Background: an optimization exercise with open tools, aiming at small area. Do not read the settings as production practice. At most, simulation tests tie the RTL to the original design; equivalence was not proved. Not every run is shown, and edits may drop behaviour that the tests do not exercise. The RTL of runs 10 and 11 was laid out without a check of its function.

===== flow/constraint.sdc =====
create_clock -name core_clock -period 20.0 [get_ports {clk}]
set_input_delay 4.0000 -clock core_clock [delete_from_list [all_inputs] [get_ports {clk}]]
set_output_delay 4.0000 -clock core_clock [all_outputs]
set_load 0.01 [all_outputs]

===== flow/config.mk =====
export PLATFORM = sky130hd
export DESIGN_NAME = i2s_mavg
export DESIGN_NICKNAME = i2s_mavg
export VERILOG_FILES = /design/flow/design.v
export SDC_FILE = /design/flow/constraint.sdc
export NUM_CORES = 4
export LEC_CHECK = 0
export CAP_MARGIN = 20
export CORE_MARGIN = 2
export CORE_UTILIZATION = 40
export SLEW_MARGIN = 20

===== flow/run.sh =====
#!/bin/bash
# synth_recipe.tcl (not shown) runs the flow's synth.tcl, then flattens the netlist and writes it again
# the make line also repeats each setting of config.mk as NAME=value (left out here)
make -C /OpenROAD-flow-scripts/flow DESIGN_CONFIG=/design/flow/config.mk WORK_HOME=/design/flow/orfs CLKGATE_MAP_FILE= SYNTH_SCRIPT=/design/flow/synth_recipe.tcl finish

===== flow/design.v =====
module audio_serial_to_parallel (
	input AUD_BCK,     
	input rst,         
	input AUD_LRCK,    
	input AUD_ADCDAT,
	output reg [15:0] AUD_outL,
	output reg [15:0] AUD_outR
);
reg [3:0] counter;
reg LRprev;
reg newR;
reg newL;
reg outDone;  
reg [15:0] audL_temp;
reg [15:0] audR_temp;
always@(posedge AUD_BCK)  
begin	
	if (rst) begin
		counter = 4'b1111;
		LRprev = 1'b0;
		outDone = 1'b1;
		audL_temp = 16'b0;
		audR_temp = 16'b0;
		newL = 1'b0;
		newR = 1'b0;
		AUD_outL <= 16'b0;
		AUD_outR <= 16'b0;
	end else begin
	newL = LRprev && ~AUD_LRCK;
	newR = ~LRprev && AUD_LRCK;
	LRprev = AUD_LRCK;
	if(~outDone) begin  
		if(AUD_LRCK) begin
			audR_temp[counter] = AUD_ADCDAT;
		end else begin
			audL_temp[counter] = AUD_ADCDAT;
		end
	end
	if(counter > 4'b0) begin
		counter = counter - 4'b1;
	end else begin
		outDone = 1'b1;
	end
	if(newR || newL) begin
		counter = 4'b1111;
		outDone = 1'b0;
		if(newR) begin
			AUD_outL <= audL_temp;
		end else if (newL) begin
			AUD_outR <= audR_temp;
		end
	end
	end
end
endmodule
module movingAverageFilter(
	output reg [17:0] addr_out,
	output reg signed [15:0] data_out,
	output reg rwb,
	input wire BCK,
	input wire rst,  
	input wire LRCK,
	input wire signed [15:0] inL,
	input wire signed [15:0] inR,
	input wire signed [15:0] memoryRead,
	output reg signed [15:0] outL,
	output reg signed [15:0] outR
);
	reg LRCK_prev;
	localparam signed [15:0] avgLength = 80;  
	integer accumulatorL;
	integer accumulatorR;
	reg [7:0] BCKCounter;  
	localparam integer gain = 2;
always @(posedge BCK) begin
	if (rst) begin
		BCKCounter = 8'b0;
		accumulatorL = 0;
		accumulatorR = 0;
		LRCK_prev = LRCK;
		addr_out <= 18'b0;
		data_out <= 16'sb0;
		rwb <= 1'b1;
		outL <= 16'sb0;
		outR <= 16'sb0;
	end else begin
	BCKCounter = (LRCK != LRCK_prev)?8'b1:BCKCounter + 1;  
	case (BCKCounter)
		8'd2:	rwb <= 1;
		8'd3: begin
			accumulatorL = LRCK ? (accumulatorL+inL-memoryRead) : accumulatorL;
			accumulatorR = LRCK ? accumulatorR : (accumulatorR+inR-memoryRead);
			outL <= LRCK?(accumulatorL/avgLength*gain):outL ;  
			outR <= LRCK? outR:(accumulatorR/avgLength*gain);
			data_out <= LRCK?inL:inR;
			rwb <= 0;  
		end
		8'd4: rwb <= 1;
		8'd5: addr_out <= (addr_out == (avgLength-1))? 18'b0:(addr_out + 1);  
	endcase
	LRCK_prev = LRCK;
	end
end
endmodule
module audio_parallel_to_serial (
	input AUD_BCK,     
	input rst,         
	input AUD_LRCK,    
	output reg AUD_DATA,
	input [15:0] AUD_inL,
	input [15:0] AUD_inR
);
reg [3:0] counter;
reg LRprev;
reg go;
reg LorR;
always@(negedge AUD_BCK)  
begin
	if (rst) begin
		counter = 4'hF;
		LorR = 1'b0;
		AUD_DATA = 1'b0;
	end else begin
		if(go == 1'b1) begin
			counter = 4'hF;
			LorR = AUD_LRCK;  
		end
		AUD_DATA = LorR?(AUD_inR[counter]):(AUD_inL[counter]);
		if(counter != 4'b0) begin
			counter = counter - 1;
		end
	end
end
always @(posedge AUD_BCK) begin
	if (rst) begin
		go = 1'b0;
		LRprev = 1'b0;
	end else begin
	if(LRprev != AUD_LRCK) begin
			go = 1'b1;  
		end else begin
			go = 1'b0;
	end
	LRprev = AUD_LRCK;
	end
end
endmodule
module i2s_mavg (
	input         clk,         
	input         rst,         
	input         lrck,        
	input         adcdat,      
	input         dsp_en,      
	input  [15:0] sram_rdata,  
	output [17:0] sram_addr,   
	output [15:0] sram_wdata,  
	output        sram_we_n,   
	output        dacdat       
);
	wire [15:0] inL, inR;
	wire [15:0] fL, fR;
	wire dat_dsp, dat_pass;
	audio_serial_to_parallel u_des (
		.AUD_BCK(clk), .rst(rst), .AUD_LRCK(lrck), .AUD_ADCDAT(adcdat),
		.AUD_outL(inL), .AUD_outR(inR)
	);
	movingAverageFilter u_mavg (
		.addr_out(sram_addr), .data_out(sram_wdata), .rwb(sram_we_n),
		.BCK(clk), .rst(rst), .LRCK(lrck), .inL(inL), .inR(inR),
		.memoryRead(sram_rdata), .outL(fL), .outR(fR)
	);
	audio_parallel_to_serial u_ser_dsp (
		.AUD_BCK(clk), .rst(rst), .AUD_LRCK(lrck), .AUD_DATA(dat_dsp),
		.AUD_inL(fL), .AUD_inR(fR)
	);
	audio_parallel_to_serial u_ser_pass (
		.AUD_BCK(clk), .rst(rst), .AUD_LRCK(lrck), .AUD_DATA(dat_pass),
		.AUD_inL(inL), .AUD_inR(inR)
	);
	assign dacdat = dsp_en ? dat_dsp : dat_pass;
endmodule

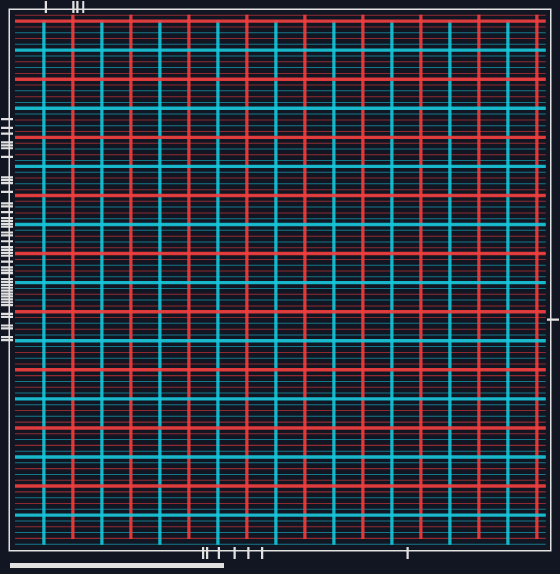
**Above:** run 1 (supply network).
Bar = 100 um. Pins as bars on the die edge.
- red: VDD
- cyan: VSS
- rows: 91
- met4 straps: 18
- met1 rails: 92
- met5 straps: 18
- signal pins: 57
chip height: 252.7 um

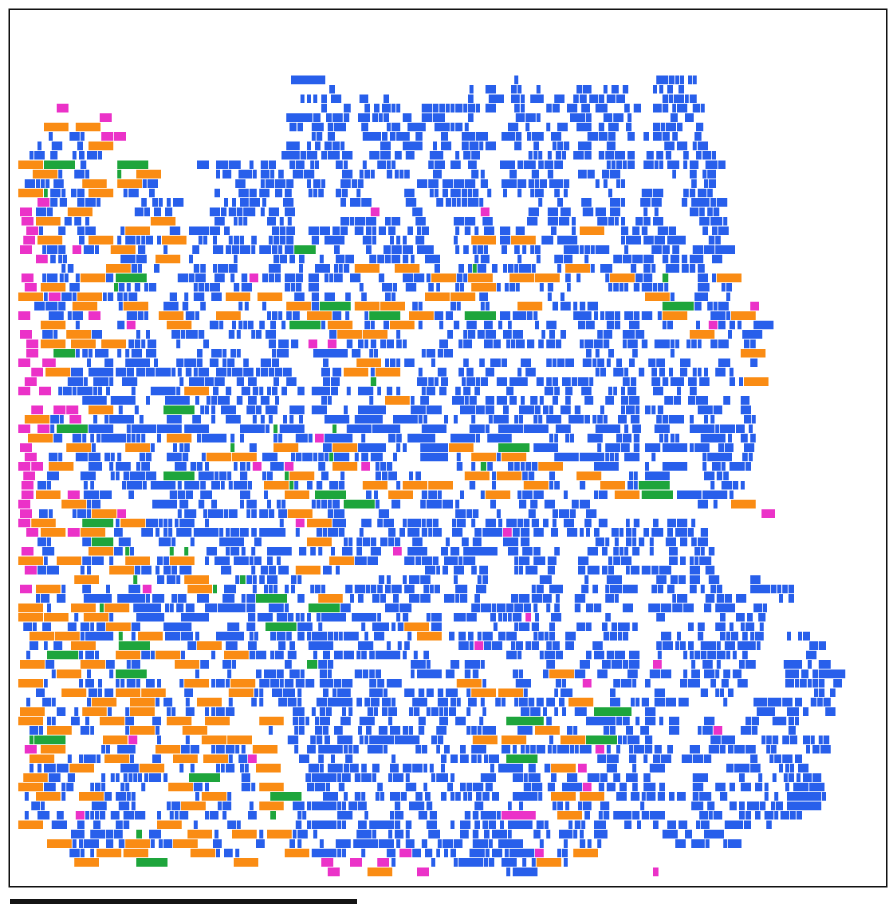
**Above:** run 1 (placed cells, one color a class).
Bar = 100 um.
- green: clock drivers and dummy loads (cells 59; share of their area 3.7%)
- magenta: remaining buffers and delay cells (cells 87; share of their area 3.1%)
- orange: sequential cells (cells 221; share of their area 17%)
- blue: combinational and other logic (cells 2,974; share of their area 76%)
Finished Core Util: 43.49%
number of cell rows: 91
Core Region: 61,480 um^2
Finished Cell Area: 26,740 um^2
Seq area share: 16.55%

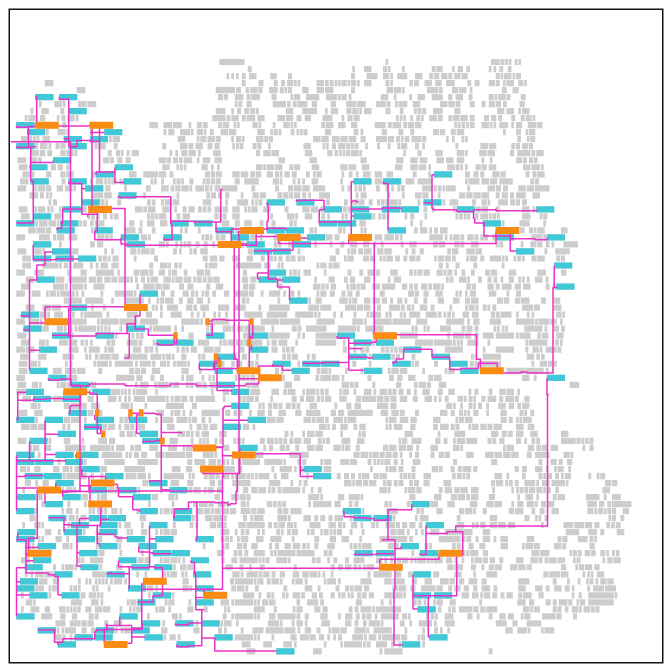
**Above:** run 1 (clock network drawn from the DEF).
- magenta: clock wires (length 3,620 um)
- cyan: flip-flops (count 221)
- orange: clock drivers (count 39)
- routed clock nets: 40
Fin Clk Skew: 0.06069 ns
Worst-Skew Late Latency: 0.61 ns

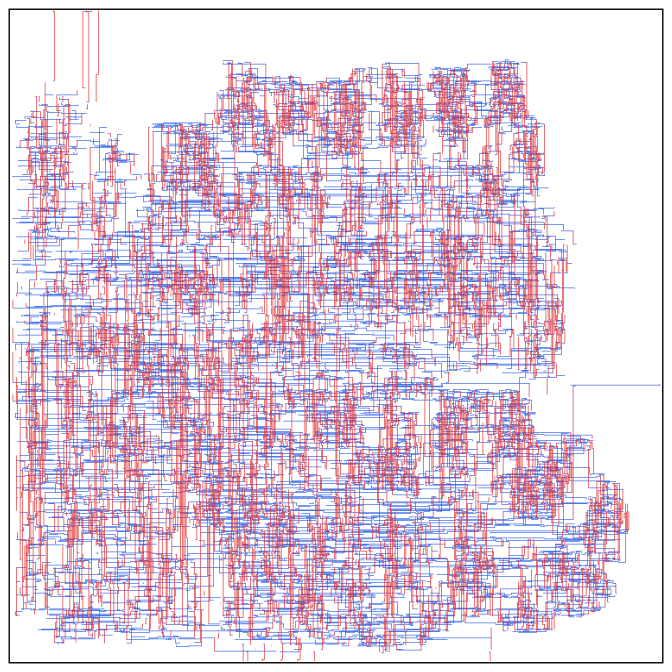
**Above:** run 1 (routed metal, one color a layer).
Two of the layers only.
- red: metal 2 (wire length 33.7 mm)
- blue: metal 1 (wire length 36.4 mm)
gr usage total: 23.05%
Post-Route WL: 75,680 um

==> results_dict.tcl, run 1 <==
set metrics [dict create \
    start_kind "primary input" \
    synth_edf_count 0 \
    grtUsageMet1_pct 33.51 \
    grt_pass1_vias 22541 \
    start_util_pct 40.24 \
    dp_hpwl_um 57200 \
    dr_wl_met2_um 33670 \
    outcome "no timing/DRC/antenna violations" \
    first_pass_iters 6 \
    use_met3_pct 1.916 \
    hold-path-cell-count 2 \
    antenna_found_initial 0 \
    tritoncts "built" \
    required_ns 20.48 \
    path_clk_slew_ns 0.06 \
    drive_gt1_share_pct 7.333 \
    final-setup-viol-count 0 \
    muxShareOfSynthArea_pct 4.779 \
    async_flop_share_pct 0 \
    routedWlPerCell_um 18.32 \
    yosysSeqAreaShare_pct 17.88 \
    clockRootBuffer "clkbuf_16" \
    cts_num_sinks 221 \
    critical_path_depth 48 \
    use_met2_pct 36.62 \
    via_count 24895 \
    synth_fa_ha_area_share_pct 9.183 \
    synth.most_common_cell "nor2_1" \
    crit_path_max_fanout 18 \
    grt_start_max_net_pins 79 \
    whs_ns 0.4555 \
    antenna_cells 0 \
    num-multi-input-gates 2726 \
    buffers 87 \
    placed_area_um2 25750 \
    ff_latch_area_um2 4424 \
    yosys.area_share.simple_pct 25.26 \
    drtIter0Drc 2253 \
    reg2reg_from "u_des.AUD_outL[15]$_SDFFE_PP0P_" \
    synth_xor_xnor_area_share_pct 6.720 \
    die_w_um 252.7 \
    routabilityCongestion 0.9144 \
    dieArea_um2 63860 \
    setup-tns-final_ns 0 \
]
--- run 2 (diff from run 1) ---
==> flow/design.v (replaced) <==
module i2s_mavg (
	input         clk,         
	input         rst,         
	input         lrck,        
	input         adcdat,      
	input         dsp_en,      
	input  [15:0] sram_rdata,  
	output [17:0] sram_addr,   
	output [15:0] sram_wdata,  
	output        sram_we_n,   
	output        dacdat       
);
	reg        lrp;     
	reg  [3:0] cnt;     
	reg        done;    
	reg [15:0] sL, sR;  
	wire tog = lrp ^ lrck;
	always @(posedge clk) begin
		if (rst) begin
			lrp  <= 1'b0;
			cnt  <= 4'hF;
			done <= 1'b1;
		end else begin
			lrp <= lrck;
			if (tog) begin
				cnt  <= 4'hF;
				done <= 1'b0;
			end else if (cnt != 4'h0)
				cnt <= cnt - 4'h1;
			else
				done <= 1'b1;
		end
	end
	always @(posedge clk) begin
		if (rst) begin
			sL <= 16'h0;
			sR <= 16'h0;
		end else if (!done && !tog) begin
			if (lrck) sR[cnt] <= adcdat;
			else      sL[cnt] <= adcdat;
		end
	end
	localparam [2:0] C0 = 3'd0, C1 = 3'd1, C2 = 3'd2, C3 = 3'd3, C4 = 3'd4,
	                 C5 = 3'd5, P1 = 3'd6, P2 = 3'd7;
	reg [2:0] fc;
	reg       we_n;
	reg [6:0] addr;
	reg       d15;      
	always @(posedge clk) begin
		if (rst) begin
			fc   <= C0;
			we_n <= 1'b1;
			addr <= 7'd0;
			d15  <= 1'b0;
		end else begin
			case (fc)
				C0:      fc <= P1;
				P1:      fc <= tog ? P1 : P2;
				P2:      fc <= tog ? P1 : C3;
				C1:      fc <= tog ? C1 : C2;
				C2:      fc <= tog ? C1 : C3;
				C3:      fc <= tog ? C1 : C4;
				C4:      fc <= tog ? C1 : C5;
				default: fc <= tog ? C1 : C5;
			endcase
			if (!tog) begin
				if (fc == C1 || fc == P1) we_n <= 1'b1;
				if (fc == C2 || fc == P2) begin
					we_n <= 1'b0;
					d15  <= lrck ? sL[15] : sR[15];
				end
				if (fc == C3) we_n <= 1'b1;
				if (fc == C4) addr <= (addr == 7'd79) ? 7'd0 : addr + 7'd1;
			end
		end
	end
	wire showL = lrp ^ (fc == C1 || fc == C2);
	assign sram_wdata = {d15, showL ? sL[14:0] : sR[14:0]};
	reg z1, z2;
	always @(posedge clk) begin
		z1 <= z1 & ~rst;
		z2 <= z2 & ~rst;
	end
	wire wcyc = (fc == C3 && ((cnt == 4'd13 && !done) || (cnt == 4'd12 && done))
	                      && d15 == (lrp ? sL[15] : sR[15]))
	         || (fc == C1 && cnt == 4'hF && !done && d15 == (lrp ? sR[15] : sL[15]));
	assign sram_addr  = {{6{z1}}, {5{z2}}, addr};
	assign sram_we_n  = we_n | ~wcyc;
	reg signed [22:0] accA, accB;
	wire upd = (fc == C3);
	wire signed [22:0] sum = accB + {{7{sram_wdata[15]}}, sram_wdata}
	                              - {{7{sram_rdata[15]}}, sram_rdata};
	wire signed [22:0] nb = upd ? sum : accB;
	always @(posedge clk) begin
		if (rst) begin
			accA <= 23'sd0;
			accB <= 23'sd0;
		end else if (tog) begin
			accA <= nb;
			accB <= accA;
		end else
			accB <= nb;
	end
	wire go = (cnt == 4'hF) & ~done;
	reg  lor;
	wire lor_n = go ? lrck : lor;
	reg  dpass, ddsp;
	reg  [2:0] rr;
	wire [22:0] biased = accA + (accA[22] ? 23'd79 : 23'd0);
	wire [18:0] y = biased[22:4];
	reg  [2:0] r0;
	always @(*) begin
		case (y[18:15])
			4'd0, 4'd5, 4'd11:        r0 = 3'd0;  
			4'd1, 4'd6, 4'd12:        r0 = 3'd1;
			4'd2, 4'd7, 4'd8, 4'd13:  r0 = 3'd2;
			4'd3, 4'd9, 4'd14:        r0 = 3'd3;
			default:                  r0 = 3'd4;  
		endcase
	end
	wire [3:0] cm1 = cnt - 4'd1;
	wire [2:0] rc  = (cnt == 4'hF) ? r0 : rr;
	wire [3:0] t   = {rc, y[cm1]};
	wire       qb  = (t >= 4'd5);
	wire [3:0] tr  = qb ? t - 4'd5 : t;
	always @(negedge clk) begin
		if (rst) begin
			lor   <= 1'b0;
			dpass <= 1'b0;
			ddsp  <= 1'b0;
		end else begin
			lor <= lor_n;
			if (cnt != 4'h0 || !done)
				dpass <= lor_n ? sR[cnt] : sL[cnt];
			ddsp <= (cnt != 4'h0) & qb;
		end
		rr <= tr[2:0];
	end
	assign dacdat = dsp_en ? ddsp : dpass;
endmodule
==> run 2 against run 1 <==
Effect of this change: via count is 72% lower; die area fell by 67%; final area fell by 67%; register-to-register slack improved by 1.1 ns; count of clock-buffer cells in the layout decreased by 20; utilization is 2.2 points higher; worst setup slack better by 2.7 ns; critical path depth fell by 40; clock skew about the same.
==> results_dict.tcl, run 2 <==
set metrics [dict create \
    die_y_um 144.4 \
    dieArea_um2 20850 \
    placed_area_um2 8537 \
    ff_latch_area_um2 2082 \
    rows 51 \
    drive_gt1_share_pct 6.423 \
    outcome "no timing/DRC/antenna violations" \
    stdcell_area_um2 8853 \
    required_ns 10.29 \
    die_w_um 144.4 \
    path_clk_slew_ns 0.07 \
    yosys.area_share.simple_pct 22.46 \
    start_util_pct 40.63 \
    dp_hpwl_um 15790 \
    via_count 7033 \
    synth_fa_ha_area_share_pct 11.78 \
    grt_start_max_net_pins 80 \
    synth.most_common_cell "nor2_1" \
    setup-tns-final_ns 0 \
    crit_path_max_fanout 13 \
    routedWlPerCell_um 16.73 \
    wl_um 21360 \
    tritoncts "built" \
    whs_ns 0.4797 \
    antenna_found_initial 1 \
    drtIter0Drc 533 \
    dr_wl_met2_um 9529 \
    core_um2 19400 \
    critical_path_depth 8 \
]
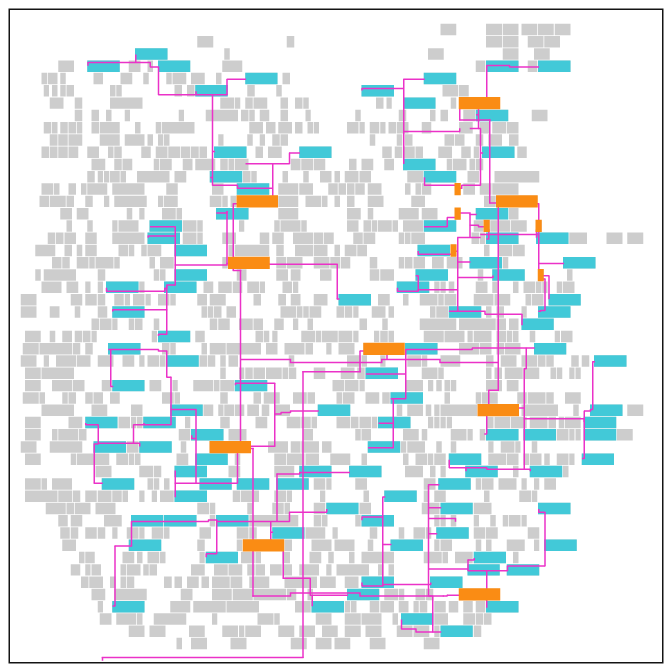
**Above:** run 2 (clock network drawn from the DEF).
- orange: clock drivers (count 15)
- magenta: clock wires (length 1,550 um)
- cyan: flip-flops (count 104)
- routed clock nets: 16

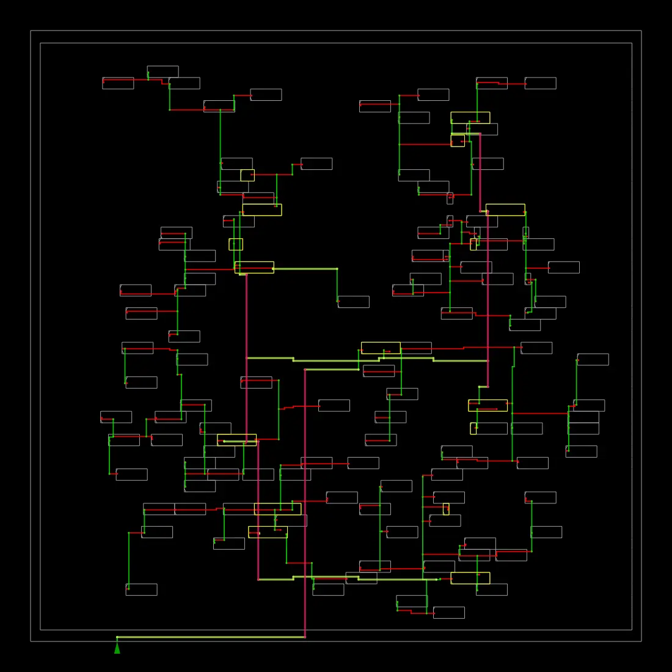
**Above:** run 2 (clock routing).
Num CTS Buffers: 9
clock sink count: 104
Fin Clk Skew: 0.06049 ns
Worst-Skew Late Latency: 0.42 ns

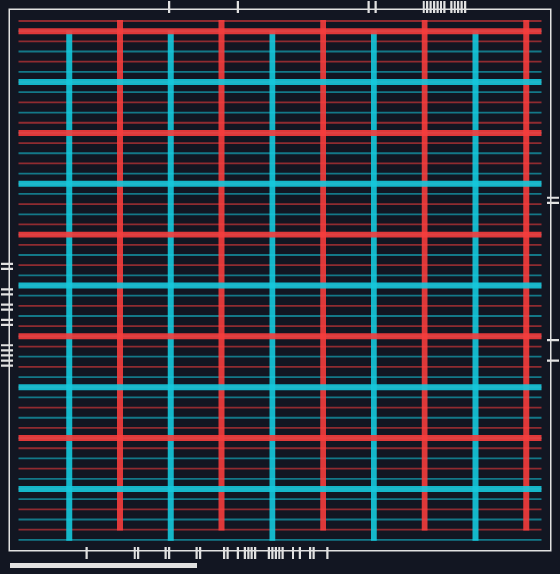
**Above:** run 2 (supply network).
Bar = 50 um. Pins as bars on the die edge.
- cyan: VSS
- red: VDD
- met4 straps: 10
- rows: 51
- met1 rails: 52
- met5 straps: 10

--- run 3 (diff from run 2) ---
--- a/flow/design.v
+++ b/flow/design.v
@@ -86,28 +86,63 @@
 	         || (fc == C1 && cnt == 4'hF && !done && d15 == (lrp ? sR[15] : sL[15]));
 	assign sram_addr  = {{6{z1}}, {5{z2}}, addr};
 	assign sram_we_n  = we_n | ~wcyc;
-	reg signed [22:0] accA, accB;
+	reg [22:0] accA, accB;
 	wire upd = (fc == C3);
-	wire signed [22:0] sum = accB + {{7{sram_wdata[15]}}, sram_wdata}
-	                              - {{7{sram_rdata[15]}}, sram_rdata};
-	wire signed [22:0] nb = upd ? sum : accB;
+	wire [16:0] e;
+	wire [16:0] ec;
+	assign ec[0] = 1'b1;
+	genvar gi;
+	generate
+		for (gi = 0; gi < 16; gi = gi + 1) begin : g_sub
+			wire a = sram_wdata[gi], b = ~sram_rdata[gi];
+			assign e[gi] = a ^ b ^ ec[gi];
+			if (gi < 15) assign ec[gi+1] = (a & b) | (ec[gi] & (a ^ b));
+			else         assign ec[16]   = (a & b) | (ec[gi] & (a ^ b));
+		end
+	endgenerate
+	assign e[16] = sram_wdata[15] ^ ~sram_rdata[15] ^ ec[16];
+	wire [22:0] g = {{6{e[16] & upd}}, e & {17{upd}}};
+	wire [22:0] sum;
+	wire [23:0] sc;
+	assign sc[0] = 1'b0;
+	generate
+		for (gi = 0; gi < 23; gi = gi + 1) begin : g_acc
+			assign sum[gi]  = accB[gi] ^ g[gi] ^ sc[gi];
+			assign sc[gi+1] = (accB[gi] & g[gi]) | (sc[gi] & (accB[gi] ^ g[gi]));
+		end
+	endgenerate
 	always @(posedge clk) begin
 		if (rst) begin
-			accA <= 23'sd0;
-			accB <= 23'sd0;
+			accA <= 23'd0;
+			accB <= 23'd0;
 		end else if (tog) begin
-			accA <= nb;
+			accA <= sum;
 			accB <= accA;
 		end else
-			accB <= nb;
+			accB <= sum;
 	end
 	wire go = (cnt == 4'hF) & ~done;
 	reg  lor;
 	wire lor_n = go ? lrck : lor;
 	reg  dpass, ddsp;
 	reg  [2:0] rr;
-	wire [22:0] biased = accA + (accA[22] ? 23'd79 : 23'd0);
-	wire [18:0] y = biased[22:4];
+	wire sg = accA[22];
+	wire [18:0] ah = accA[22:4];
+	wire [18:0] y;
+	wire [19:0] yc;
+	assign yc[0] = sg & (accA[3:0] != 4'd0);
+	assign y[0] = ah[0] ^ yc[0];
+	assign yc[1] = ah[0] & yc[0];
+	assign y[1] = ah[1] ^ yc[1];
+	assign yc[2] = ah[1] & yc[1];
+	assign y[2] = ah[2] ^ sg ^ yc[2];
+	assign yc[3] = (ah[2] & sg) | (yc[2] & (ah[2] ^ sg));
+	generate
+		for (gi = 3; gi < 19; gi = gi + 1) begin : g_y
+			assign y[gi] = ah[gi] ^ yc[gi];
+			assign yc[gi+1] = ah[gi] & yc[gi];
+		end
+	endgenerate
 	reg  [2:0] r0;
 	always @(*) begin
 		case (y[18:15])
==> flow/flow/run.sh (new file) <==
#!/bin/bash
# Standard synthesis, then the combinational logic re-mapped by ABC for area
# (flip-flops untouched), then the standard layout with the ports buffered by
# the smallest buffer cell.
set -euo pipefail
R=$(pwd)/orfs/results/${FLOW_PLATFORM}/i2s_mavg/base
LIB=${FLOW_HOME}/platforms/${FLOW_PLATFORM}/lib/sky130_fd_sc_hd__tt_025C_1v80.lib
bash standard.sh synth > synth.log 2>&1
cp $R/1_2_yosys.v $R/1_2_yosys_standard.v
sed -e "s#LIBFILE#$LIB#g" -e "s#NETIN#$R/1_2_yosys_standard.v#" -e "s#NETOUT#$R/1_2_yosys_area.v#" \
    -e "s#TOP#${FLOW_TOP}#" -e "s#ABCSCRIPT#$(pwd)/flow/area.abc#" flow/reabc.ys > reabc_run.ys
yosys -l reabc.log reabc_run.ys > /dev/null 2>&1
cp $R/1_2_yosys_area.v $R/1_2_yosys.v
export BUFFER_PORTS_ARGS="-buffer_cell sky130_fd_sc_hd__buf_1"
bash standard.sh finish > finish.log 2>&1
==> flow/flow/area.abc (new file) <==
strash
&get -n
&deepsyn -T 10
&put
dch -f
map -a
==> flow/flow/reabc.ys (new file) <==
# Re-map the combinational logic of the standard synthesis for area.
# The flip-flops are kept as they are (same cells, names and connections).
read_liberty -ignore_miss_func LIBFILE
read_verilog NETIN
hierarchy -top TOP
blackbox sky130_fd_sc_hd__dfxtp_1 sky130_fd_sc_hd__dfxtp_2 sky130_fd_sc_hd__dfxtp_4
flatten
rename -hide w:*.*
opt -purge
techmap
opt -purge
abc -liberty LIBFILE -script ABCSCRIPT -dont_use *probe* -dont_use *lpflow* -dont_use *clkdly* -dont_use *dlygate* -dont_use *clkbuf* -dont_use *clkinv*
opt_clean -purge
hilomap -singleton -hicell sky130_fd_sc_hd__conb_1 HI -locell sky130_fd_sc_hd__conb_1 LO
setundef -zero
insbuf -buf sky130_fd_sc_hd__buf_1 A X
check
stat -liberty LIBFILE
write_verilog -noattr -nohex -nodec NETOUT
==> flow/standard.sh (new file) <==
#!/bin/bash
# synth_recipe.tcl (not shown) runs the flow's synth.tcl, then flattens the netlist and writes it again
# the make line also repeats each setting of config.mk as NAME=value (left out here)
make -C /OpenROAD-flow-scripts/flow DESIGN_CONFIG=/design/flow/config.mk WORK_HOME=/design/flow/orfs CLKGATE_MAP_FILE= SYNTH_SCRIPT=/design/flow/synth_recipe.tcl "${@:-finish}"
--- a/flow/config.mk
+++ b/flow/config.mk
@@ -8,4 +8,5 @@
 export CAP_MARGIN = 20
 export CORE_MARGIN = 2
 export CORE_UTILIZATION = 40
+export CTS_BUF_LIST = sky130_fd_sc_hd__clkbuf_8
 export SLEW_MARGIN = 20
removed: flow/run.sh
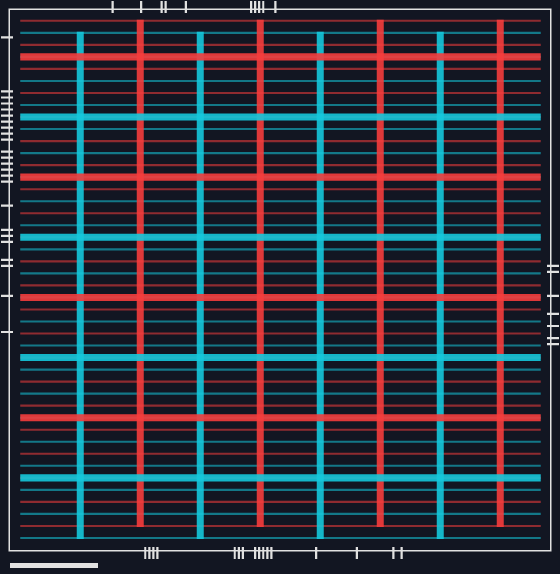
**Above:** run 3 (supply network).
Bar = 20 um. Pins as bars on the die edge.
- red: VDD
- cyan: VSS
- signal pins: 57
- met5 straps: 8
chip height: 122.1 um
Core Region: 13,770 um^2

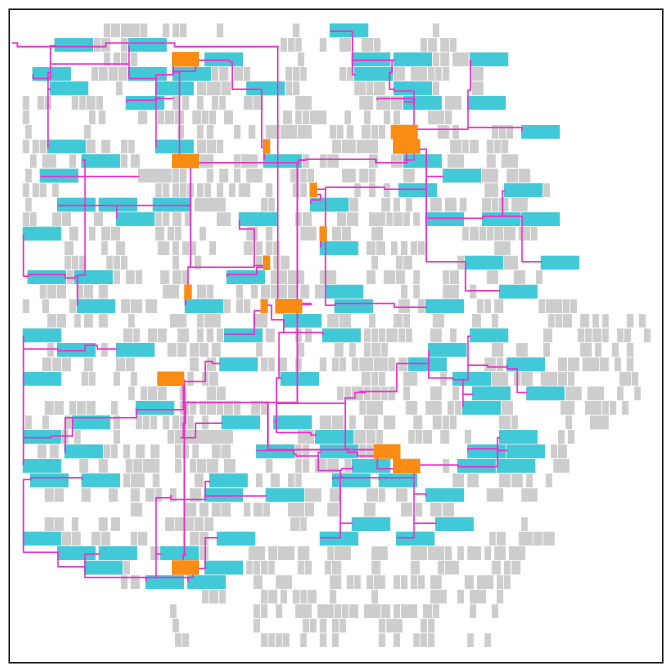
**Above:** run 3 (clock network drawn from the DEF).
- orange: clock drivers (count 15)
- magenta: clock wires (length 1,360 um)
- cyan: flip-flops (count 104)
- flops lie: widely spread
Worst-Skew Late Latency: 0.43 ns

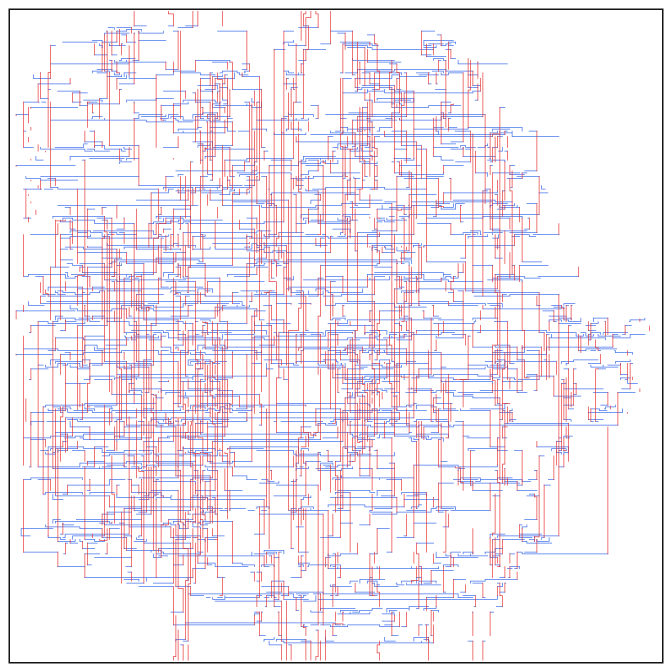
**Above:** run 3 (routed metal, one color a layer).
Two of the layers only.
- blue: metal 1 (wire length 7,120 um)
- red: metal 2 (wire length 6,380 um)

==> run 3 against run 2 <==
Effect of this change: sequential share of layout area up 9.9 points; register-to-register slack worse by 0.26 ns; still clean on timing, DRC and antenna; critical path depth down 5; count of clock-buffer cells in the layout decreased by 2; die area decreased by 28%.
==> results_dict.tcl, run 3 <==
set metrics [dict create \
    path_clk_slew_ns 0.09 \
    dp_hpwl_um 11010 \
    critical_path_depth 3 \
    routedWlPerCell_um 13.59 \
    cts_num_sinks 104 \
    cap_violations 0 \
    grt_start_max_net_pins 40 \
    dieArea_um2 14910 \
    inverters 140 \
    nonClkBufAreaFrac_pct 3.977 \
    antenna_found_initial 0 \
    dr_wl_met2_um 6379 \
    outcome "no timing/DRC/antenna violations" \
    cts_buffers 9 \
    placed_area_um2 6017 \
    required_ns 16.00 \
    stdcell_area_um2 6230 \
    postSynthCellCount 824 \
    drtIter0Drc 279 \
    wl_um 14600 \
    drive_gt1_share_pct 3.579 \
    grt_use_total_pct 20.42 \
    tritoncts "built" \
    die_w_um 122.1 \
    crit_path_max_fanout 2 \
    setup-tns-final_ns 0 \
    ff2ff_setup_slack_ns 5.65 \
    whs_ns 0.4729 \
    start_util_pct 40.53 \
    report.final.slew_viol_count 0 \
    rows 43 \
]
**Run 3: placed cells, one color a class**

Bar = 20 um.
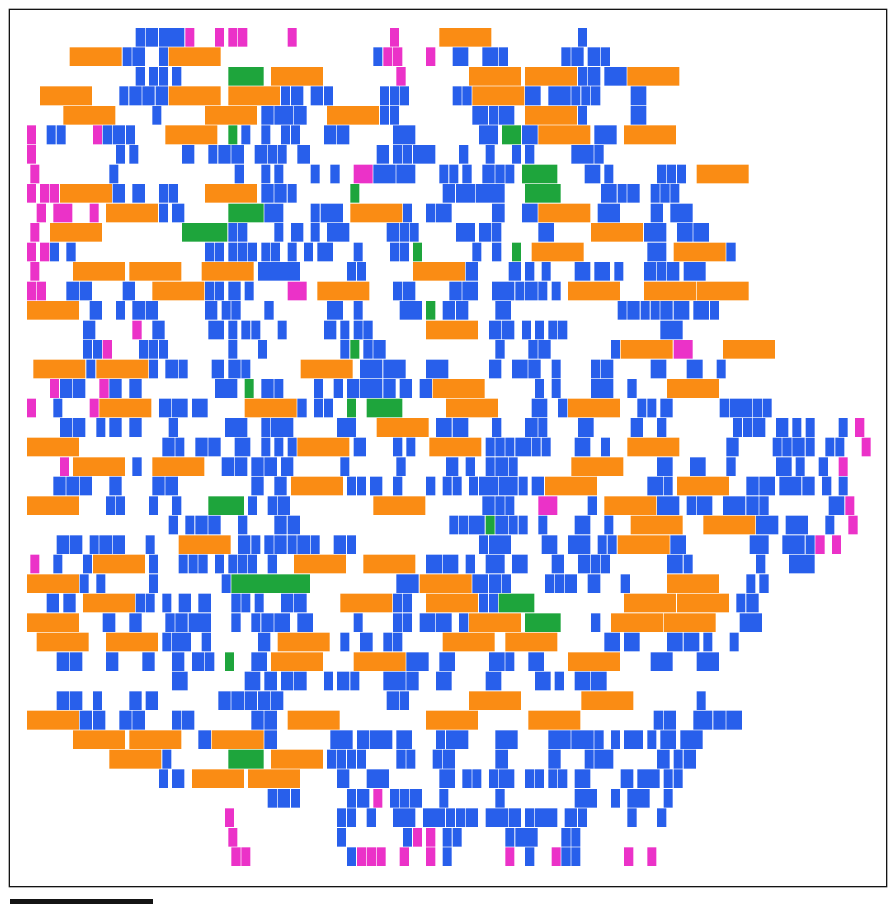

--- run 4 (diff from run 3) ---
--- a/flow/design.v
+++ b/flow/design.v
@@ -87,28 +87,18 @@
 	assign sram_addr  = {{6{z1}}, {5{z2}}, addr};
 	assign sram_we_n  = we_n | ~wcyc;
 	reg [22:0] accA, accB;
+	wire upr = (fc == C2 || fc == P2) && !tog;
 	wire upd = (fc == C3);
-	wire [16:0] e;
-	wire [16:0] ec;
-	assign ec[0] = 1'b1;
+	wire [15:0] xo = ({16{upd}} & sram_wdata) | ({16{upr}} & ~sram_rdata);
+	wire [22:0] x  = {{7{xo[15]}}, xo};
+	wire [22:0] sum;
+	wire [23:0] sc;
+	assign sc[0] = upr;
 	genvar gi;
 	generate
-		for (gi = 0; gi < 16; gi = gi + 1) begin : g_sub
-			wire a = sram_wdata[gi], b = ~sram_rdata[gi];
-			assign e[gi] = a ^ b ^ ec[gi];
-			if (gi < 15) assign ec[gi+1] = (a & b) | (ec[gi] & (a ^ b));
-			else         assign ec[16]   = (a & b) | (ec[gi] & (a ^ b));
-		end
-	endgenerate
-	assign e[16] = sram_wdata[15] ^ ~sram_rdata[15] ^ ec[16];
-	wire [22:0] g = {{6{e[16] & upd}}, e & {17{upd}}};
-	wire [22:0] sum;
-	wire [23:0] sc;
-	assign sc[0] = 1'b0;
-	generate
 		for (gi = 0; gi < 23; gi = gi + 1) begin : g_acc
-			assign sum[gi]  = accB[gi] ^ g[gi] ^ sc[gi];
-			assign sc[gi+1] = (accB[gi] & g[gi]) | (sc[gi] & (accB[gi] ^ g[gi]));
+			assign sum[gi]  = accB[gi] ^ x[gi] ^ sc[gi];
+			assign sc[gi+1] = (accB[gi] & x[gi]) | (sc[gi] & (accB[gi] ^ x[gi]));
 		end
 	endgenerate
 	always @(posedge clk) begin
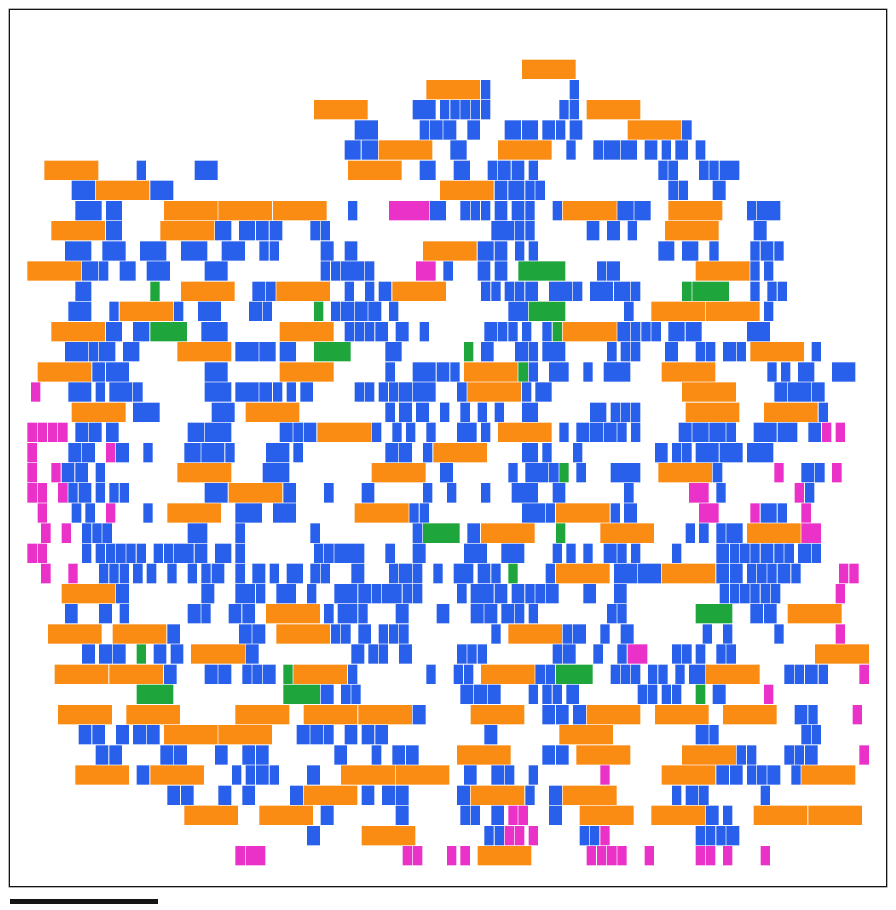
**Above:** run 4 (placed cells, one color a class).
Bar = 20 um.
- blue: combinational and other logic (cells 629; share of their area 55%)
- orange: sequential cells (cells 104; share of their area 37%)
- green: clock drivers and dummy loads (cells 22; share of their area 3.3%)
- magenta: remaining buffers and delay cells (cells 63; share of their area 4.8%)
Seq area share: 35.66%
number of cell rows: 41
Finished Cell Area: 5838 um^2
Finished Core Util: 46.07%

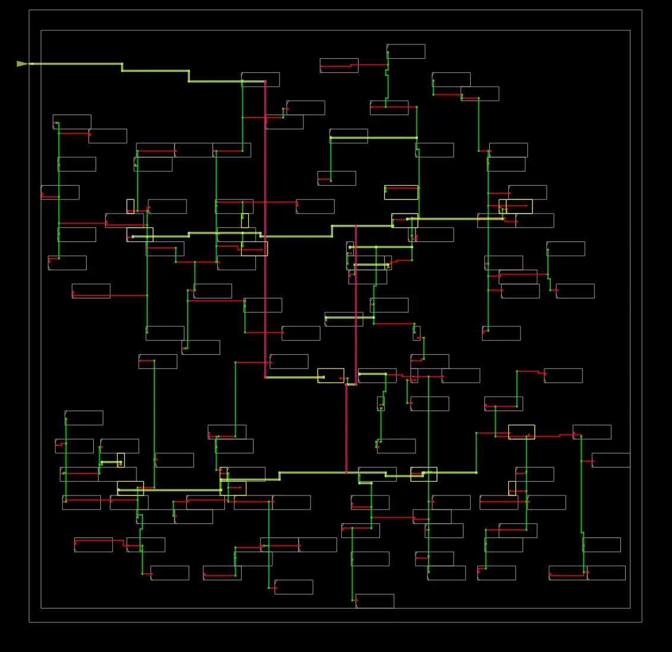
**Above:** run 4 (clock routing).
Fin Clk Skew: 0.05329 ns
Worst-Skew Late Latency: 0.42 ns
FFs & Latches: 104

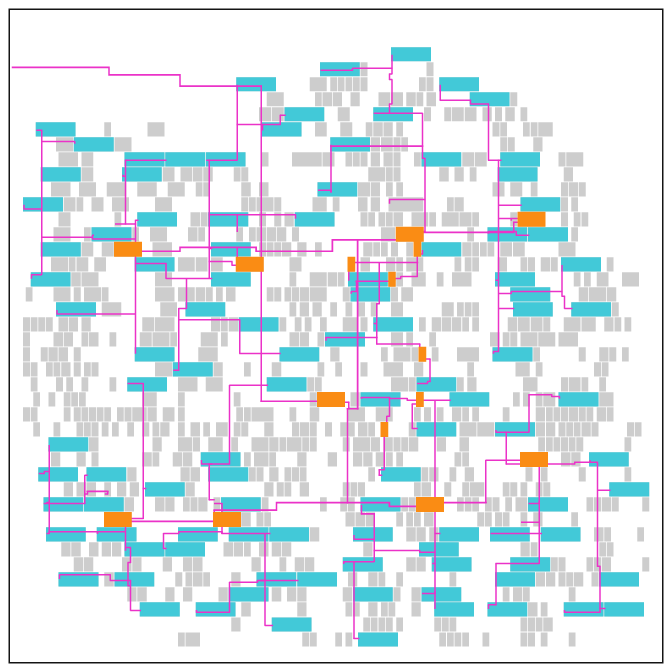
**Above:** run 4 (clock network drawn from the DEF).
- orange: clock drivers (count 15)
- cyan: flip-flops (count 104)
- magenta: clock wires (length 1,380 um)
- routed clock nets: 16

==> run 4 against run 3 <==
Effect of this change: global-route usage grew 1.5 points; die area is 6.4% lower; non-clock buffer count rose by 2; sequential share of layout area rose by 2.2 points; first-iteration DRC count rose by 64%; critical endpoint is now dpass$_SDFFE_NP0P_.
==> results_dict.tcl, run 4 <==
set metrics [dict create \
    outcome "no timing/DRC/antenna violations" \
    critPathLaunch "lrck" \
    die_w_um 118.2 \
    postSynthCellCount 746 \
    required_ns 10.28 \
    clockRootBuffer "clkbuf_8" \
    whs_ns 0.4743 \
    path_clk_slew_ns 0.09 \
    grt_pass1_wl_um 24800 \
    die_y_um 118.2 \
    dieArea_um2 13970 \
    cts_buffers 9 \
    cts_num_sinks 104 \
    ff2ff_setup_slack_ns 5.72 \
    start_util_pct 41.16 \
    core_um2 12670 \
    cap_violations 0 \
    critPathKind "in -> reg" \
    io_pins 57 \
    report.final.slew_viol_count 0 \
    syn_avg_cell_area_um2 6.991 \
    grt_start_max_net_pins 29 \
    crit_path_max_fanout 7 \
    gr-total-overflow 0 \
    wl_um 14830 \
    setup-tns-final_ns 0 \
    nonClkBufAreaFrac_pct 4.629 \
    drive_gt1_share_pct 2.812 \
    cts_setup_buffers 0 \
    drtAntennaViolNets 0 \
    drtIter0Drc 457 \
    dr_wl_met2_um 6536 \
    tritoncts "built" \
    routedWlPerCell_um 14.98 \
    inverters 105 \
    critical_path_depth 10 \
    grt_use_total_pct 21.90 \
    antenna_found_initial 0 \
]
**Run 4: supply network**

Bar = 20 um. Pins as bars on the die edge.
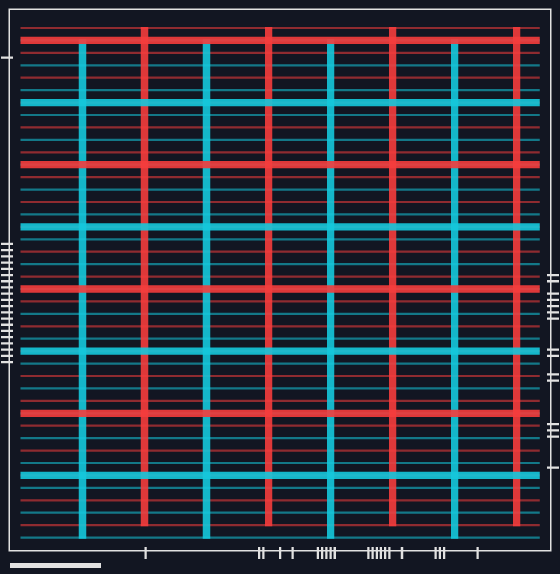

--- run 5 (diff from run 4) ---
==> flow/flow/area.abc (replaced) <==
strash
&get -n
&deepsyn -T 10
&put
dch -f
amap
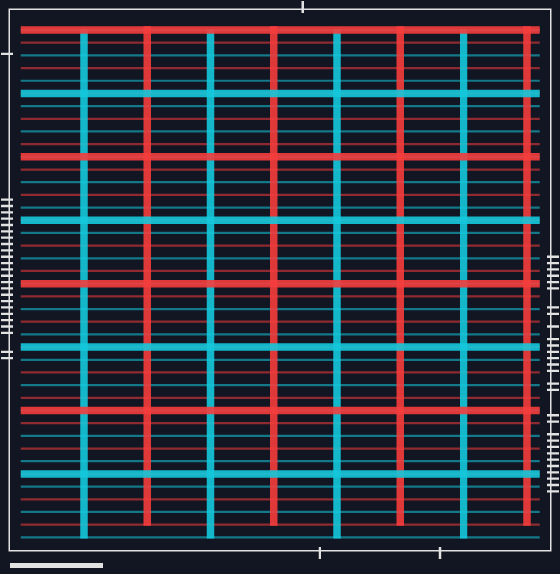
**Above:** run 5 (supply network).
Bar = 20 um. Pins as bars on the die edge.
- red: VDD
- cyan: VSS
- signal pins: 57
- rows: 40

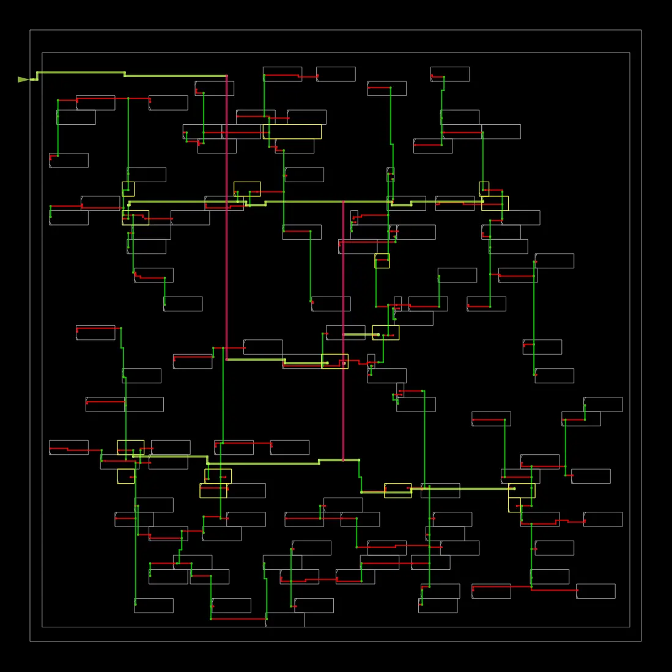
**Above:** run 5 (clock routing).
Fin Clk Skew: 0.04862 ns

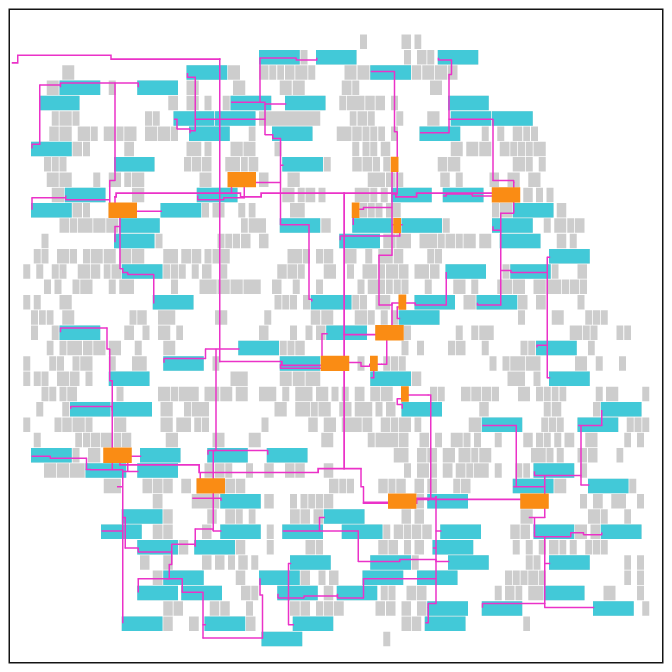
**Above:** run 5 (clock network drawn from the DEF).
- magenta: clock wires (length 1,340 um)
- cyan: flip-flops (count 104)
- orange: clock drivers (count 15)
- routed clock nets: 16
- flops lie: widely spread

==> run 5 against run 4 <==
Effect of this change: hold slack improved by 0.024 ns; flip-flop and latch count stayed put; synthesized area decreased by 4.1%; worst setup slack gained 0.083 ns; sequential share of layout area is 1.3 points higher; non-clock buffer count down 3; global-route usage is 0.75 points higher; routed wire length fell by 0.71%; via count fell by 0.47%; still clean; highest routed layer unchanged.
==> results_dict.tcl, run 5 <==
set metrics [dict create \
    dieArea_um2 13410 \
    cts_buffers 9 \
    clockRootBuffer "clkbuf_8" \
    outcome "no timing/DRC/antenna violations" \
    required_ns 10.29 \
    crit_path_max_fanout 7 \
    path_clk_slew_ns 0.11 \
    wl_um 14720 \
    inverters 89 \
    core_um2 12110 \
    fin_util_pct 46.46 \
    tritoncts "built" \
    seq_cell_count 104 \
    whs_ns 0.4980 \
    cts_num_sinks 104 \
    critical_path_depth 10 \
    critPathKind "in -> reg" \
    start_util_pct 41.29 \
    routedWlPerCell_um 15.74 \
    grt_start_max_net_pins 48 \
    nonClkBufAreaFrac_pct 4.270 \
    die_w_um 115.8 \
    stdcell_area_um2 5627 \
    grt_pass1_wl_um 23730 \
    gr-total-overflow 0 \
    drtAntennaViolNets 0 \
    ff2ff_setup_slack_ns 4.96 \
    critPathLaunch "lrck" \
    clkLatencyLatePin_ns 0.42 \
    syn_avg_cell_area_um2 7.165 \
    die_y_um 115.8 \
    report.final.slew_viol_count 0 \
    setup-tns-final_ns 0 \
    io_pins 57 \
    postSynthCellCount 698 \
    dr_wl_met2_um 6572 \
]
--- run 6 (diff from run 5) ---
--- a/flow/config.mk
+++ b/flow/config.mk
@@ -9,4 +9,5 @@
 export CORE_MARGIN = 2
 export CORE_UTILIZATION = 40
 export CTS_BUF_LIST = sky130_fd_sc_hd__clkbuf_8
+export CTS_CLUSTER_SIZE = 26
 export SLEW_MARGIN = 20
==> run 6 against run 5 <==
Effect of this change: die area stayed put; routed wire length stayed put; highest routed layer unchanged; global-route usage stayed put; synthesized area stayed put; flip-flop and latch count unchanged; first-iteration DRC count unchanged; register-to-register slack about the same; still clean on timing, DRC and antenna; via count unchanged; hold slack unchanged.
==> results_dict.tcl, run 6 <==
set metrics [dict create \
    outcome "no timing/DRC/antenna violations" \
    ff2ff_setup_slack_ns 4.96 \
    die_w_um 115.8 \
    dieArea_um2 13410 \
    critPathKind "in -> reg" \
    clockRootBuffer "clkbuf_8" \
    clock-skew-final_ns 0.04862 \
    fin_util_pct 46.46 \
    critical_path_depth 10 \
    seq_cell_count 104 \
    nonClkBufAreaFrac_pct 4.270 \
    path_clk_slew_ns 0.11 \
    critPathLaunch "lrck" \
    postSynthCellCount 698 \
    setup-tns-final_ns 0 \
    dr_wl_met2_um 6572 \
    whs_ns 0.4980 \
    report.final.slew_viol_count 0 \
    dp_cells 914 \
    grt_pass1_wl_um 23730 \
    hold-path-cell-count 2 \
    cts_buffers 9 \
    drtAntennaViolNets 0 \
    io_pins 57 \
    start_util_pct 41.29 \
    die_y_um 115.8 \
    num-multi-input-gates 492 \
    grt_start_max_net_pins 48 \
    gr-total-overflow 0 \
    clkLatencyLatePin_ns 0.42 \
    tritoncts "built" \
    cts_num_sinks 104 \
    start_kind "primary input" \
    required_ns 10.29 \
    crit_chain "buf_1 -> nand2_1 -> o21ai_0 -> inv_1 -> o22ai_1 -> nor2_1 -> nor4_1 -> o21ai_0 -> a31oi_1 -> a211oi_1" \
    syn_avg_cell_area_um2 7.165 \
    cp_slowest_stage_delay_ns 0.28 \
    inverters 89 \
    crit_path_max_fanout 7 \
    hold_path_end "accB[3]$_SDFF_PP0_" \
]
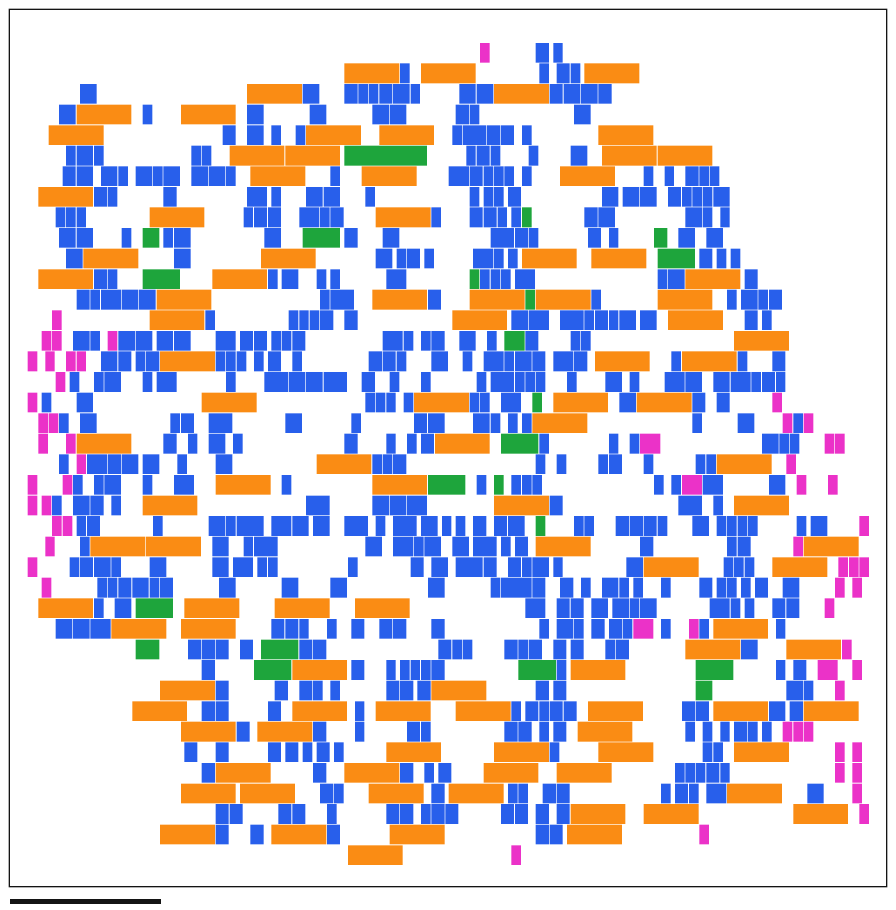
**Above:** run 6 (placed cells, one color a class).
Bar = 20 um.
- green: clock drivers and dummy loads (cells 22; share of their area 4.1%)
- magenta: remaining buffers and delay cells (cells 60; share of their area 4.4%)
- blue: combinational and other logic (cells 581; share of their area 53%)
- orange: sequential cells (cells 104; share of their area 38%)
Finished Cell Area: 5627 um^2
Seq area share: 37.00%
Core Region: 12,110 um^2
number of cell rows: 40

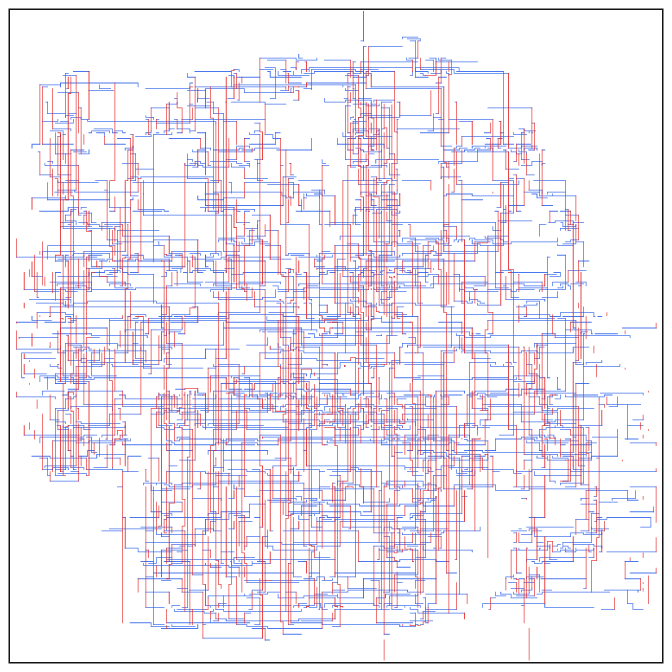
**Above:** run 6 (routed metal, one color a layer).
Two of the layers only.
- red: metal 2 (wire length 6,570 um)
- blue: metal 1 (wire length 6,690 um)
wire per inst: 15.74 um
Post-Route WL: 14,720 um

--- run 7 (diff from run 6) ---
--- a/flow/config.mk
+++ b/flow/config.mk
@@ -8,6 +8,6 @@
 export CAP_MARGIN = 20
 export CORE_MARGIN = 2
 export CORE_UTILIZATION = 40
-export CTS_BUF_LIST = sky130_fd_sc_hd__clkbuf_8
-export CTS_CLUSTER_SIZE = 26
+export CTS_BUF_LIST = sky130_fd_sc_hd__clkbuf_16
+export CTS_CLUSTER_SIZE = 40
 export SLEW_MARGIN = 20
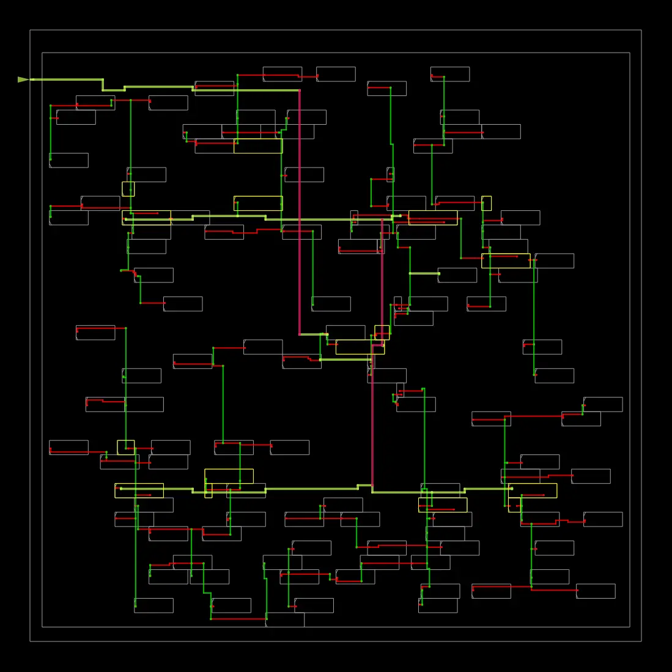
**Above:** run 7 (clock routing).
clock buffers: 10
Worst-Skew Late Latency: 0.41 ns
Fin Clk Skew: 0.06738 ns

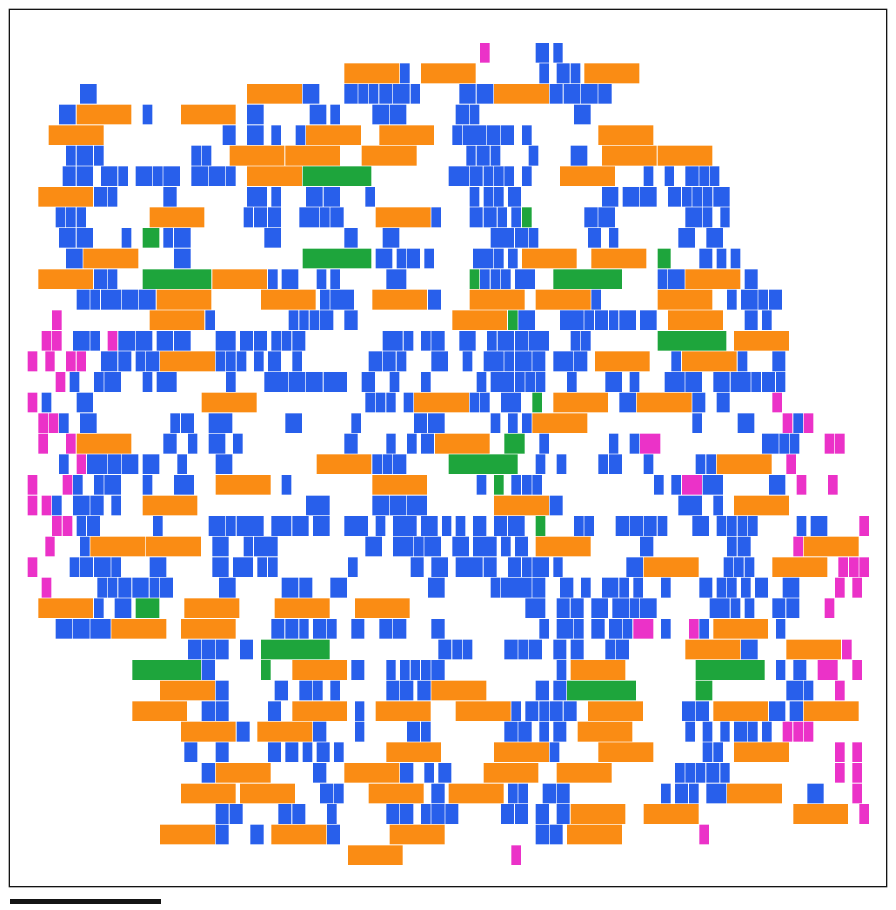
**Above:** run 7 (placed cells, one color a class).
Bar = 20 um.
- blue: combinational and other logic (cells 581; share of their area 52%)
- orange: sequential cells (cells 104; share of their area 38%)
- green: clock drivers and dummy loads (cells 22; share of their area 5.6%)
- magenta: remaining buffers and delay cells (cells 60; share of their area 4.4%)

==> run 7 against run 6 <==
Effect of this change: highest routed layer unchanged; synthesized cell count unchanged; flip-flop and latch count stayed put; still clean on timing, DRC and antenna; sequential share of layout area down 0.56 points.
==> results_dict.tcl, run 7 <==
set metrics [dict create \
    die_y_um 115.8 \
    hold_path_end "accB[3]$_SDFF_PP0_" \
    grt_start_max_net_pins 48 \
    setup-tns-final_ns 0 \
    dieArea_um2 13410 \
    report.final.slew_viol_count 0 \
    routedWlPerCell_um 15.72 \
    seq_cell_count 104 \
    wl_um 14700 \
    nonClkBufAreaFrac_pct 4.205 \
    hold-path-cell-count 2 \
    drtAntennaViolNets 0 \
    crit_path_max_fanout 7 \
    ff2ff_setup_slack_ns 5.07 \
    outcome "no timing/DRC/antenna violations" \
    postSynthCellCount 698 \
    inverters 89 \
    tritoncts "built" \
    stdcell_area_um2 5713 \
    path_clk_slew_ns 0.07 \
    cts_num_sinks 104 \
    cts_buffers 9 \
    cp_slowest_stage_delay_ns 0.29 \
    io_pins 57 \
    required_ns 10.27 \
    die_w_um 115.8 \
    dp_cells 914 \
    num-multi-input-gates 492 \
    whs_ns 0.4990 \
    start_util_pct 41.29 \
    critPathLaunch "lrck" \
    dr_wl_met2_um 6656 \
    rows 40 \
]
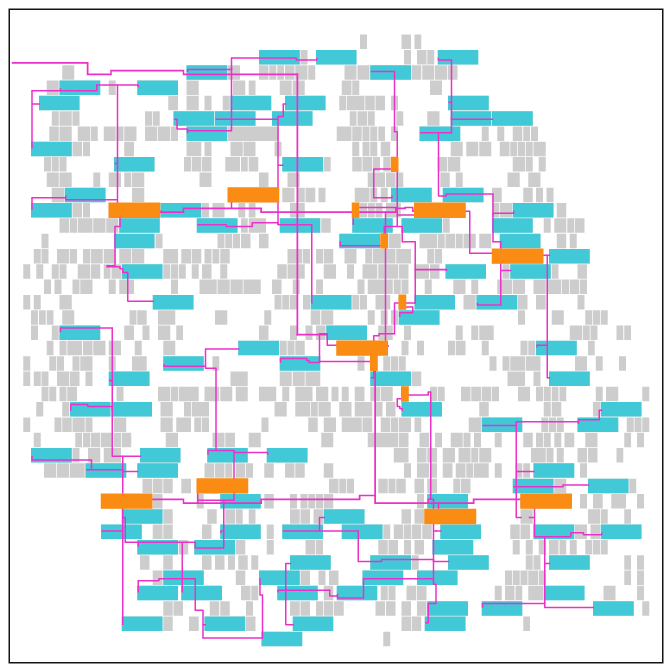
**Above:** run 7 (clock network drawn from the DEF).
- cyan: flip-flops (count 104)
- magenta: clock wires (length 1,340 um)
- orange: clock drivers (count 15)
- flops lie: widely spread
- routed clock nets: 16

--- run 8 (diff from run 7) ---
--- a/flow/design.v
+++ b/flow/design.v
@@ -112,9 +112,9 @@
 			accB <= sum;
 	end
 	wire go = (cnt == 4'hF) & ~done;
-	reg  lor;
+	reg  lor;           
 	wire lor_n = go ? lrck : lor;
-	reg  dpass, ddsp;
+	reg  dph;           
 	reg  [2:0] rr;
 	wire sg = accA[22];
 	wire [18:0] ah = accA[22:4];
@@ -148,18 +148,12 @@
 	wire [3:0] t   = {rc, y[cm1]};
 	wire       qb  = (t >= 4'd5);
 	wire [3:0] tr  = qb ? t - 4'd5 : t;
-	always @(negedge clk) begin
-		if (rst) begin
-			lor   <= 1'b0;
-			dpass <= 1'b0;
-			ddsp  <= 1'b0;
-		end else begin
-			lor <= lor_n;
-			if (cnt != 4'h0 || !done)
-				dpass <= lor_n ? sR[cnt] : sL[cnt];
-			ddsp <= (cnt != 4'h0) & qb;
-		end
-		rr <= tr[2:0];
+	wire dpass = rst ? 1'b0 : (cnt != 4'h0 || !done) ? (lor_n ? sR[cnt] : sL[cnt]) : dph;
+	wire ddsp  = ~rst & (cnt != 4'h0) & qb;
+	always @(posedge clk) begin
+		lor <= ~rst & lor_n;
+		dph <= dpass;
+		rr  <= tr[2:0];
 	end
 	assign dacdat = dsp_en ? ddsp : dpass;
 endmodule
--- a/flow/config.mk
+++ b/flow/config.mk
@@ -7,7 +7,6 @@
 export LEC_CHECK = 0
 export CAP_MARGIN = 20
 export CORE_MARGIN = 2
-export CORE_UTILIZATION = 40
-export CTS_BUF_LIST = sky130_fd_sc_hd__clkbuf_16
-export CTS_CLUSTER_SIZE = 40
+export CORE_UTILIZATION = 70
+export CTS_BUF_LIST = sky130_fd_sc_hd__clkbuf_8
 export SLEW_MARGIN = 20
==> run 8 against run 7 <==
Effect of this change: highest routed layer unchanged; register-to-register slack better by 8.1 ns; cell count down 9.7%; count of clock-buffer cells in the layout unchanged; critical path depth shrank 1.
==> results_dict.tcl, run 8 <==
set metrics [dict create \
    tritoncts "built" \
    outcome "no timing/DRC/antenna violations" \
    path_clk_slew_ns 0.09 \
    final_hold_viol_count 0 \
    start_util_pct 72.71 \
    dp_cells 828 \
    report.final.slew_viol_count 0 \
    whs_ns 0.5030 \
    cts_buffers 9 \
    inverters 98 \
    critPathLaunch "lrck" \
    num-multi-input-gates 471 \
    io_pins 57 \
    postSynthCellCount 684 \
    nonClkBufAreaFrac_pct 4.405 \
    clock-skew-final_ns 0.01146 \
    hold_path_end "sR[4]$_SDFFE_PP0P_" \
    dieArea_um2 7745 \
    cp_slowest_stage_delay_ns 0.43 \
    clockRootBuffer "clkbuf_8" \
    stdcell_area_um2 5454 \
    setup-tns-final_ns 0 \
    ff2ff_setup_slack_ns 13.18 \
    hold-path-cell-count 2 \
]
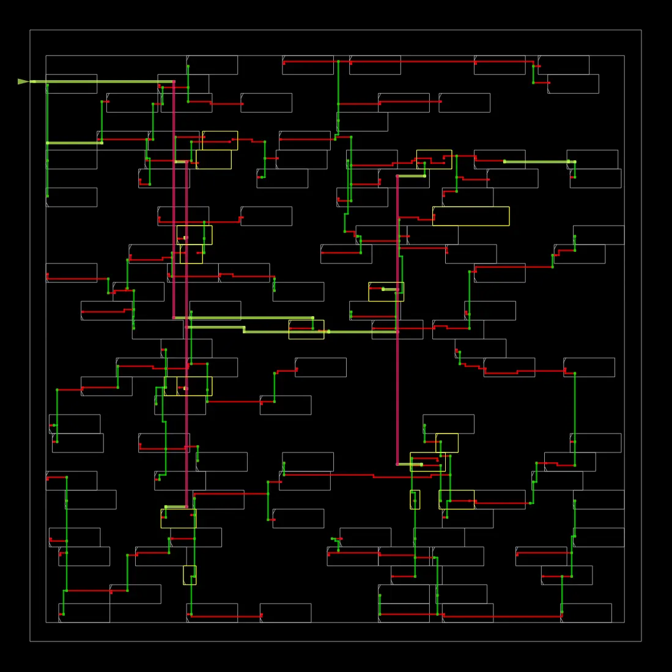
**Above:** run 8 (clock routing).
clock sink count: 103
FFs & Latches: 103

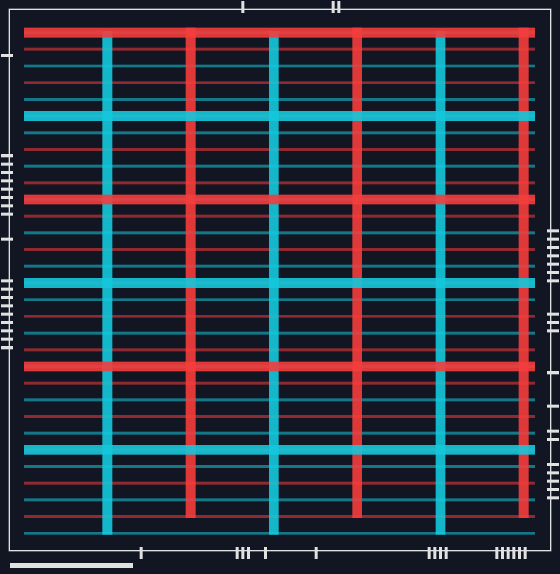
**Above:** run 8 (supply network).
Bar = 20 um. Pins as bars on the die edge.
- red: VDD
- cyan: VSS
- met5 straps: 6
- signal pins: 57
- rows: 30
chip width: 88.01 um
Core Region: 6794 um^2

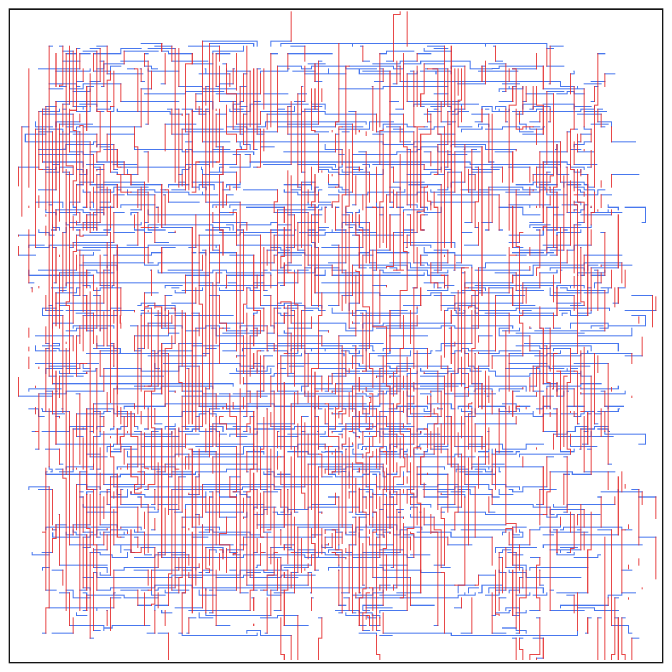
**Above:** run 8 (routed metal, one color a layer).
Two of the layers only.
- blue: metal 1 (wire length 5,520 um)
- red: metal 2 (wire length 6,230 um)
gr usage total: 36.10%
Post-Route WL: 13,760 um
via count: 5,345
wire per inst: 16.31 um

**Run 8: placed cells, one color a class**

Bar = 20 um.
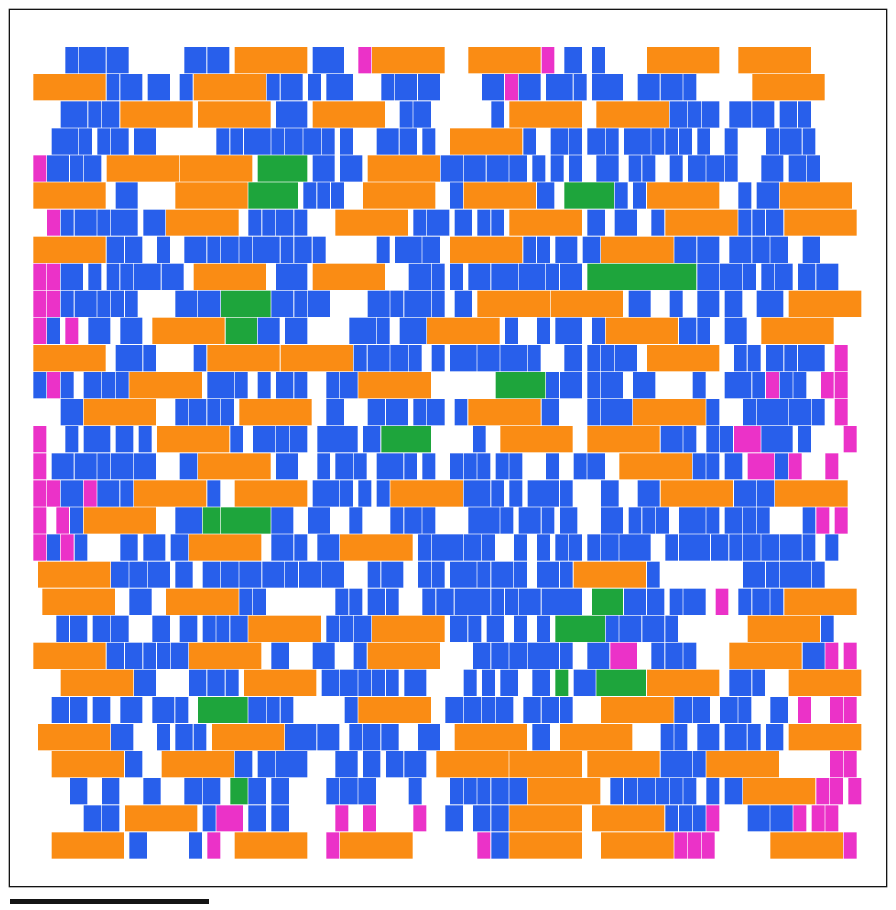

--- run 9 (diff from run 8) ---
--- a/flow/config.mk
+++ b/flow/config.mk
@@ -7,6 +7,6 @@
 export LEC_CHECK = 0
 export CAP_MARGIN = 20
 export CORE_MARGIN = 2
-export CORE_UTILIZATION = 70
+export CORE_UTILIZATION = 40
 export CTS_BUF_LIST = sky130_fd_sc_hd__clkbuf_8
 export SLEW_MARGIN = 20
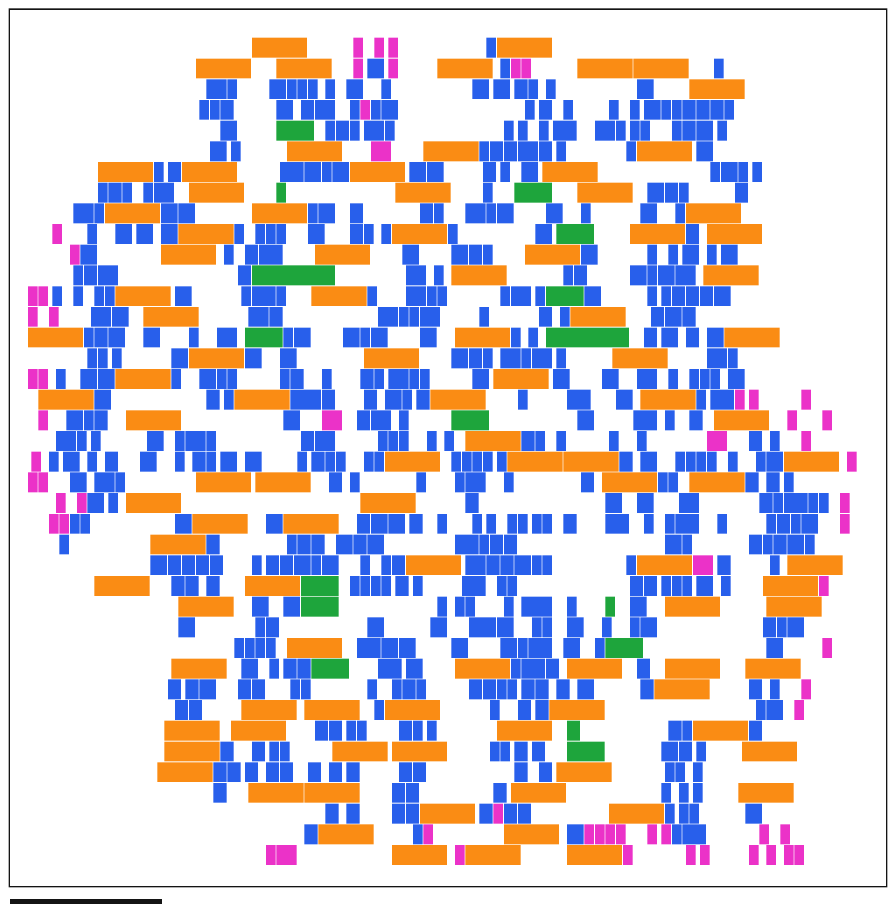
**Above:** run 9 (placed cells, one color a class).
Bar = 20 um.
- magenta: remaining buffers and delay cells (cells 61; share of their area 4.6%)
- green: clock drivers and dummy loads (cells 16; share of their area 4.2%)
- blue: combinational and other logic (cells 569; share of their area 53%)
- orange: sequential cells (cells 103; share of their area 38%)
Finished Cell Area: 5550 um^2
Finished Core Util: 46.21%
Core Region: 12,010 um^2
Seq area share: 37.15%

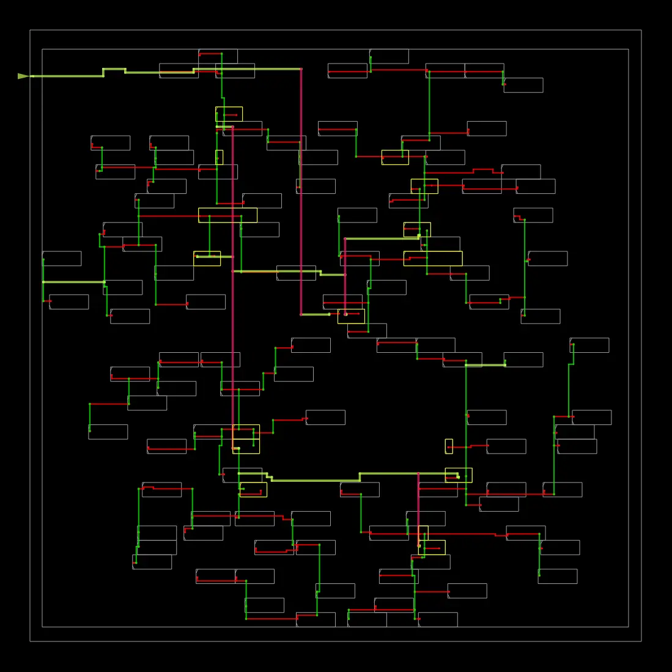
**Above:** run 9 (clock routing).
Worst-Skew Late Latency: 0.38 ns
Fin Clk Skew: 0.008837 ns
clock buffers: 11

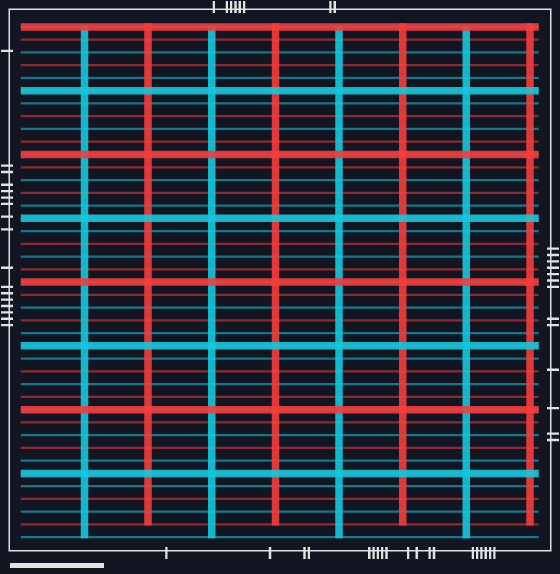
**Above:** run 9 (supply network).
Bar = 20 um. Pins as bars on the die edge.
- cyan: VSS
- red: VDD
- met1 rails: 41
- met4 straps: 8

==> run 9 against run 8 <==
Effect of this change: via count down 4.2%; utilization down 34 points; count of clock-buffer cells in the layout up 1; synthesized area unchanged; largest cell class unchanged; non-clock buffer count up 1; still clean on timing, DRC and antenna; critical path depth unchanged.
==> results_dict.tcl, run 9 <==
set metrics [dict create \
    outcome "no timing/DRC/antenna violations" \
    grt_pass1_vias 4726 \
    required_ns 16.00 \
    worstMarginPinSlew_ns 0.7631 \
    rsz0062_at_grt "false" \
    nets 765 \
    endpoint_kind "output pin" \
    grt_start_max_net_pins 48 \
    inverters 98 \
    ff_latch_area_um2 2062 \
    multi_input_area_um2 2465 \
    routedWlPerCell_um 15.95 \
    cp_slowest_stage_delay_ns 0.50 \
    hold_path_end "accB[0]$_SDFF_PP0_" \
    holdCritPathClass "reg -> reg" \
    cts_num_sinks 103 \
    report.final.slew_viol_count 0 \
    whs_ns 0.4929 \
    tritoncts "built" \
    start_util_pct 41.13 \
    cts_buffers 9 \
    layout_common_cells "dfxtp_1 (103), o21ai_0 (101), inv_1 (100)" \
    final_hold_viol_count 0 \
    top_usage_layer "met2" \
    seq_cell_count 103 \
    ff2ff_setup_slack_ns 13.29 \
    portBuffers 56 \
    rows 40 \
    syn_avg_cell_area_um2 7.222 \
    via_count 5122 \
    nonClkBufAreaFrac_pct 4.463 \
    die_w_um 115.1 \
    wl_um 14300 \
    dp_cells 880 \
    hold-path-cell-count 2 \
    slowest_stage "a2111oi_0" \
    num-multi-input-gates 471 \
    clockRootBuffer "clkbuf_8" \
    postSynthCellCount 684 \
    io_pins 57 \
    dieArea_um2 13250 \
    routedLengthMet1_um 6610 \
    critPathLaunch "lrck" \
    grt_use_total_pct 22.31 \
    first_pass_iters 5 \
    drc 0 \
    cts_max_path_buffers 2 \
    area_delta_synth_final_pct 12.36 \
    use_met3_pct 4.164 \
    setup-tns-final_ns 0 \
    path_clk_slew_ns 0.09 \
]
--- run 10 (diff from run 9) ---
--- a/flow/design.v
+++ b/flow/design.v
@@ -114,7 +114,7 @@
 	wire go = (cnt == 4'hF) & ~done;
 	reg  lor;           
 	wire lor_n = go ? lrck : lor;
-	reg  dph;           
+	reg  dpass, ddsp;   
 	reg  [2:0] rr;
 	wire sg = accA[22];
 	wire [18:0] ah = accA[22:4];
@@ -148,12 +148,19 @@
 	wire [3:0] t   = {rc, y[cm1]};
 	wire       qb  = (t >= 4'd5);
 	wire [3:0] tr  = qb ? t - 4'd5 : t;
-	wire dpass = rst ? 1'b0 : (cnt != 4'h0 || !done) ? (lor_n ? sR[cnt] : sL[cnt]) : dph;
-	wire ddsp  = ~rst & (cnt != 4'h0) & qb;
 	always @(posedge clk) begin
 		lor <= ~rst & lor_n;
-		dph <= dpass;
 		rr  <= tr[2:0];
+	end
+	always @(negedge clk or posedge rst) begin
+		if (rst) begin
+			dpass <= 1'b0;
+			ddsp  <= 1'b0;
+		end else begin
+			if (cnt != 4'h0 || !done)
+				dpass <= lor_n ? sR[cnt] : sL[cnt];
+			ddsp <= (cnt != 4'h0) & qb;
+		end
 	end
 	assign dacdat = dsp_en ? ddsp : dpass;
 endmodule
--- a/flow/flow/run.sh
+++ b/flow/flow/run.sh
@@ -1,7 +1,7 @@
 #!/bin/bash
 # Standard synthesis, then the combinational logic re-mapped by ABC for area
 # (flip-flops untouched), then the standard layout with the ports buffered by
-# the smallest buffer cell.
+# the smallest buffer cell and a clock tree without dummy loads.
 set -euo pipefail
 R=$(pwd)/orfs/results/${FLOW_PLATFORM}/i2s_mavg/base
 LIB=${FLOW_HOME}/platforms/${FLOW_PLATFORM}/lib/sky130_fd_sc_hd__tt_025C_1v80.lib
@@ -12,4 +12,6 @@
 yosys -l reabc.log reabc_run.ys > /dev/null 2>&1
 cp $R/1_2_yosys_area.v $R/1_2_yosys.v
 export BUFFER_PORTS_ARGS="-buffer_cell sky130_fd_sc_hd__buf_1"
+# the standard clock tree arguments, without the dummy balancing loads
+export CTS_ARGS="-sink_clustering_enable -repair_clock_nets -buf_list sky130_fd_sc_hd__clkbuf_8 -dont_use_dummy_load"
 bash standard.sh finish > finish.log 2>&1
--- a/flow/flow/reabc.ys
+++ b/flow/flow/reabc.ys
@@ -3,7 +3,7 @@
 read_liberty -ignore_miss_func LIBFILE
 read_verilog NETIN
 hierarchy -top TOP
-blackbox sky130_fd_sc_hd__dfxtp_1 sky130_fd_sc_hd__dfxtp_2 sky130_fd_sc_hd__dfxtp_4
+blackbox sky130_fd_sc_hd__*df* sky130_fd_sc_hd__*dl*
 flatten
 rename -hide w:*.*
 opt -purge
==> flow/config.mk (replaced) <==
export PLATFORM = sky130hd
export DESIGN_NAME = i2s_mavg
export DESIGN_NICKNAME = i2s_mavg
export VERILOG_FILES = /design/flow/design.v
export SDC_FILE = /design/flow/constraint.sdc
export NUM_CORES = 4
export LEC_CHECK = 0
export CAP_MARGIN = 0
export CORE_MARGIN = 2
export CORE_UTILIZATION = 70
export CTS_BUF_LIST = sky130_fd_sc_hd__clkbuf_8
export SLEW_MARGIN = 0
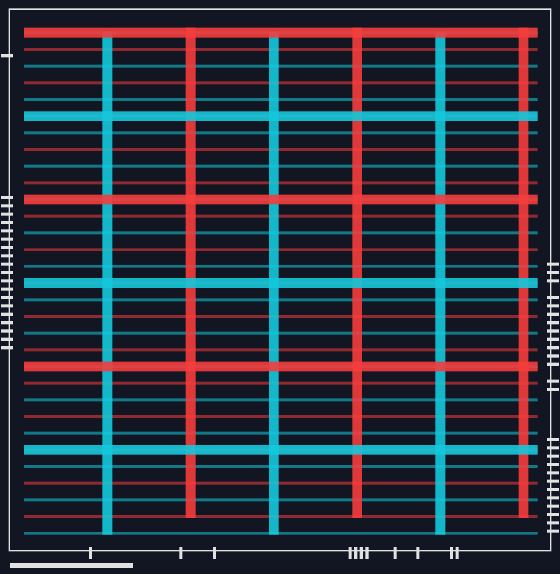
**Above:** run 10 (supply network).
Bar = 20 um. Pins as bars on the die edge.
- red: VDD
- cyan: VSS
- rows: 30
- signal pins: 57
- met4 straps: 6
- met5 straps: 6

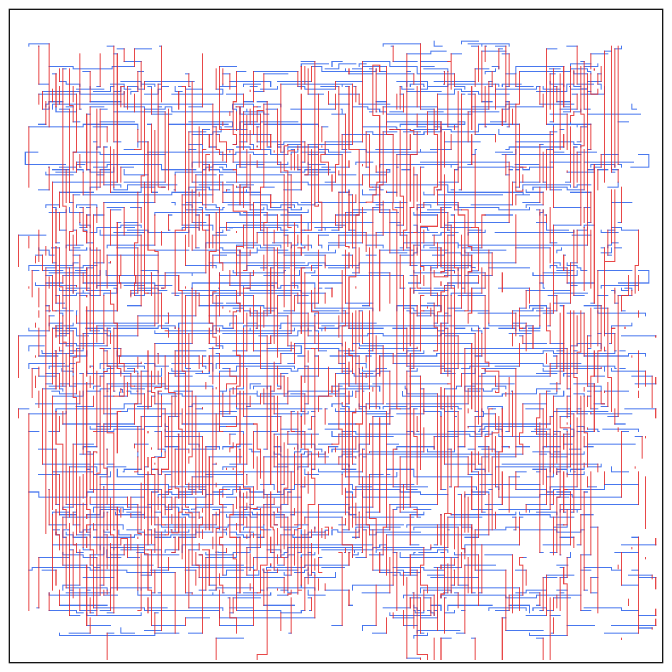
**Above:** run 10 (routed metal, one color a layer).
Two of the layers only.
- red: metal 2 (wire length 6,180 um)
- blue: metal 1 (wire length 5,490 um)
via count: 5,371
gr usage total: 35.56%
Post-Route WL: 13,630 um
wire per inst: 16.50 um

==> run 10 against run 9 <==
Effect of this change: final area decreased by 3.0%; critical path depth decreased by 6; non-clock buffer count decreased by 1; flip-flop and latch count increased by 1; via count increased by 4.9%; routed wire length decreased by 4.7%; synthesized area about the same.
==> results_dict.tcl, run 10 <==
set metrics [dict create \
    nonClkBufAreaFrac_pct 4.464 \
    endpoint_kind "output pin" \
    area_delta_synth_final_pct 8.886 \
    seq_share_pct 38.87 \
    cts_max_path_buffers 2 \
    grt_pass1_vias 4823 \
    clock-skew-final_ns 0.03920 \
    hold_path_end "sL[0]$_SDFFE_PP0P_" \
    multi_input_area_share_pct 46.13 \
    multi_input_area_um2 2482 \
    path_clk_slew_ns 0.09 \
    holdCritPathClass "reg -> reg" \
    report.final.slew_viol_count 0 \
    whs_ns 0.5010 \
    final_hold_viol_count 0 \
    hold-path-cell-count 2 \
    outcome "no timing/DRC/antenna violations" \
    use_met3_pct 10.93 \
    core_um2 6832 \
    ff2ff_setup_slack_ns 5.49 \
    slowest_stage "dfrtn_1" \
    routedLengthMet1_um 5491 \
    stdcell_area_um2 5381 \
    postSynthCellCount 673 \
    top_usage_layer "met2" \
    use_met2_pct 58.47 \
    clockRootBuffer "clkbuf_8" \
    first_pass_iters 7 \
    tritoncts "built" \
    drc 0 \
    syn_avg_cell_area_um2 7.344 \
    start_util_pct 72.34 \
    ff_latch_area_um2 2092 \
    clkbuf_count 9 \
    required_ns 16.00 \
    portBuffers 56 \
    dieArea_um2 7748 \
    dp_cells 817 \
    cp_slowest_stage_delay_ns 0.38 \
    inverters 86 \
    setup-tns-final_ns 0 \
    grt_start_max_net_pins 49 \
    rows 30 \
    seq_cell_count 104 \
    num-multi-input-gates 471 \
    fin_util_pct 78.77 \
]
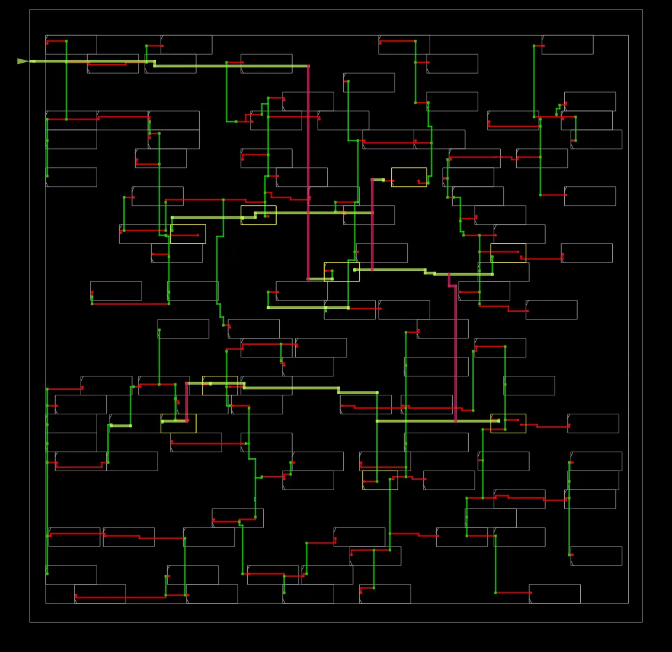
**Above:** run 10 (clock routing).
clock sink count: 104
Worst-Skew Late Latency: 0.37 ns

--- run 11 (diff from run 10) ---
--- a/flow/config.mk
+++ b/flow/config.mk
@@ -5,8 +5,8 @@
 export SDC_FILE = /design/flow/constraint.sdc
 export NUM_CORES = 4
 export LEC_CHECK = 0
-export CAP_MARGIN = 0
+export CAP_MARGIN = 20
 export CORE_MARGIN = 2
 export CORE_UTILIZATION = 70
 export CTS_BUF_LIST = sky130_fd_sc_hd__clkbuf_8
-export SLEW_MARGIN = 0
+export SLEW_MARGIN = 20
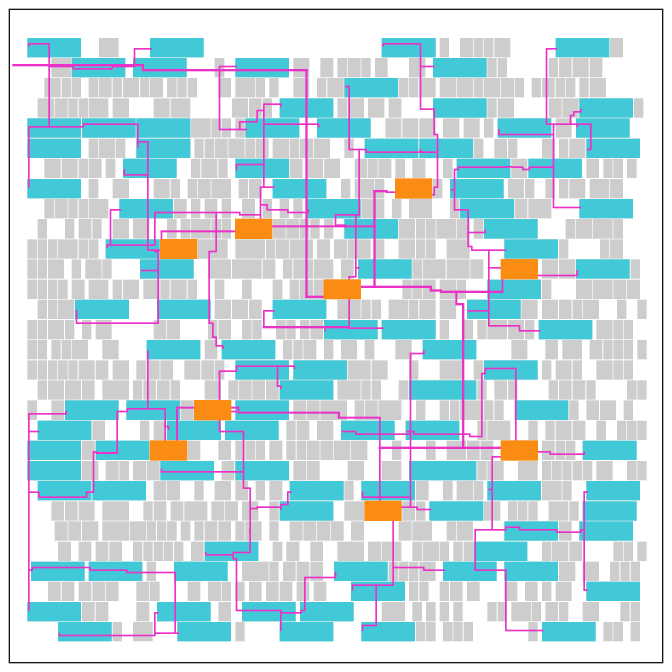
**Above:** run 11 (clock network drawn from the DEF).
- orange: clock drivers (count 9)
- magenta: clock wires (length 1,110 um)
- cyan: flip-flops (count 104)
- routed clock nets: 10
- flops lie: widely spread

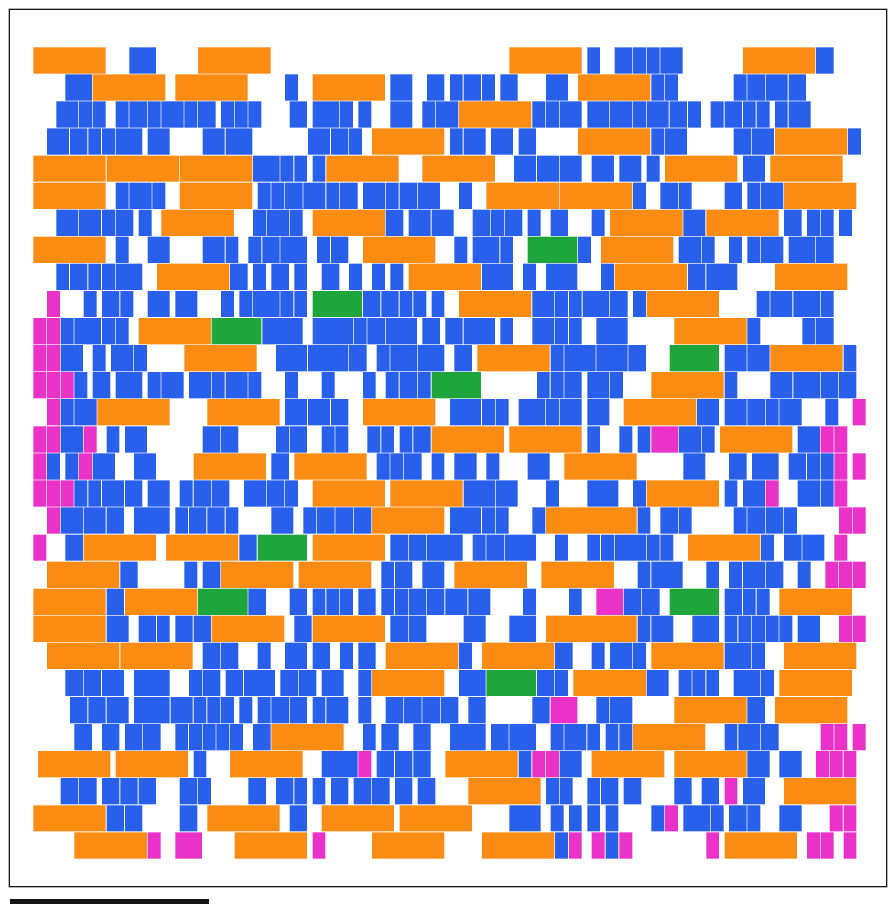
**Above:** run 11 (placed cells, one color a class).
Bar = 20 um.
- green: clock drivers (cells 9; share of their area 2.4%)
- blue: combinational and other logic (cells 557; share of their area 53%)
- magenta: remaining buffers and delay cells (cells 60; share of their area 4.6%)
- orange: sequential cells (cells 104; share of their area 40%)
Finished Core Util: 78.77%
Finished Cell Area: 5381 um^2

==> run 11 against run 10 <==
Effect of this change: routed wire length unchanged; sequential share of layout area unchanged; critical endpoint unchanged; highest routed layer unchanged.
==> results_dict.tcl, run 11 <==
set metrics [dict create \
    dp_cells 817 \
    wl_um 13630 \
    min-delay-start "sL[0]$_SDFFE_PP0P_" \
    core_um2 6832 \
    hold_path_end "sL[0]$_SDFFE_PP0P_" \
    setup-tns-final_ns 0 \
    slowest_stage "dfrtn_1" \
    use_met2_pct 58.47 \
    clkLatencyLatePin_ns 0.37 \
    final_hold_viol_count 0 \
    crit_chain "inv_1 -> o21ai_0 -> buf_1" \
    multi_input_area_share_pct 46.13 \
    rows 30 \
    start_util_pct 72.34 \
    nets 753 \
    inverters 86 \
    hold-path-cell-count 2 \
    holdCritPathClass "reg -> reg" \
    portBuffers 56 \
    cts_max_path_buffers 2 \
    outcome "no timing/DRC/antenna violations" \
    num-multi-input-gates 471 \
    seq_share_pct 38.87 \
    grt_start_max_net_pins 49 \
    use_met3_pct 10.93 \
    required_ns 16.00 \
    first_pass_iters 7 \
    worstMarginPinSlew_ns 1.019 \
    tritoncts "built" \
    multi_input_area_um2 2482 \
    clock-skew-final_ns 0.03920 \
    routedLengthMet1_um 5491 \
    grt_use_total_pct 35.56 \
    clockRootBuffer "clkbuf_8" \
    grt_pass1_vias 4823 \
    area_delta_synth_final_pct 8.886 \
    nonClkBufAreaFrac_pct 4.464 \
    drc 0 \
    via_count 5371 \
    endpoint_kind "output pin" \
    whs_ns 0.5010 \
    routedWlPerCell_um 16.50 \
    path_clk_slew_ns 0.09 \
    syn_avg_cell_area_um2 7.344 \
    ff_latch_area_um2 2092 \
]
--- run 12 (diff from run 11) ---
--- a/flow/design.v
+++ b/flow/design.v
@@ -111,9 +111,6 @@
 		end else
 			accB <= sum;
 	end
-	wire go = (cnt == 4'hF) & ~done;
-	reg  lor;           
-	wire lor_n = go ? lrck : lor;
 	reg  dpass, ddsp;   
 	reg  [2:0] rr;
 	wire sg = accA[22];
@@ -149,7 +146,6 @@
 	wire       qb  = (t >= 4'd5);
 	wire [3:0] tr  = qb ? t - 4'd5 : t;
 	always @(posedge clk) begin
-		lor <= ~rst & lor_n;
 		rr  <= tr[2:0];
 	end
 	always @(negedge clk or posedge rst) begin
@@ -158,7 +154,7 @@
 			ddsp  <= 1'b0;
 		end else begin
 			if (cnt != 4'h0 || !done)
-				dpass <= lor_n ? sR[cnt] : sL[cnt];
+				dpass <= lrp ? sR[cnt] : sL[cnt];
 			ddsp <= (cnt != 4'h0) & qb;
 		end
 	end
--- a/flow/config.mk
+++ b/flow/config.mk
@@ -9,4 +9,5 @@
 export CORE_MARGIN = 2
 export CORE_UTILIZATION = 70
 export CTS_BUF_LIST = sky130_fd_sc_hd__clkbuf_8
+export GPL_TIMING_DRIVEN = 0
 export SLEW_MARGIN = 20
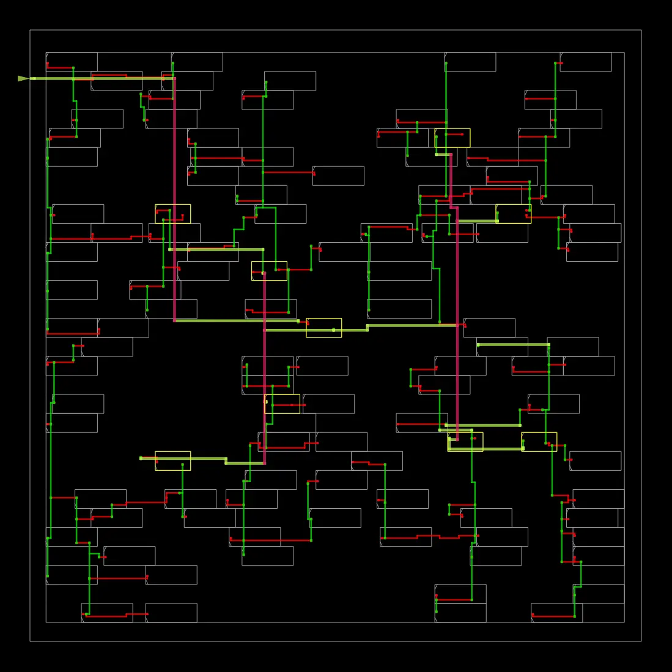
**Above:** run 12 (clock routing).
Worst-Skew Late Latency: 0.38 ns
clock buffers: 9
Fin Clk Skew: 0.04611 ns

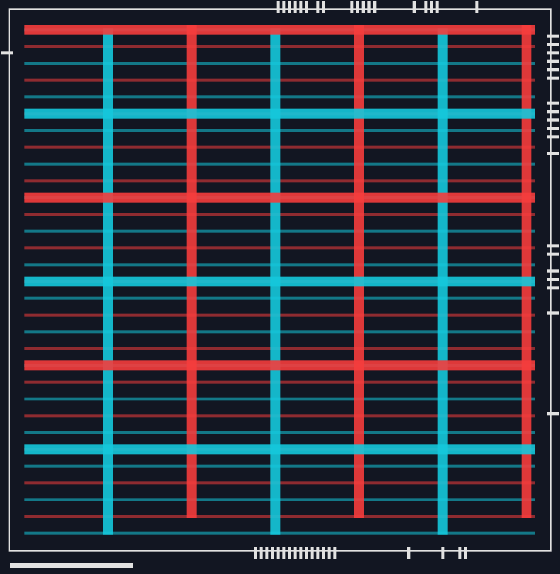
**Above:** run 12 (supply network).
Bar = 20 um. Pins as bars on the die edge.
- red: VDD
- cyan: VSS
- rows: 30
- met1 rails: 31
- met4 straps: 6
- met5 straps: 6
chip height: 87.54 um
Core Region: 6756 um^2

==> run 12 against run 11 <==
Effect of this change: largest cell class unchanged; critical path depth is the same; non-clock buffer count grew 8; highest routed layer unchanged; register-to-register slack lost 0.05 ns; clock skew grew 0.0069 ns.
==> results_dict.tcl, run 12 <==
set metrics [dict create \
    crit_chain "inv_1 -> o21ai_0 -> buf_1" \
    endpoint_kind "output pin" \
    seq_share_pct 38.92 \
    num-multi-input-gates 475 \
    nonClkBufAreaFrac_pct 4.818 \
    worstMarginPinSlew_ns 0.8523 \
    wl_um 13310 \
    use_met2_pct 57.99 \
    multi_input_area_share_pct 46.13 \
    required_ns 16.00 \
    min-delay-start "accA[0]$_SDFFE_PP0P_" \
    path_clk_slew_ns 0.11 \
    outcome "no timing/DRC/antenna violations" \
    nets 762 \
    use_met3_pct 7.163 \
    via_count 5248 \
    whs_ns 0.5009 \
    hold-path-cell-count 2 \
    hold_path_end "accA[0]$_SDFFE_PP0P_" \
    holdCritPathClass "reg -> reg" \
    stdcell_area_um2 5324 \
    slowest_stage "dfrtn_1" \
    drc 0 \
    dp_cells 810 \
    grt_pass1_vias 4654 \
    tritoncts "built" \
    rows 30 \
]
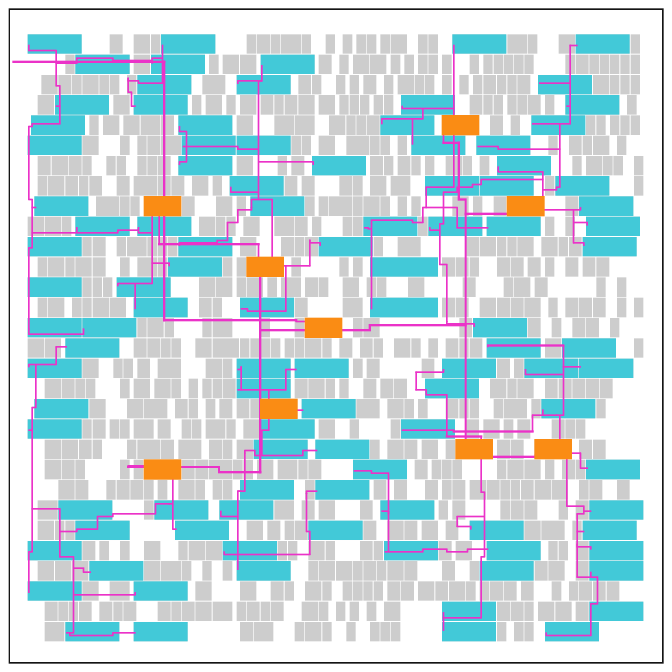
**Above:** run 12 (clock network drawn from the DEF).
- orange: clock drivers (count 9)
- cyan: flip-flops (count 103)
- magenta: clock wires (length 1,060 um)
- flops lie: widely spread

--- run 13 (diff from run 12) ---
==> flow/flow/run.sh (replaced) <==
#!/bin/bash
# Standard synthesis; then its combinational logic is re-mapped by ABC for
# area (flip-flops untouched), trying several ABC scripts and keeping the
# smallest netlist; then the standard layout, with the ports buffered by the
# smallest buffer cell and a clock tree without dummy loads.
set -euo pipefail
W=$(pwd)
R=$W/orfs/results/${FLOW_PLATFORM}/i2s_mavg/base
LIB=${FLOW_HOME}/platforms/${FLOW_PLATFORM}/lib/sky130_fd_sc_hd__tt_025C_1v80.lib
bash standard.sh synth > synth.log 2>&1
cp $R/1_2_yosys.v $R/1_2_yosys_standard.v
mkdir -p $W/reabc
run_one() {
  local name=$1 pre=$2 seed=$3
  printf 'strash\n%s\n&get -n\n&deepsyn -T 10 -S %s\n&put\ndch -f\namap\n' "$pre" "$seed" > $W/reabc/$name.abc
  sed -e "s#LIBFILE#$LIB#g" -e "s#NETIN#$R/1_2_yosys_standard.v#" -e "s#NETOUT#$W/reabc/$name.v#" \
      -e "s#TOP#${FLOW_TOP}#" -e "s#ABCSCRIPT#$W/reabc/$name.abc#" $W/flow/reabc.ys > $W/reabc/$name.ys
  yosys -l $W/reabc/$name.log $W/reabc/$name.ys > /dev/null 2>&1 || true
}
n=0
for pre in "" "dc2"; do
  for seed in 0 3 7 11; do
    run_one "t${n}" "$pre" "$seed" &
    n=$((n+1))
    if (( n % ${NUM_CORES:-4} == 0 )); then wait; fi
  done
done
wait
best=""; barea=""
for l in $W/reabc/t*.log; do
  a=$(grep "Chip area" $l | awk '{print $NF}' || true)
  v=${l%.log}.v
  [[ -n "$a" && -s "$v" ]] || continue
  if [[ -z "$barea" ]] || awk "BEGIN{exit !($a < $barea)}"; then best=$v; barea=$a; fi
done
echo "best: $best $barea" > reabc.log
cat $W/reabc/t*.log >> reabc.log
cp $best $R/1_2_yosys.v
export BUFFER_PORTS_ARGS="-buffer_cell sky130_fd_sc_hd__buf_1"
export CTS_ARGS="-sink_clustering_enable -repair_clock_nets -buf_list sky130_fd_sc_hd__clkbuf_8 -dont_use_dummy_load"
bash standard.sh finish > finish.log 2>&1
--- a/flow/config.mk
+++ b/flow/config.mk
@@ -7,7 +7,7 @@
 export LEC_CHECK = 0
 export CAP_MARGIN = 20
 export CORE_MARGIN = 2
-export CORE_UTILIZATION = 70
+export CORE_UTILIZATION = 80
 export CTS_BUF_LIST = sky130_fd_sc_hd__clkbuf_8
 export GPL_TIMING_DRIVEN = 0
 export SLEW_MARGIN = 20
removed: flow/flow/area.abc
==> run 13 against run 12 <==
Effect of this change: the run now fails in global placement; synthesized area is the same; synthesized cell count did not move.
==> results_dict.tcl, run 13 <==
set metrics [dict create \
    synth_area_um2 4885 \
    die_y_um 82.14 \
    yosysWarnings 1 \
    outcome "aborted with a tool error" \
    postSynthCellCount 674 \
    die_w_um 82.14 \
    syn_avg_cell_area_um2 7.247 \
    rows 28 \
    start_util_pct 82.50 \
    portBuffers 56 \
    io_pins 57 \
    tool.error "[ERROR GPL-0301] Utilization 100.827 % exceeds 100%." \
    syn_nets 695 \
    stop_stage "global placement" \
]
--- run 14 (diff from run 13) ---
--- a/flow/design.v
+++ b/flow/design.v
@@ -76,16 +76,17 @@
 	end
 	wire showL = lrp ^ (fc == C1 || fc == C2);
 	assign sram_wdata = {d15, showL ? sL[14:0] : sR[14:0]};
-	reg z1, z2;
+	reg z1, z2, z3;
 	always @(posedge clk) begin
 		z1 <= z1 & ~rst;
 		z2 <= z2 & ~rst;
+		z3 <= z3 & ~rst;
 	end
 	wire wcyc = (fc == C3 && ((cnt == 4'd13 && !done) || (cnt == 4'd12 && done))
 	                      && d15 == (lrp ? sL[15] : sR[15]))
 	         || (fc == C1 && cnt == 4'hF && !done && d15 == (lrp ? sR[15] : sL[15]));
 	assign sram_addr  = {{6{z1}}, {5{z2}}, addr};
-	assign sram_we_n  = we_n | ~wcyc;
+	assign sram_we_n  = we_n | ~wcyc | z3;
 	reg [22:0] accA, accB;
 	wire upr = (fc == C2 || fc == P2) && !tog;
 	wire upd = (fc == C3);
--- a/flow/config.mk
+++ b/flow/config.mk
@@ -7,7 +7,7 @@
 export LEC_CHECK = 0
 export CAP_MARGIN = 20
 export CORE_MARGIN = 2
-export CORE_UTILIZATION = 80
+export CORE_UTILIZATION = 70
 export CTS_BUF_LIST = sky130_fd_sc_hd__clkbuf_8
 export GPL_TIMING_DRIVEN = 0
 export SLEW_MARGIN = 20
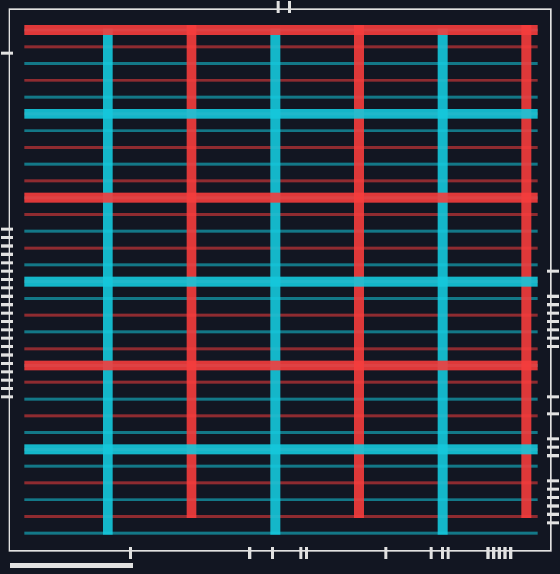
**Above:** run 14 (supply network).
Bar = 20 um. Pins as bars on the die edge.
- cyan: VSS
- red: VDD
- rows: 30
- met1 rails: 31
- signal pins: 57

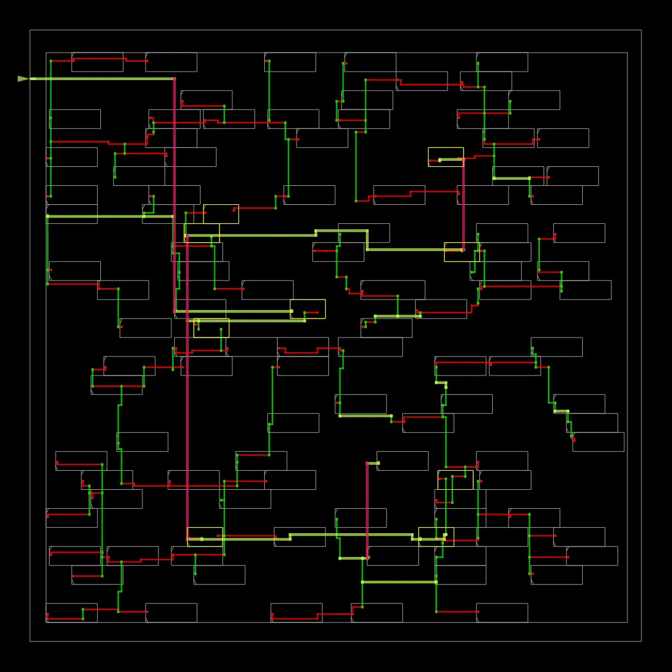
**Above:** run 14 (clock routing).
Worst-Skew Late Latency: 0.37 ns
FFs & Latches: 104

==> run 14 against run 13 <==
Effect of this change: now clean on timing, DRC and antenna; synthesized area hardly changed; synthesized cell count down 0.59%.
==> results_dict.tcl, run 14 <==
set metrics [dict create \
    outcome "no timing/DRC/antenna violations" \
    highest_layer "met4" \
    drtAntennaViolNets 0 \
    grt_pass1_vias 4713 \
    worstMarginPinSlew_ns 1.186 \
    synth_area_um2 4888 \
    clkbuf_count 9 \
    postSynthCellCount 670 \
    holdCritPathClass "reg -> reg" \
    buffers 68 \
    syn_avg_cell_area_um2 7.296 \
    grt_start_max_net_pins 47 \
    cts.repair.resized 0 \
    num-multi-input-gates 473 \
    required_ns 16.00 \
    setup_ws_ns 4.797 \
    die_y_um 87.57 \
    clockNetworkAreaShare_pct 2.315 \
    final_common_cell "dfxtp_1" \
    die_w_um 87.57 \
    io_pins 57 \
    crit_chain "inv_1 -> o21ai_0 -> buf_1" \
    drive_gt1_share_pct 1.905 \
    cts_setup_buffers 0 \
    whs_ns 0.4745 \
    critPathKind "reg -> out" \
    grt_pass1_wl_um 21760 \
    yosysWarnings 1 \
    cts_buffers 9 \
    path_clk_slew_ns 0.09 \
    maxSlewHeadroom_pct 20.66 \
    syn_nets 691 \
    routedWlPerCell_um 16.29 \
    htreeDepth 3 \
    cts_max_path_buffers 2 \
    fin_util_pct 78.75 \
    start_util_pct 71.95 \
    use_met3_pct 9.519 \
    routedLengthMet1_um 5660 \
    portBuffers 56 \
    nets 758 \
    rows 30 \
    cp_slowest_stage_delay_ns 0.39 \
    preCtsSetupSlack_ns 5.191 \
]
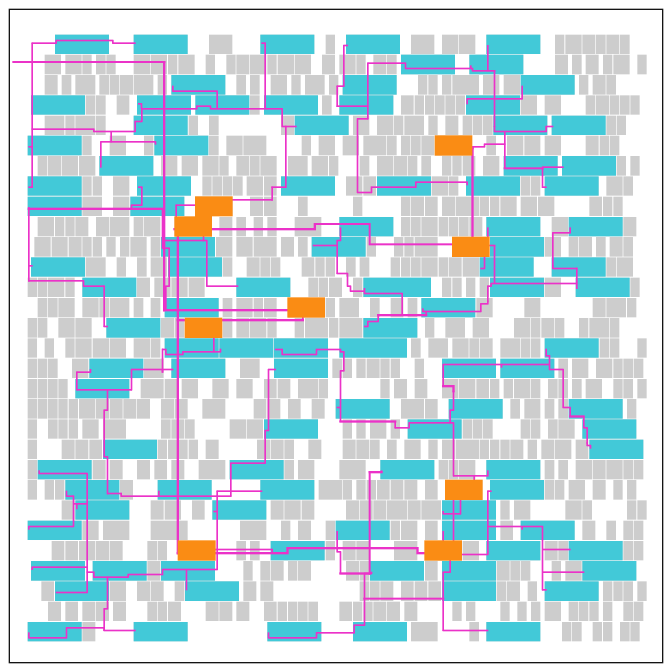
**Above:** run 14 (clock network drawn from the DEF).
- cyan: flip-flops (count 104)
- orange: clock drivers (count 9)
- magenta: clock wires (length 1,100 um)
- flops lie: widely spread
- routed clock nets: 10

--- run 15 (diff from run 14) ---
--- a/flow/flow/run.sh
+++ b/flow/flow/run.sh
@@ -18,7 +18,7 @@
   yosys -l $W/reabc/$name.log $W/reabc/$name.ys > /dev/null 2>&1 || true
 }
 n=0
-for pre in "" "dc2"; do
+for pre in "" "dc2" "dch" "resub -K 8"; do
   for seed in 0 3 7 11; do
     run_one "t${n}" "$pre" "$seed" &
     n=$((n+1))
@@ -37,5 +37,6 @@
 cat $W/reabc/t*.log >> reabc.log
 cp $best $R/1_2_yosys.v
 export BUFFER_PORTS_ARGS="-buffer_cell sky130_fd_sc_hd__buf_1"
+export PRE_GLOBAL_PLACE_TCL=$W/flow/pre_gpl.tcl
 export CTS_ARGS="-sink_clustering_enable -repair_clock_nets -buf_list sky130_fd_sc_hd__clkbuf_8 -dont_use_dummy_load"
 bash standard.sh finish > finish.log 2>&1
==> flow/flow/pre_gpl.tcl (new file) <==
# Remove the buffers synthesis left (they only split nets that drive several
# output ports) before the ports get their own buffers.
remove_buffers
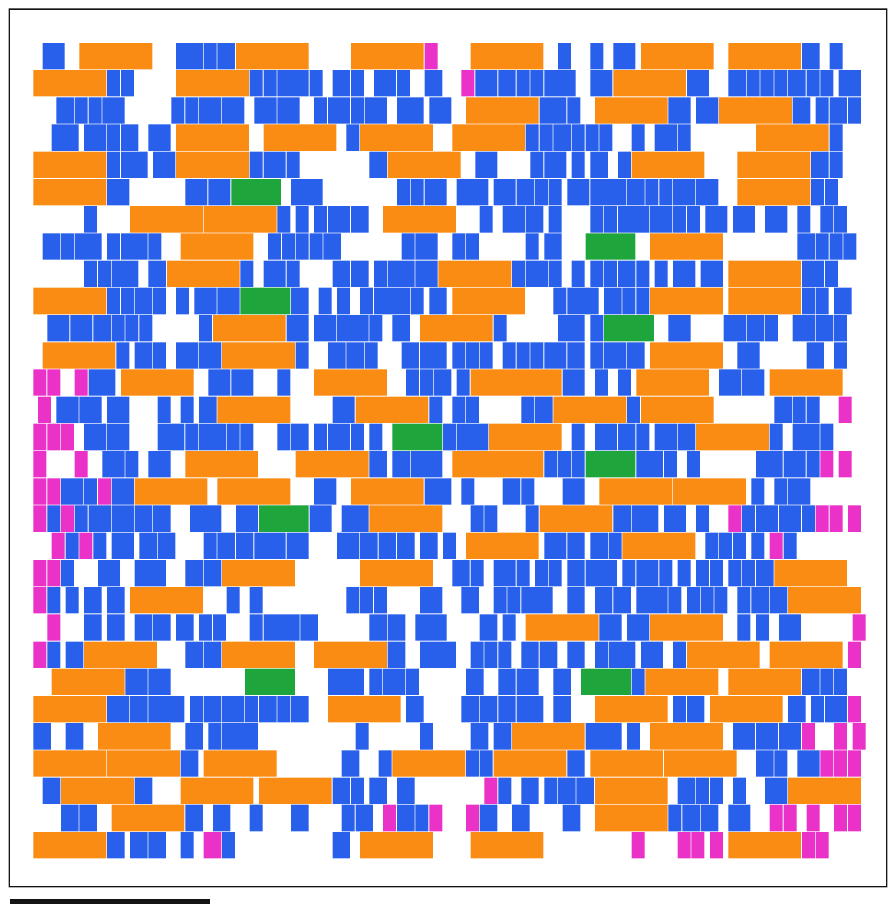
**Above:** run 15 (placed cells, one color a class).
Bar = 20 um.
- magenta: remaining buffers and delay cells (cells 56; share of their area 4.1%)
- blue: combinational and other logic (cells 554; share of their area 53%)
- orange: sequential cells (cells 104; share of their area 40%)
- green: clock drivers (cells 9; share of their area 2.4%)
Core Region: 6794 um^2
Finished Core Util: 78.05%
number of cell rows: 30
Finished Cell Area: 5303 um^2
Seq area share: 39.45%

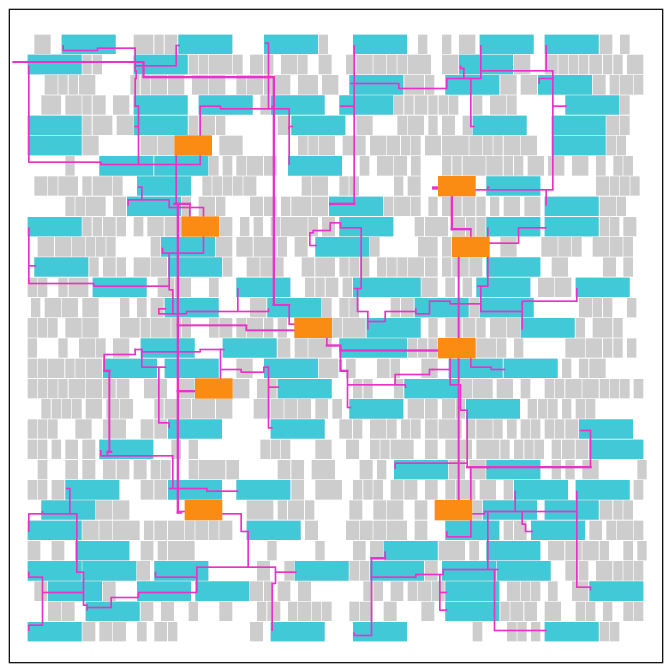
**Above:** run 15 (clock network drawn from the DEF).
- orange: clock drivers (count 9)
- cyan: flip-flops (count 104)
- magenta: clock wires (length 1,020 um)
- flops lie: widely spread

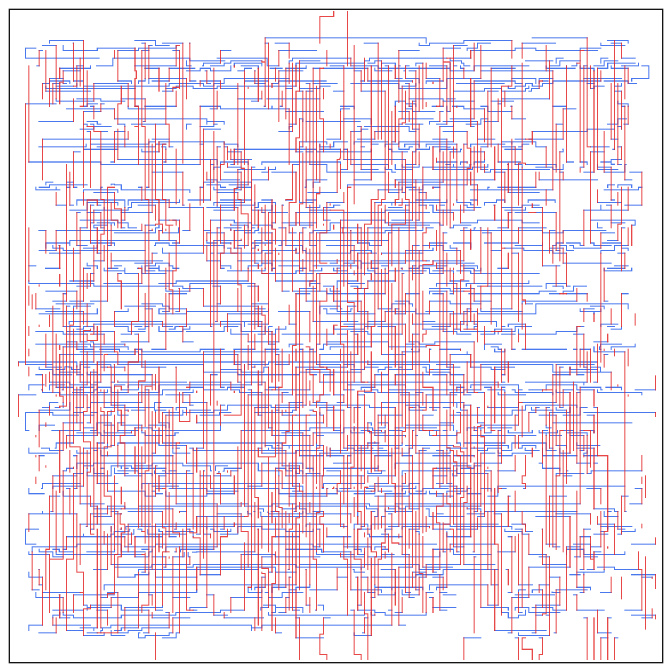
**Above:** run 15 (routed metal, one color a layer).
Two of the layers only.
- red: metal 2 (wire length 5,990 um)
- blue: metal 1 (wire length 5,700 um)

==> run 15 against run 14 <==
Effect of this change: still clean on timing, DRC and antenna; routed wire length is 2.5% lower; flip-flop and latch count unchanged.
==> results_dict.tcl, run 15 <==
set metrics [dict create \
    synth_area_um2 4888 \
    required_ns 16.00 \
    io_pins 57 \
    drive_gt1_share_pct 1.798 \
    clkbuf_count 9 \
    outcome "no timing/DRC/antenna violations" \
    critPathKind "reg -> out" \
    whs_ns 0.4720 \
    cts_setup_buffers 0 \
    grt_start_max_net_pins 47 \
    use_met3_pct 3.770 \
    drtAntennaViolNets 0 \
    cts.repair.resized 0 \
    start_util_pct 71.95 \
    cp_slowest_stage_delay_ns 0.40 \
    nets 746 \
    worstMarginPinSlew_ns 1.219 \
    postSynthCellCount 670 \
    maxSlewHeadroom_pct 18.41 \
    buffers 56 \
    htreeDepth 3 \
    grt_pass1_wl_um 20810 \
    cts_buffers 9 \
    syn_nets 691 \
    final_common_cell "dfxtp_1" \
    hold-path-cell-count 2 \
    num-multi-input-gates 473 \
    seq_cell_count 104 \
    routedLengthMet1_um 5700 \
    portBuffers 56 \
    die_y_um 87.57 \
    path_clk_slew_ns 0.09 \
    holdCritPathClass "reg -> reg" \
    setup_ws_ns 4.752 \
    routedWlPerCell_um 16.11 \
    clockNetworkAreaShare_pct 2.336 \
    preCtsSetupSlack_ns 5.149 \
    yosysWarnings 1 \
    syn_avg_cell_area_um2 7.296 \
    highest_layer "met4" \
    die_w_um 87.57 \
]

[separate check: timing with driven ports]
Ports are ideal in the flow. The routed layouts listed here were re-timed in OpenROAD.
Step 1, drivers: a clkbuf_16 drives clk and a buf_2 each remaining input, both assumed.
Step 2, shift: input delay + t, output delay - t, t = (earliest + latest rising clock arrival at the registers) / 2. This alone moves slack from input paths to output paths.
Slacks: ideal ports / drivers / drivers and shift; pairs: ideal ports / drivers.
| run | t (ns) | slack for setup (ns) | worst hold slack (ns) |
|---|---|---|---|
| run 8 | 0.393 | 10.175 / 10.146 / 10.146 | 0.503 / 0.503 / 0.503 |
| run 9 | 0.406 | 9.999 / 9.977 / 9.977 | 0.493 / 0.493 / 0.493 |
After both steps setup and hold are still met in every run listed. The setup slack of run 8, which loses most, moves by -0.029 ns with the drivers and by -0.029 ns with both steps.
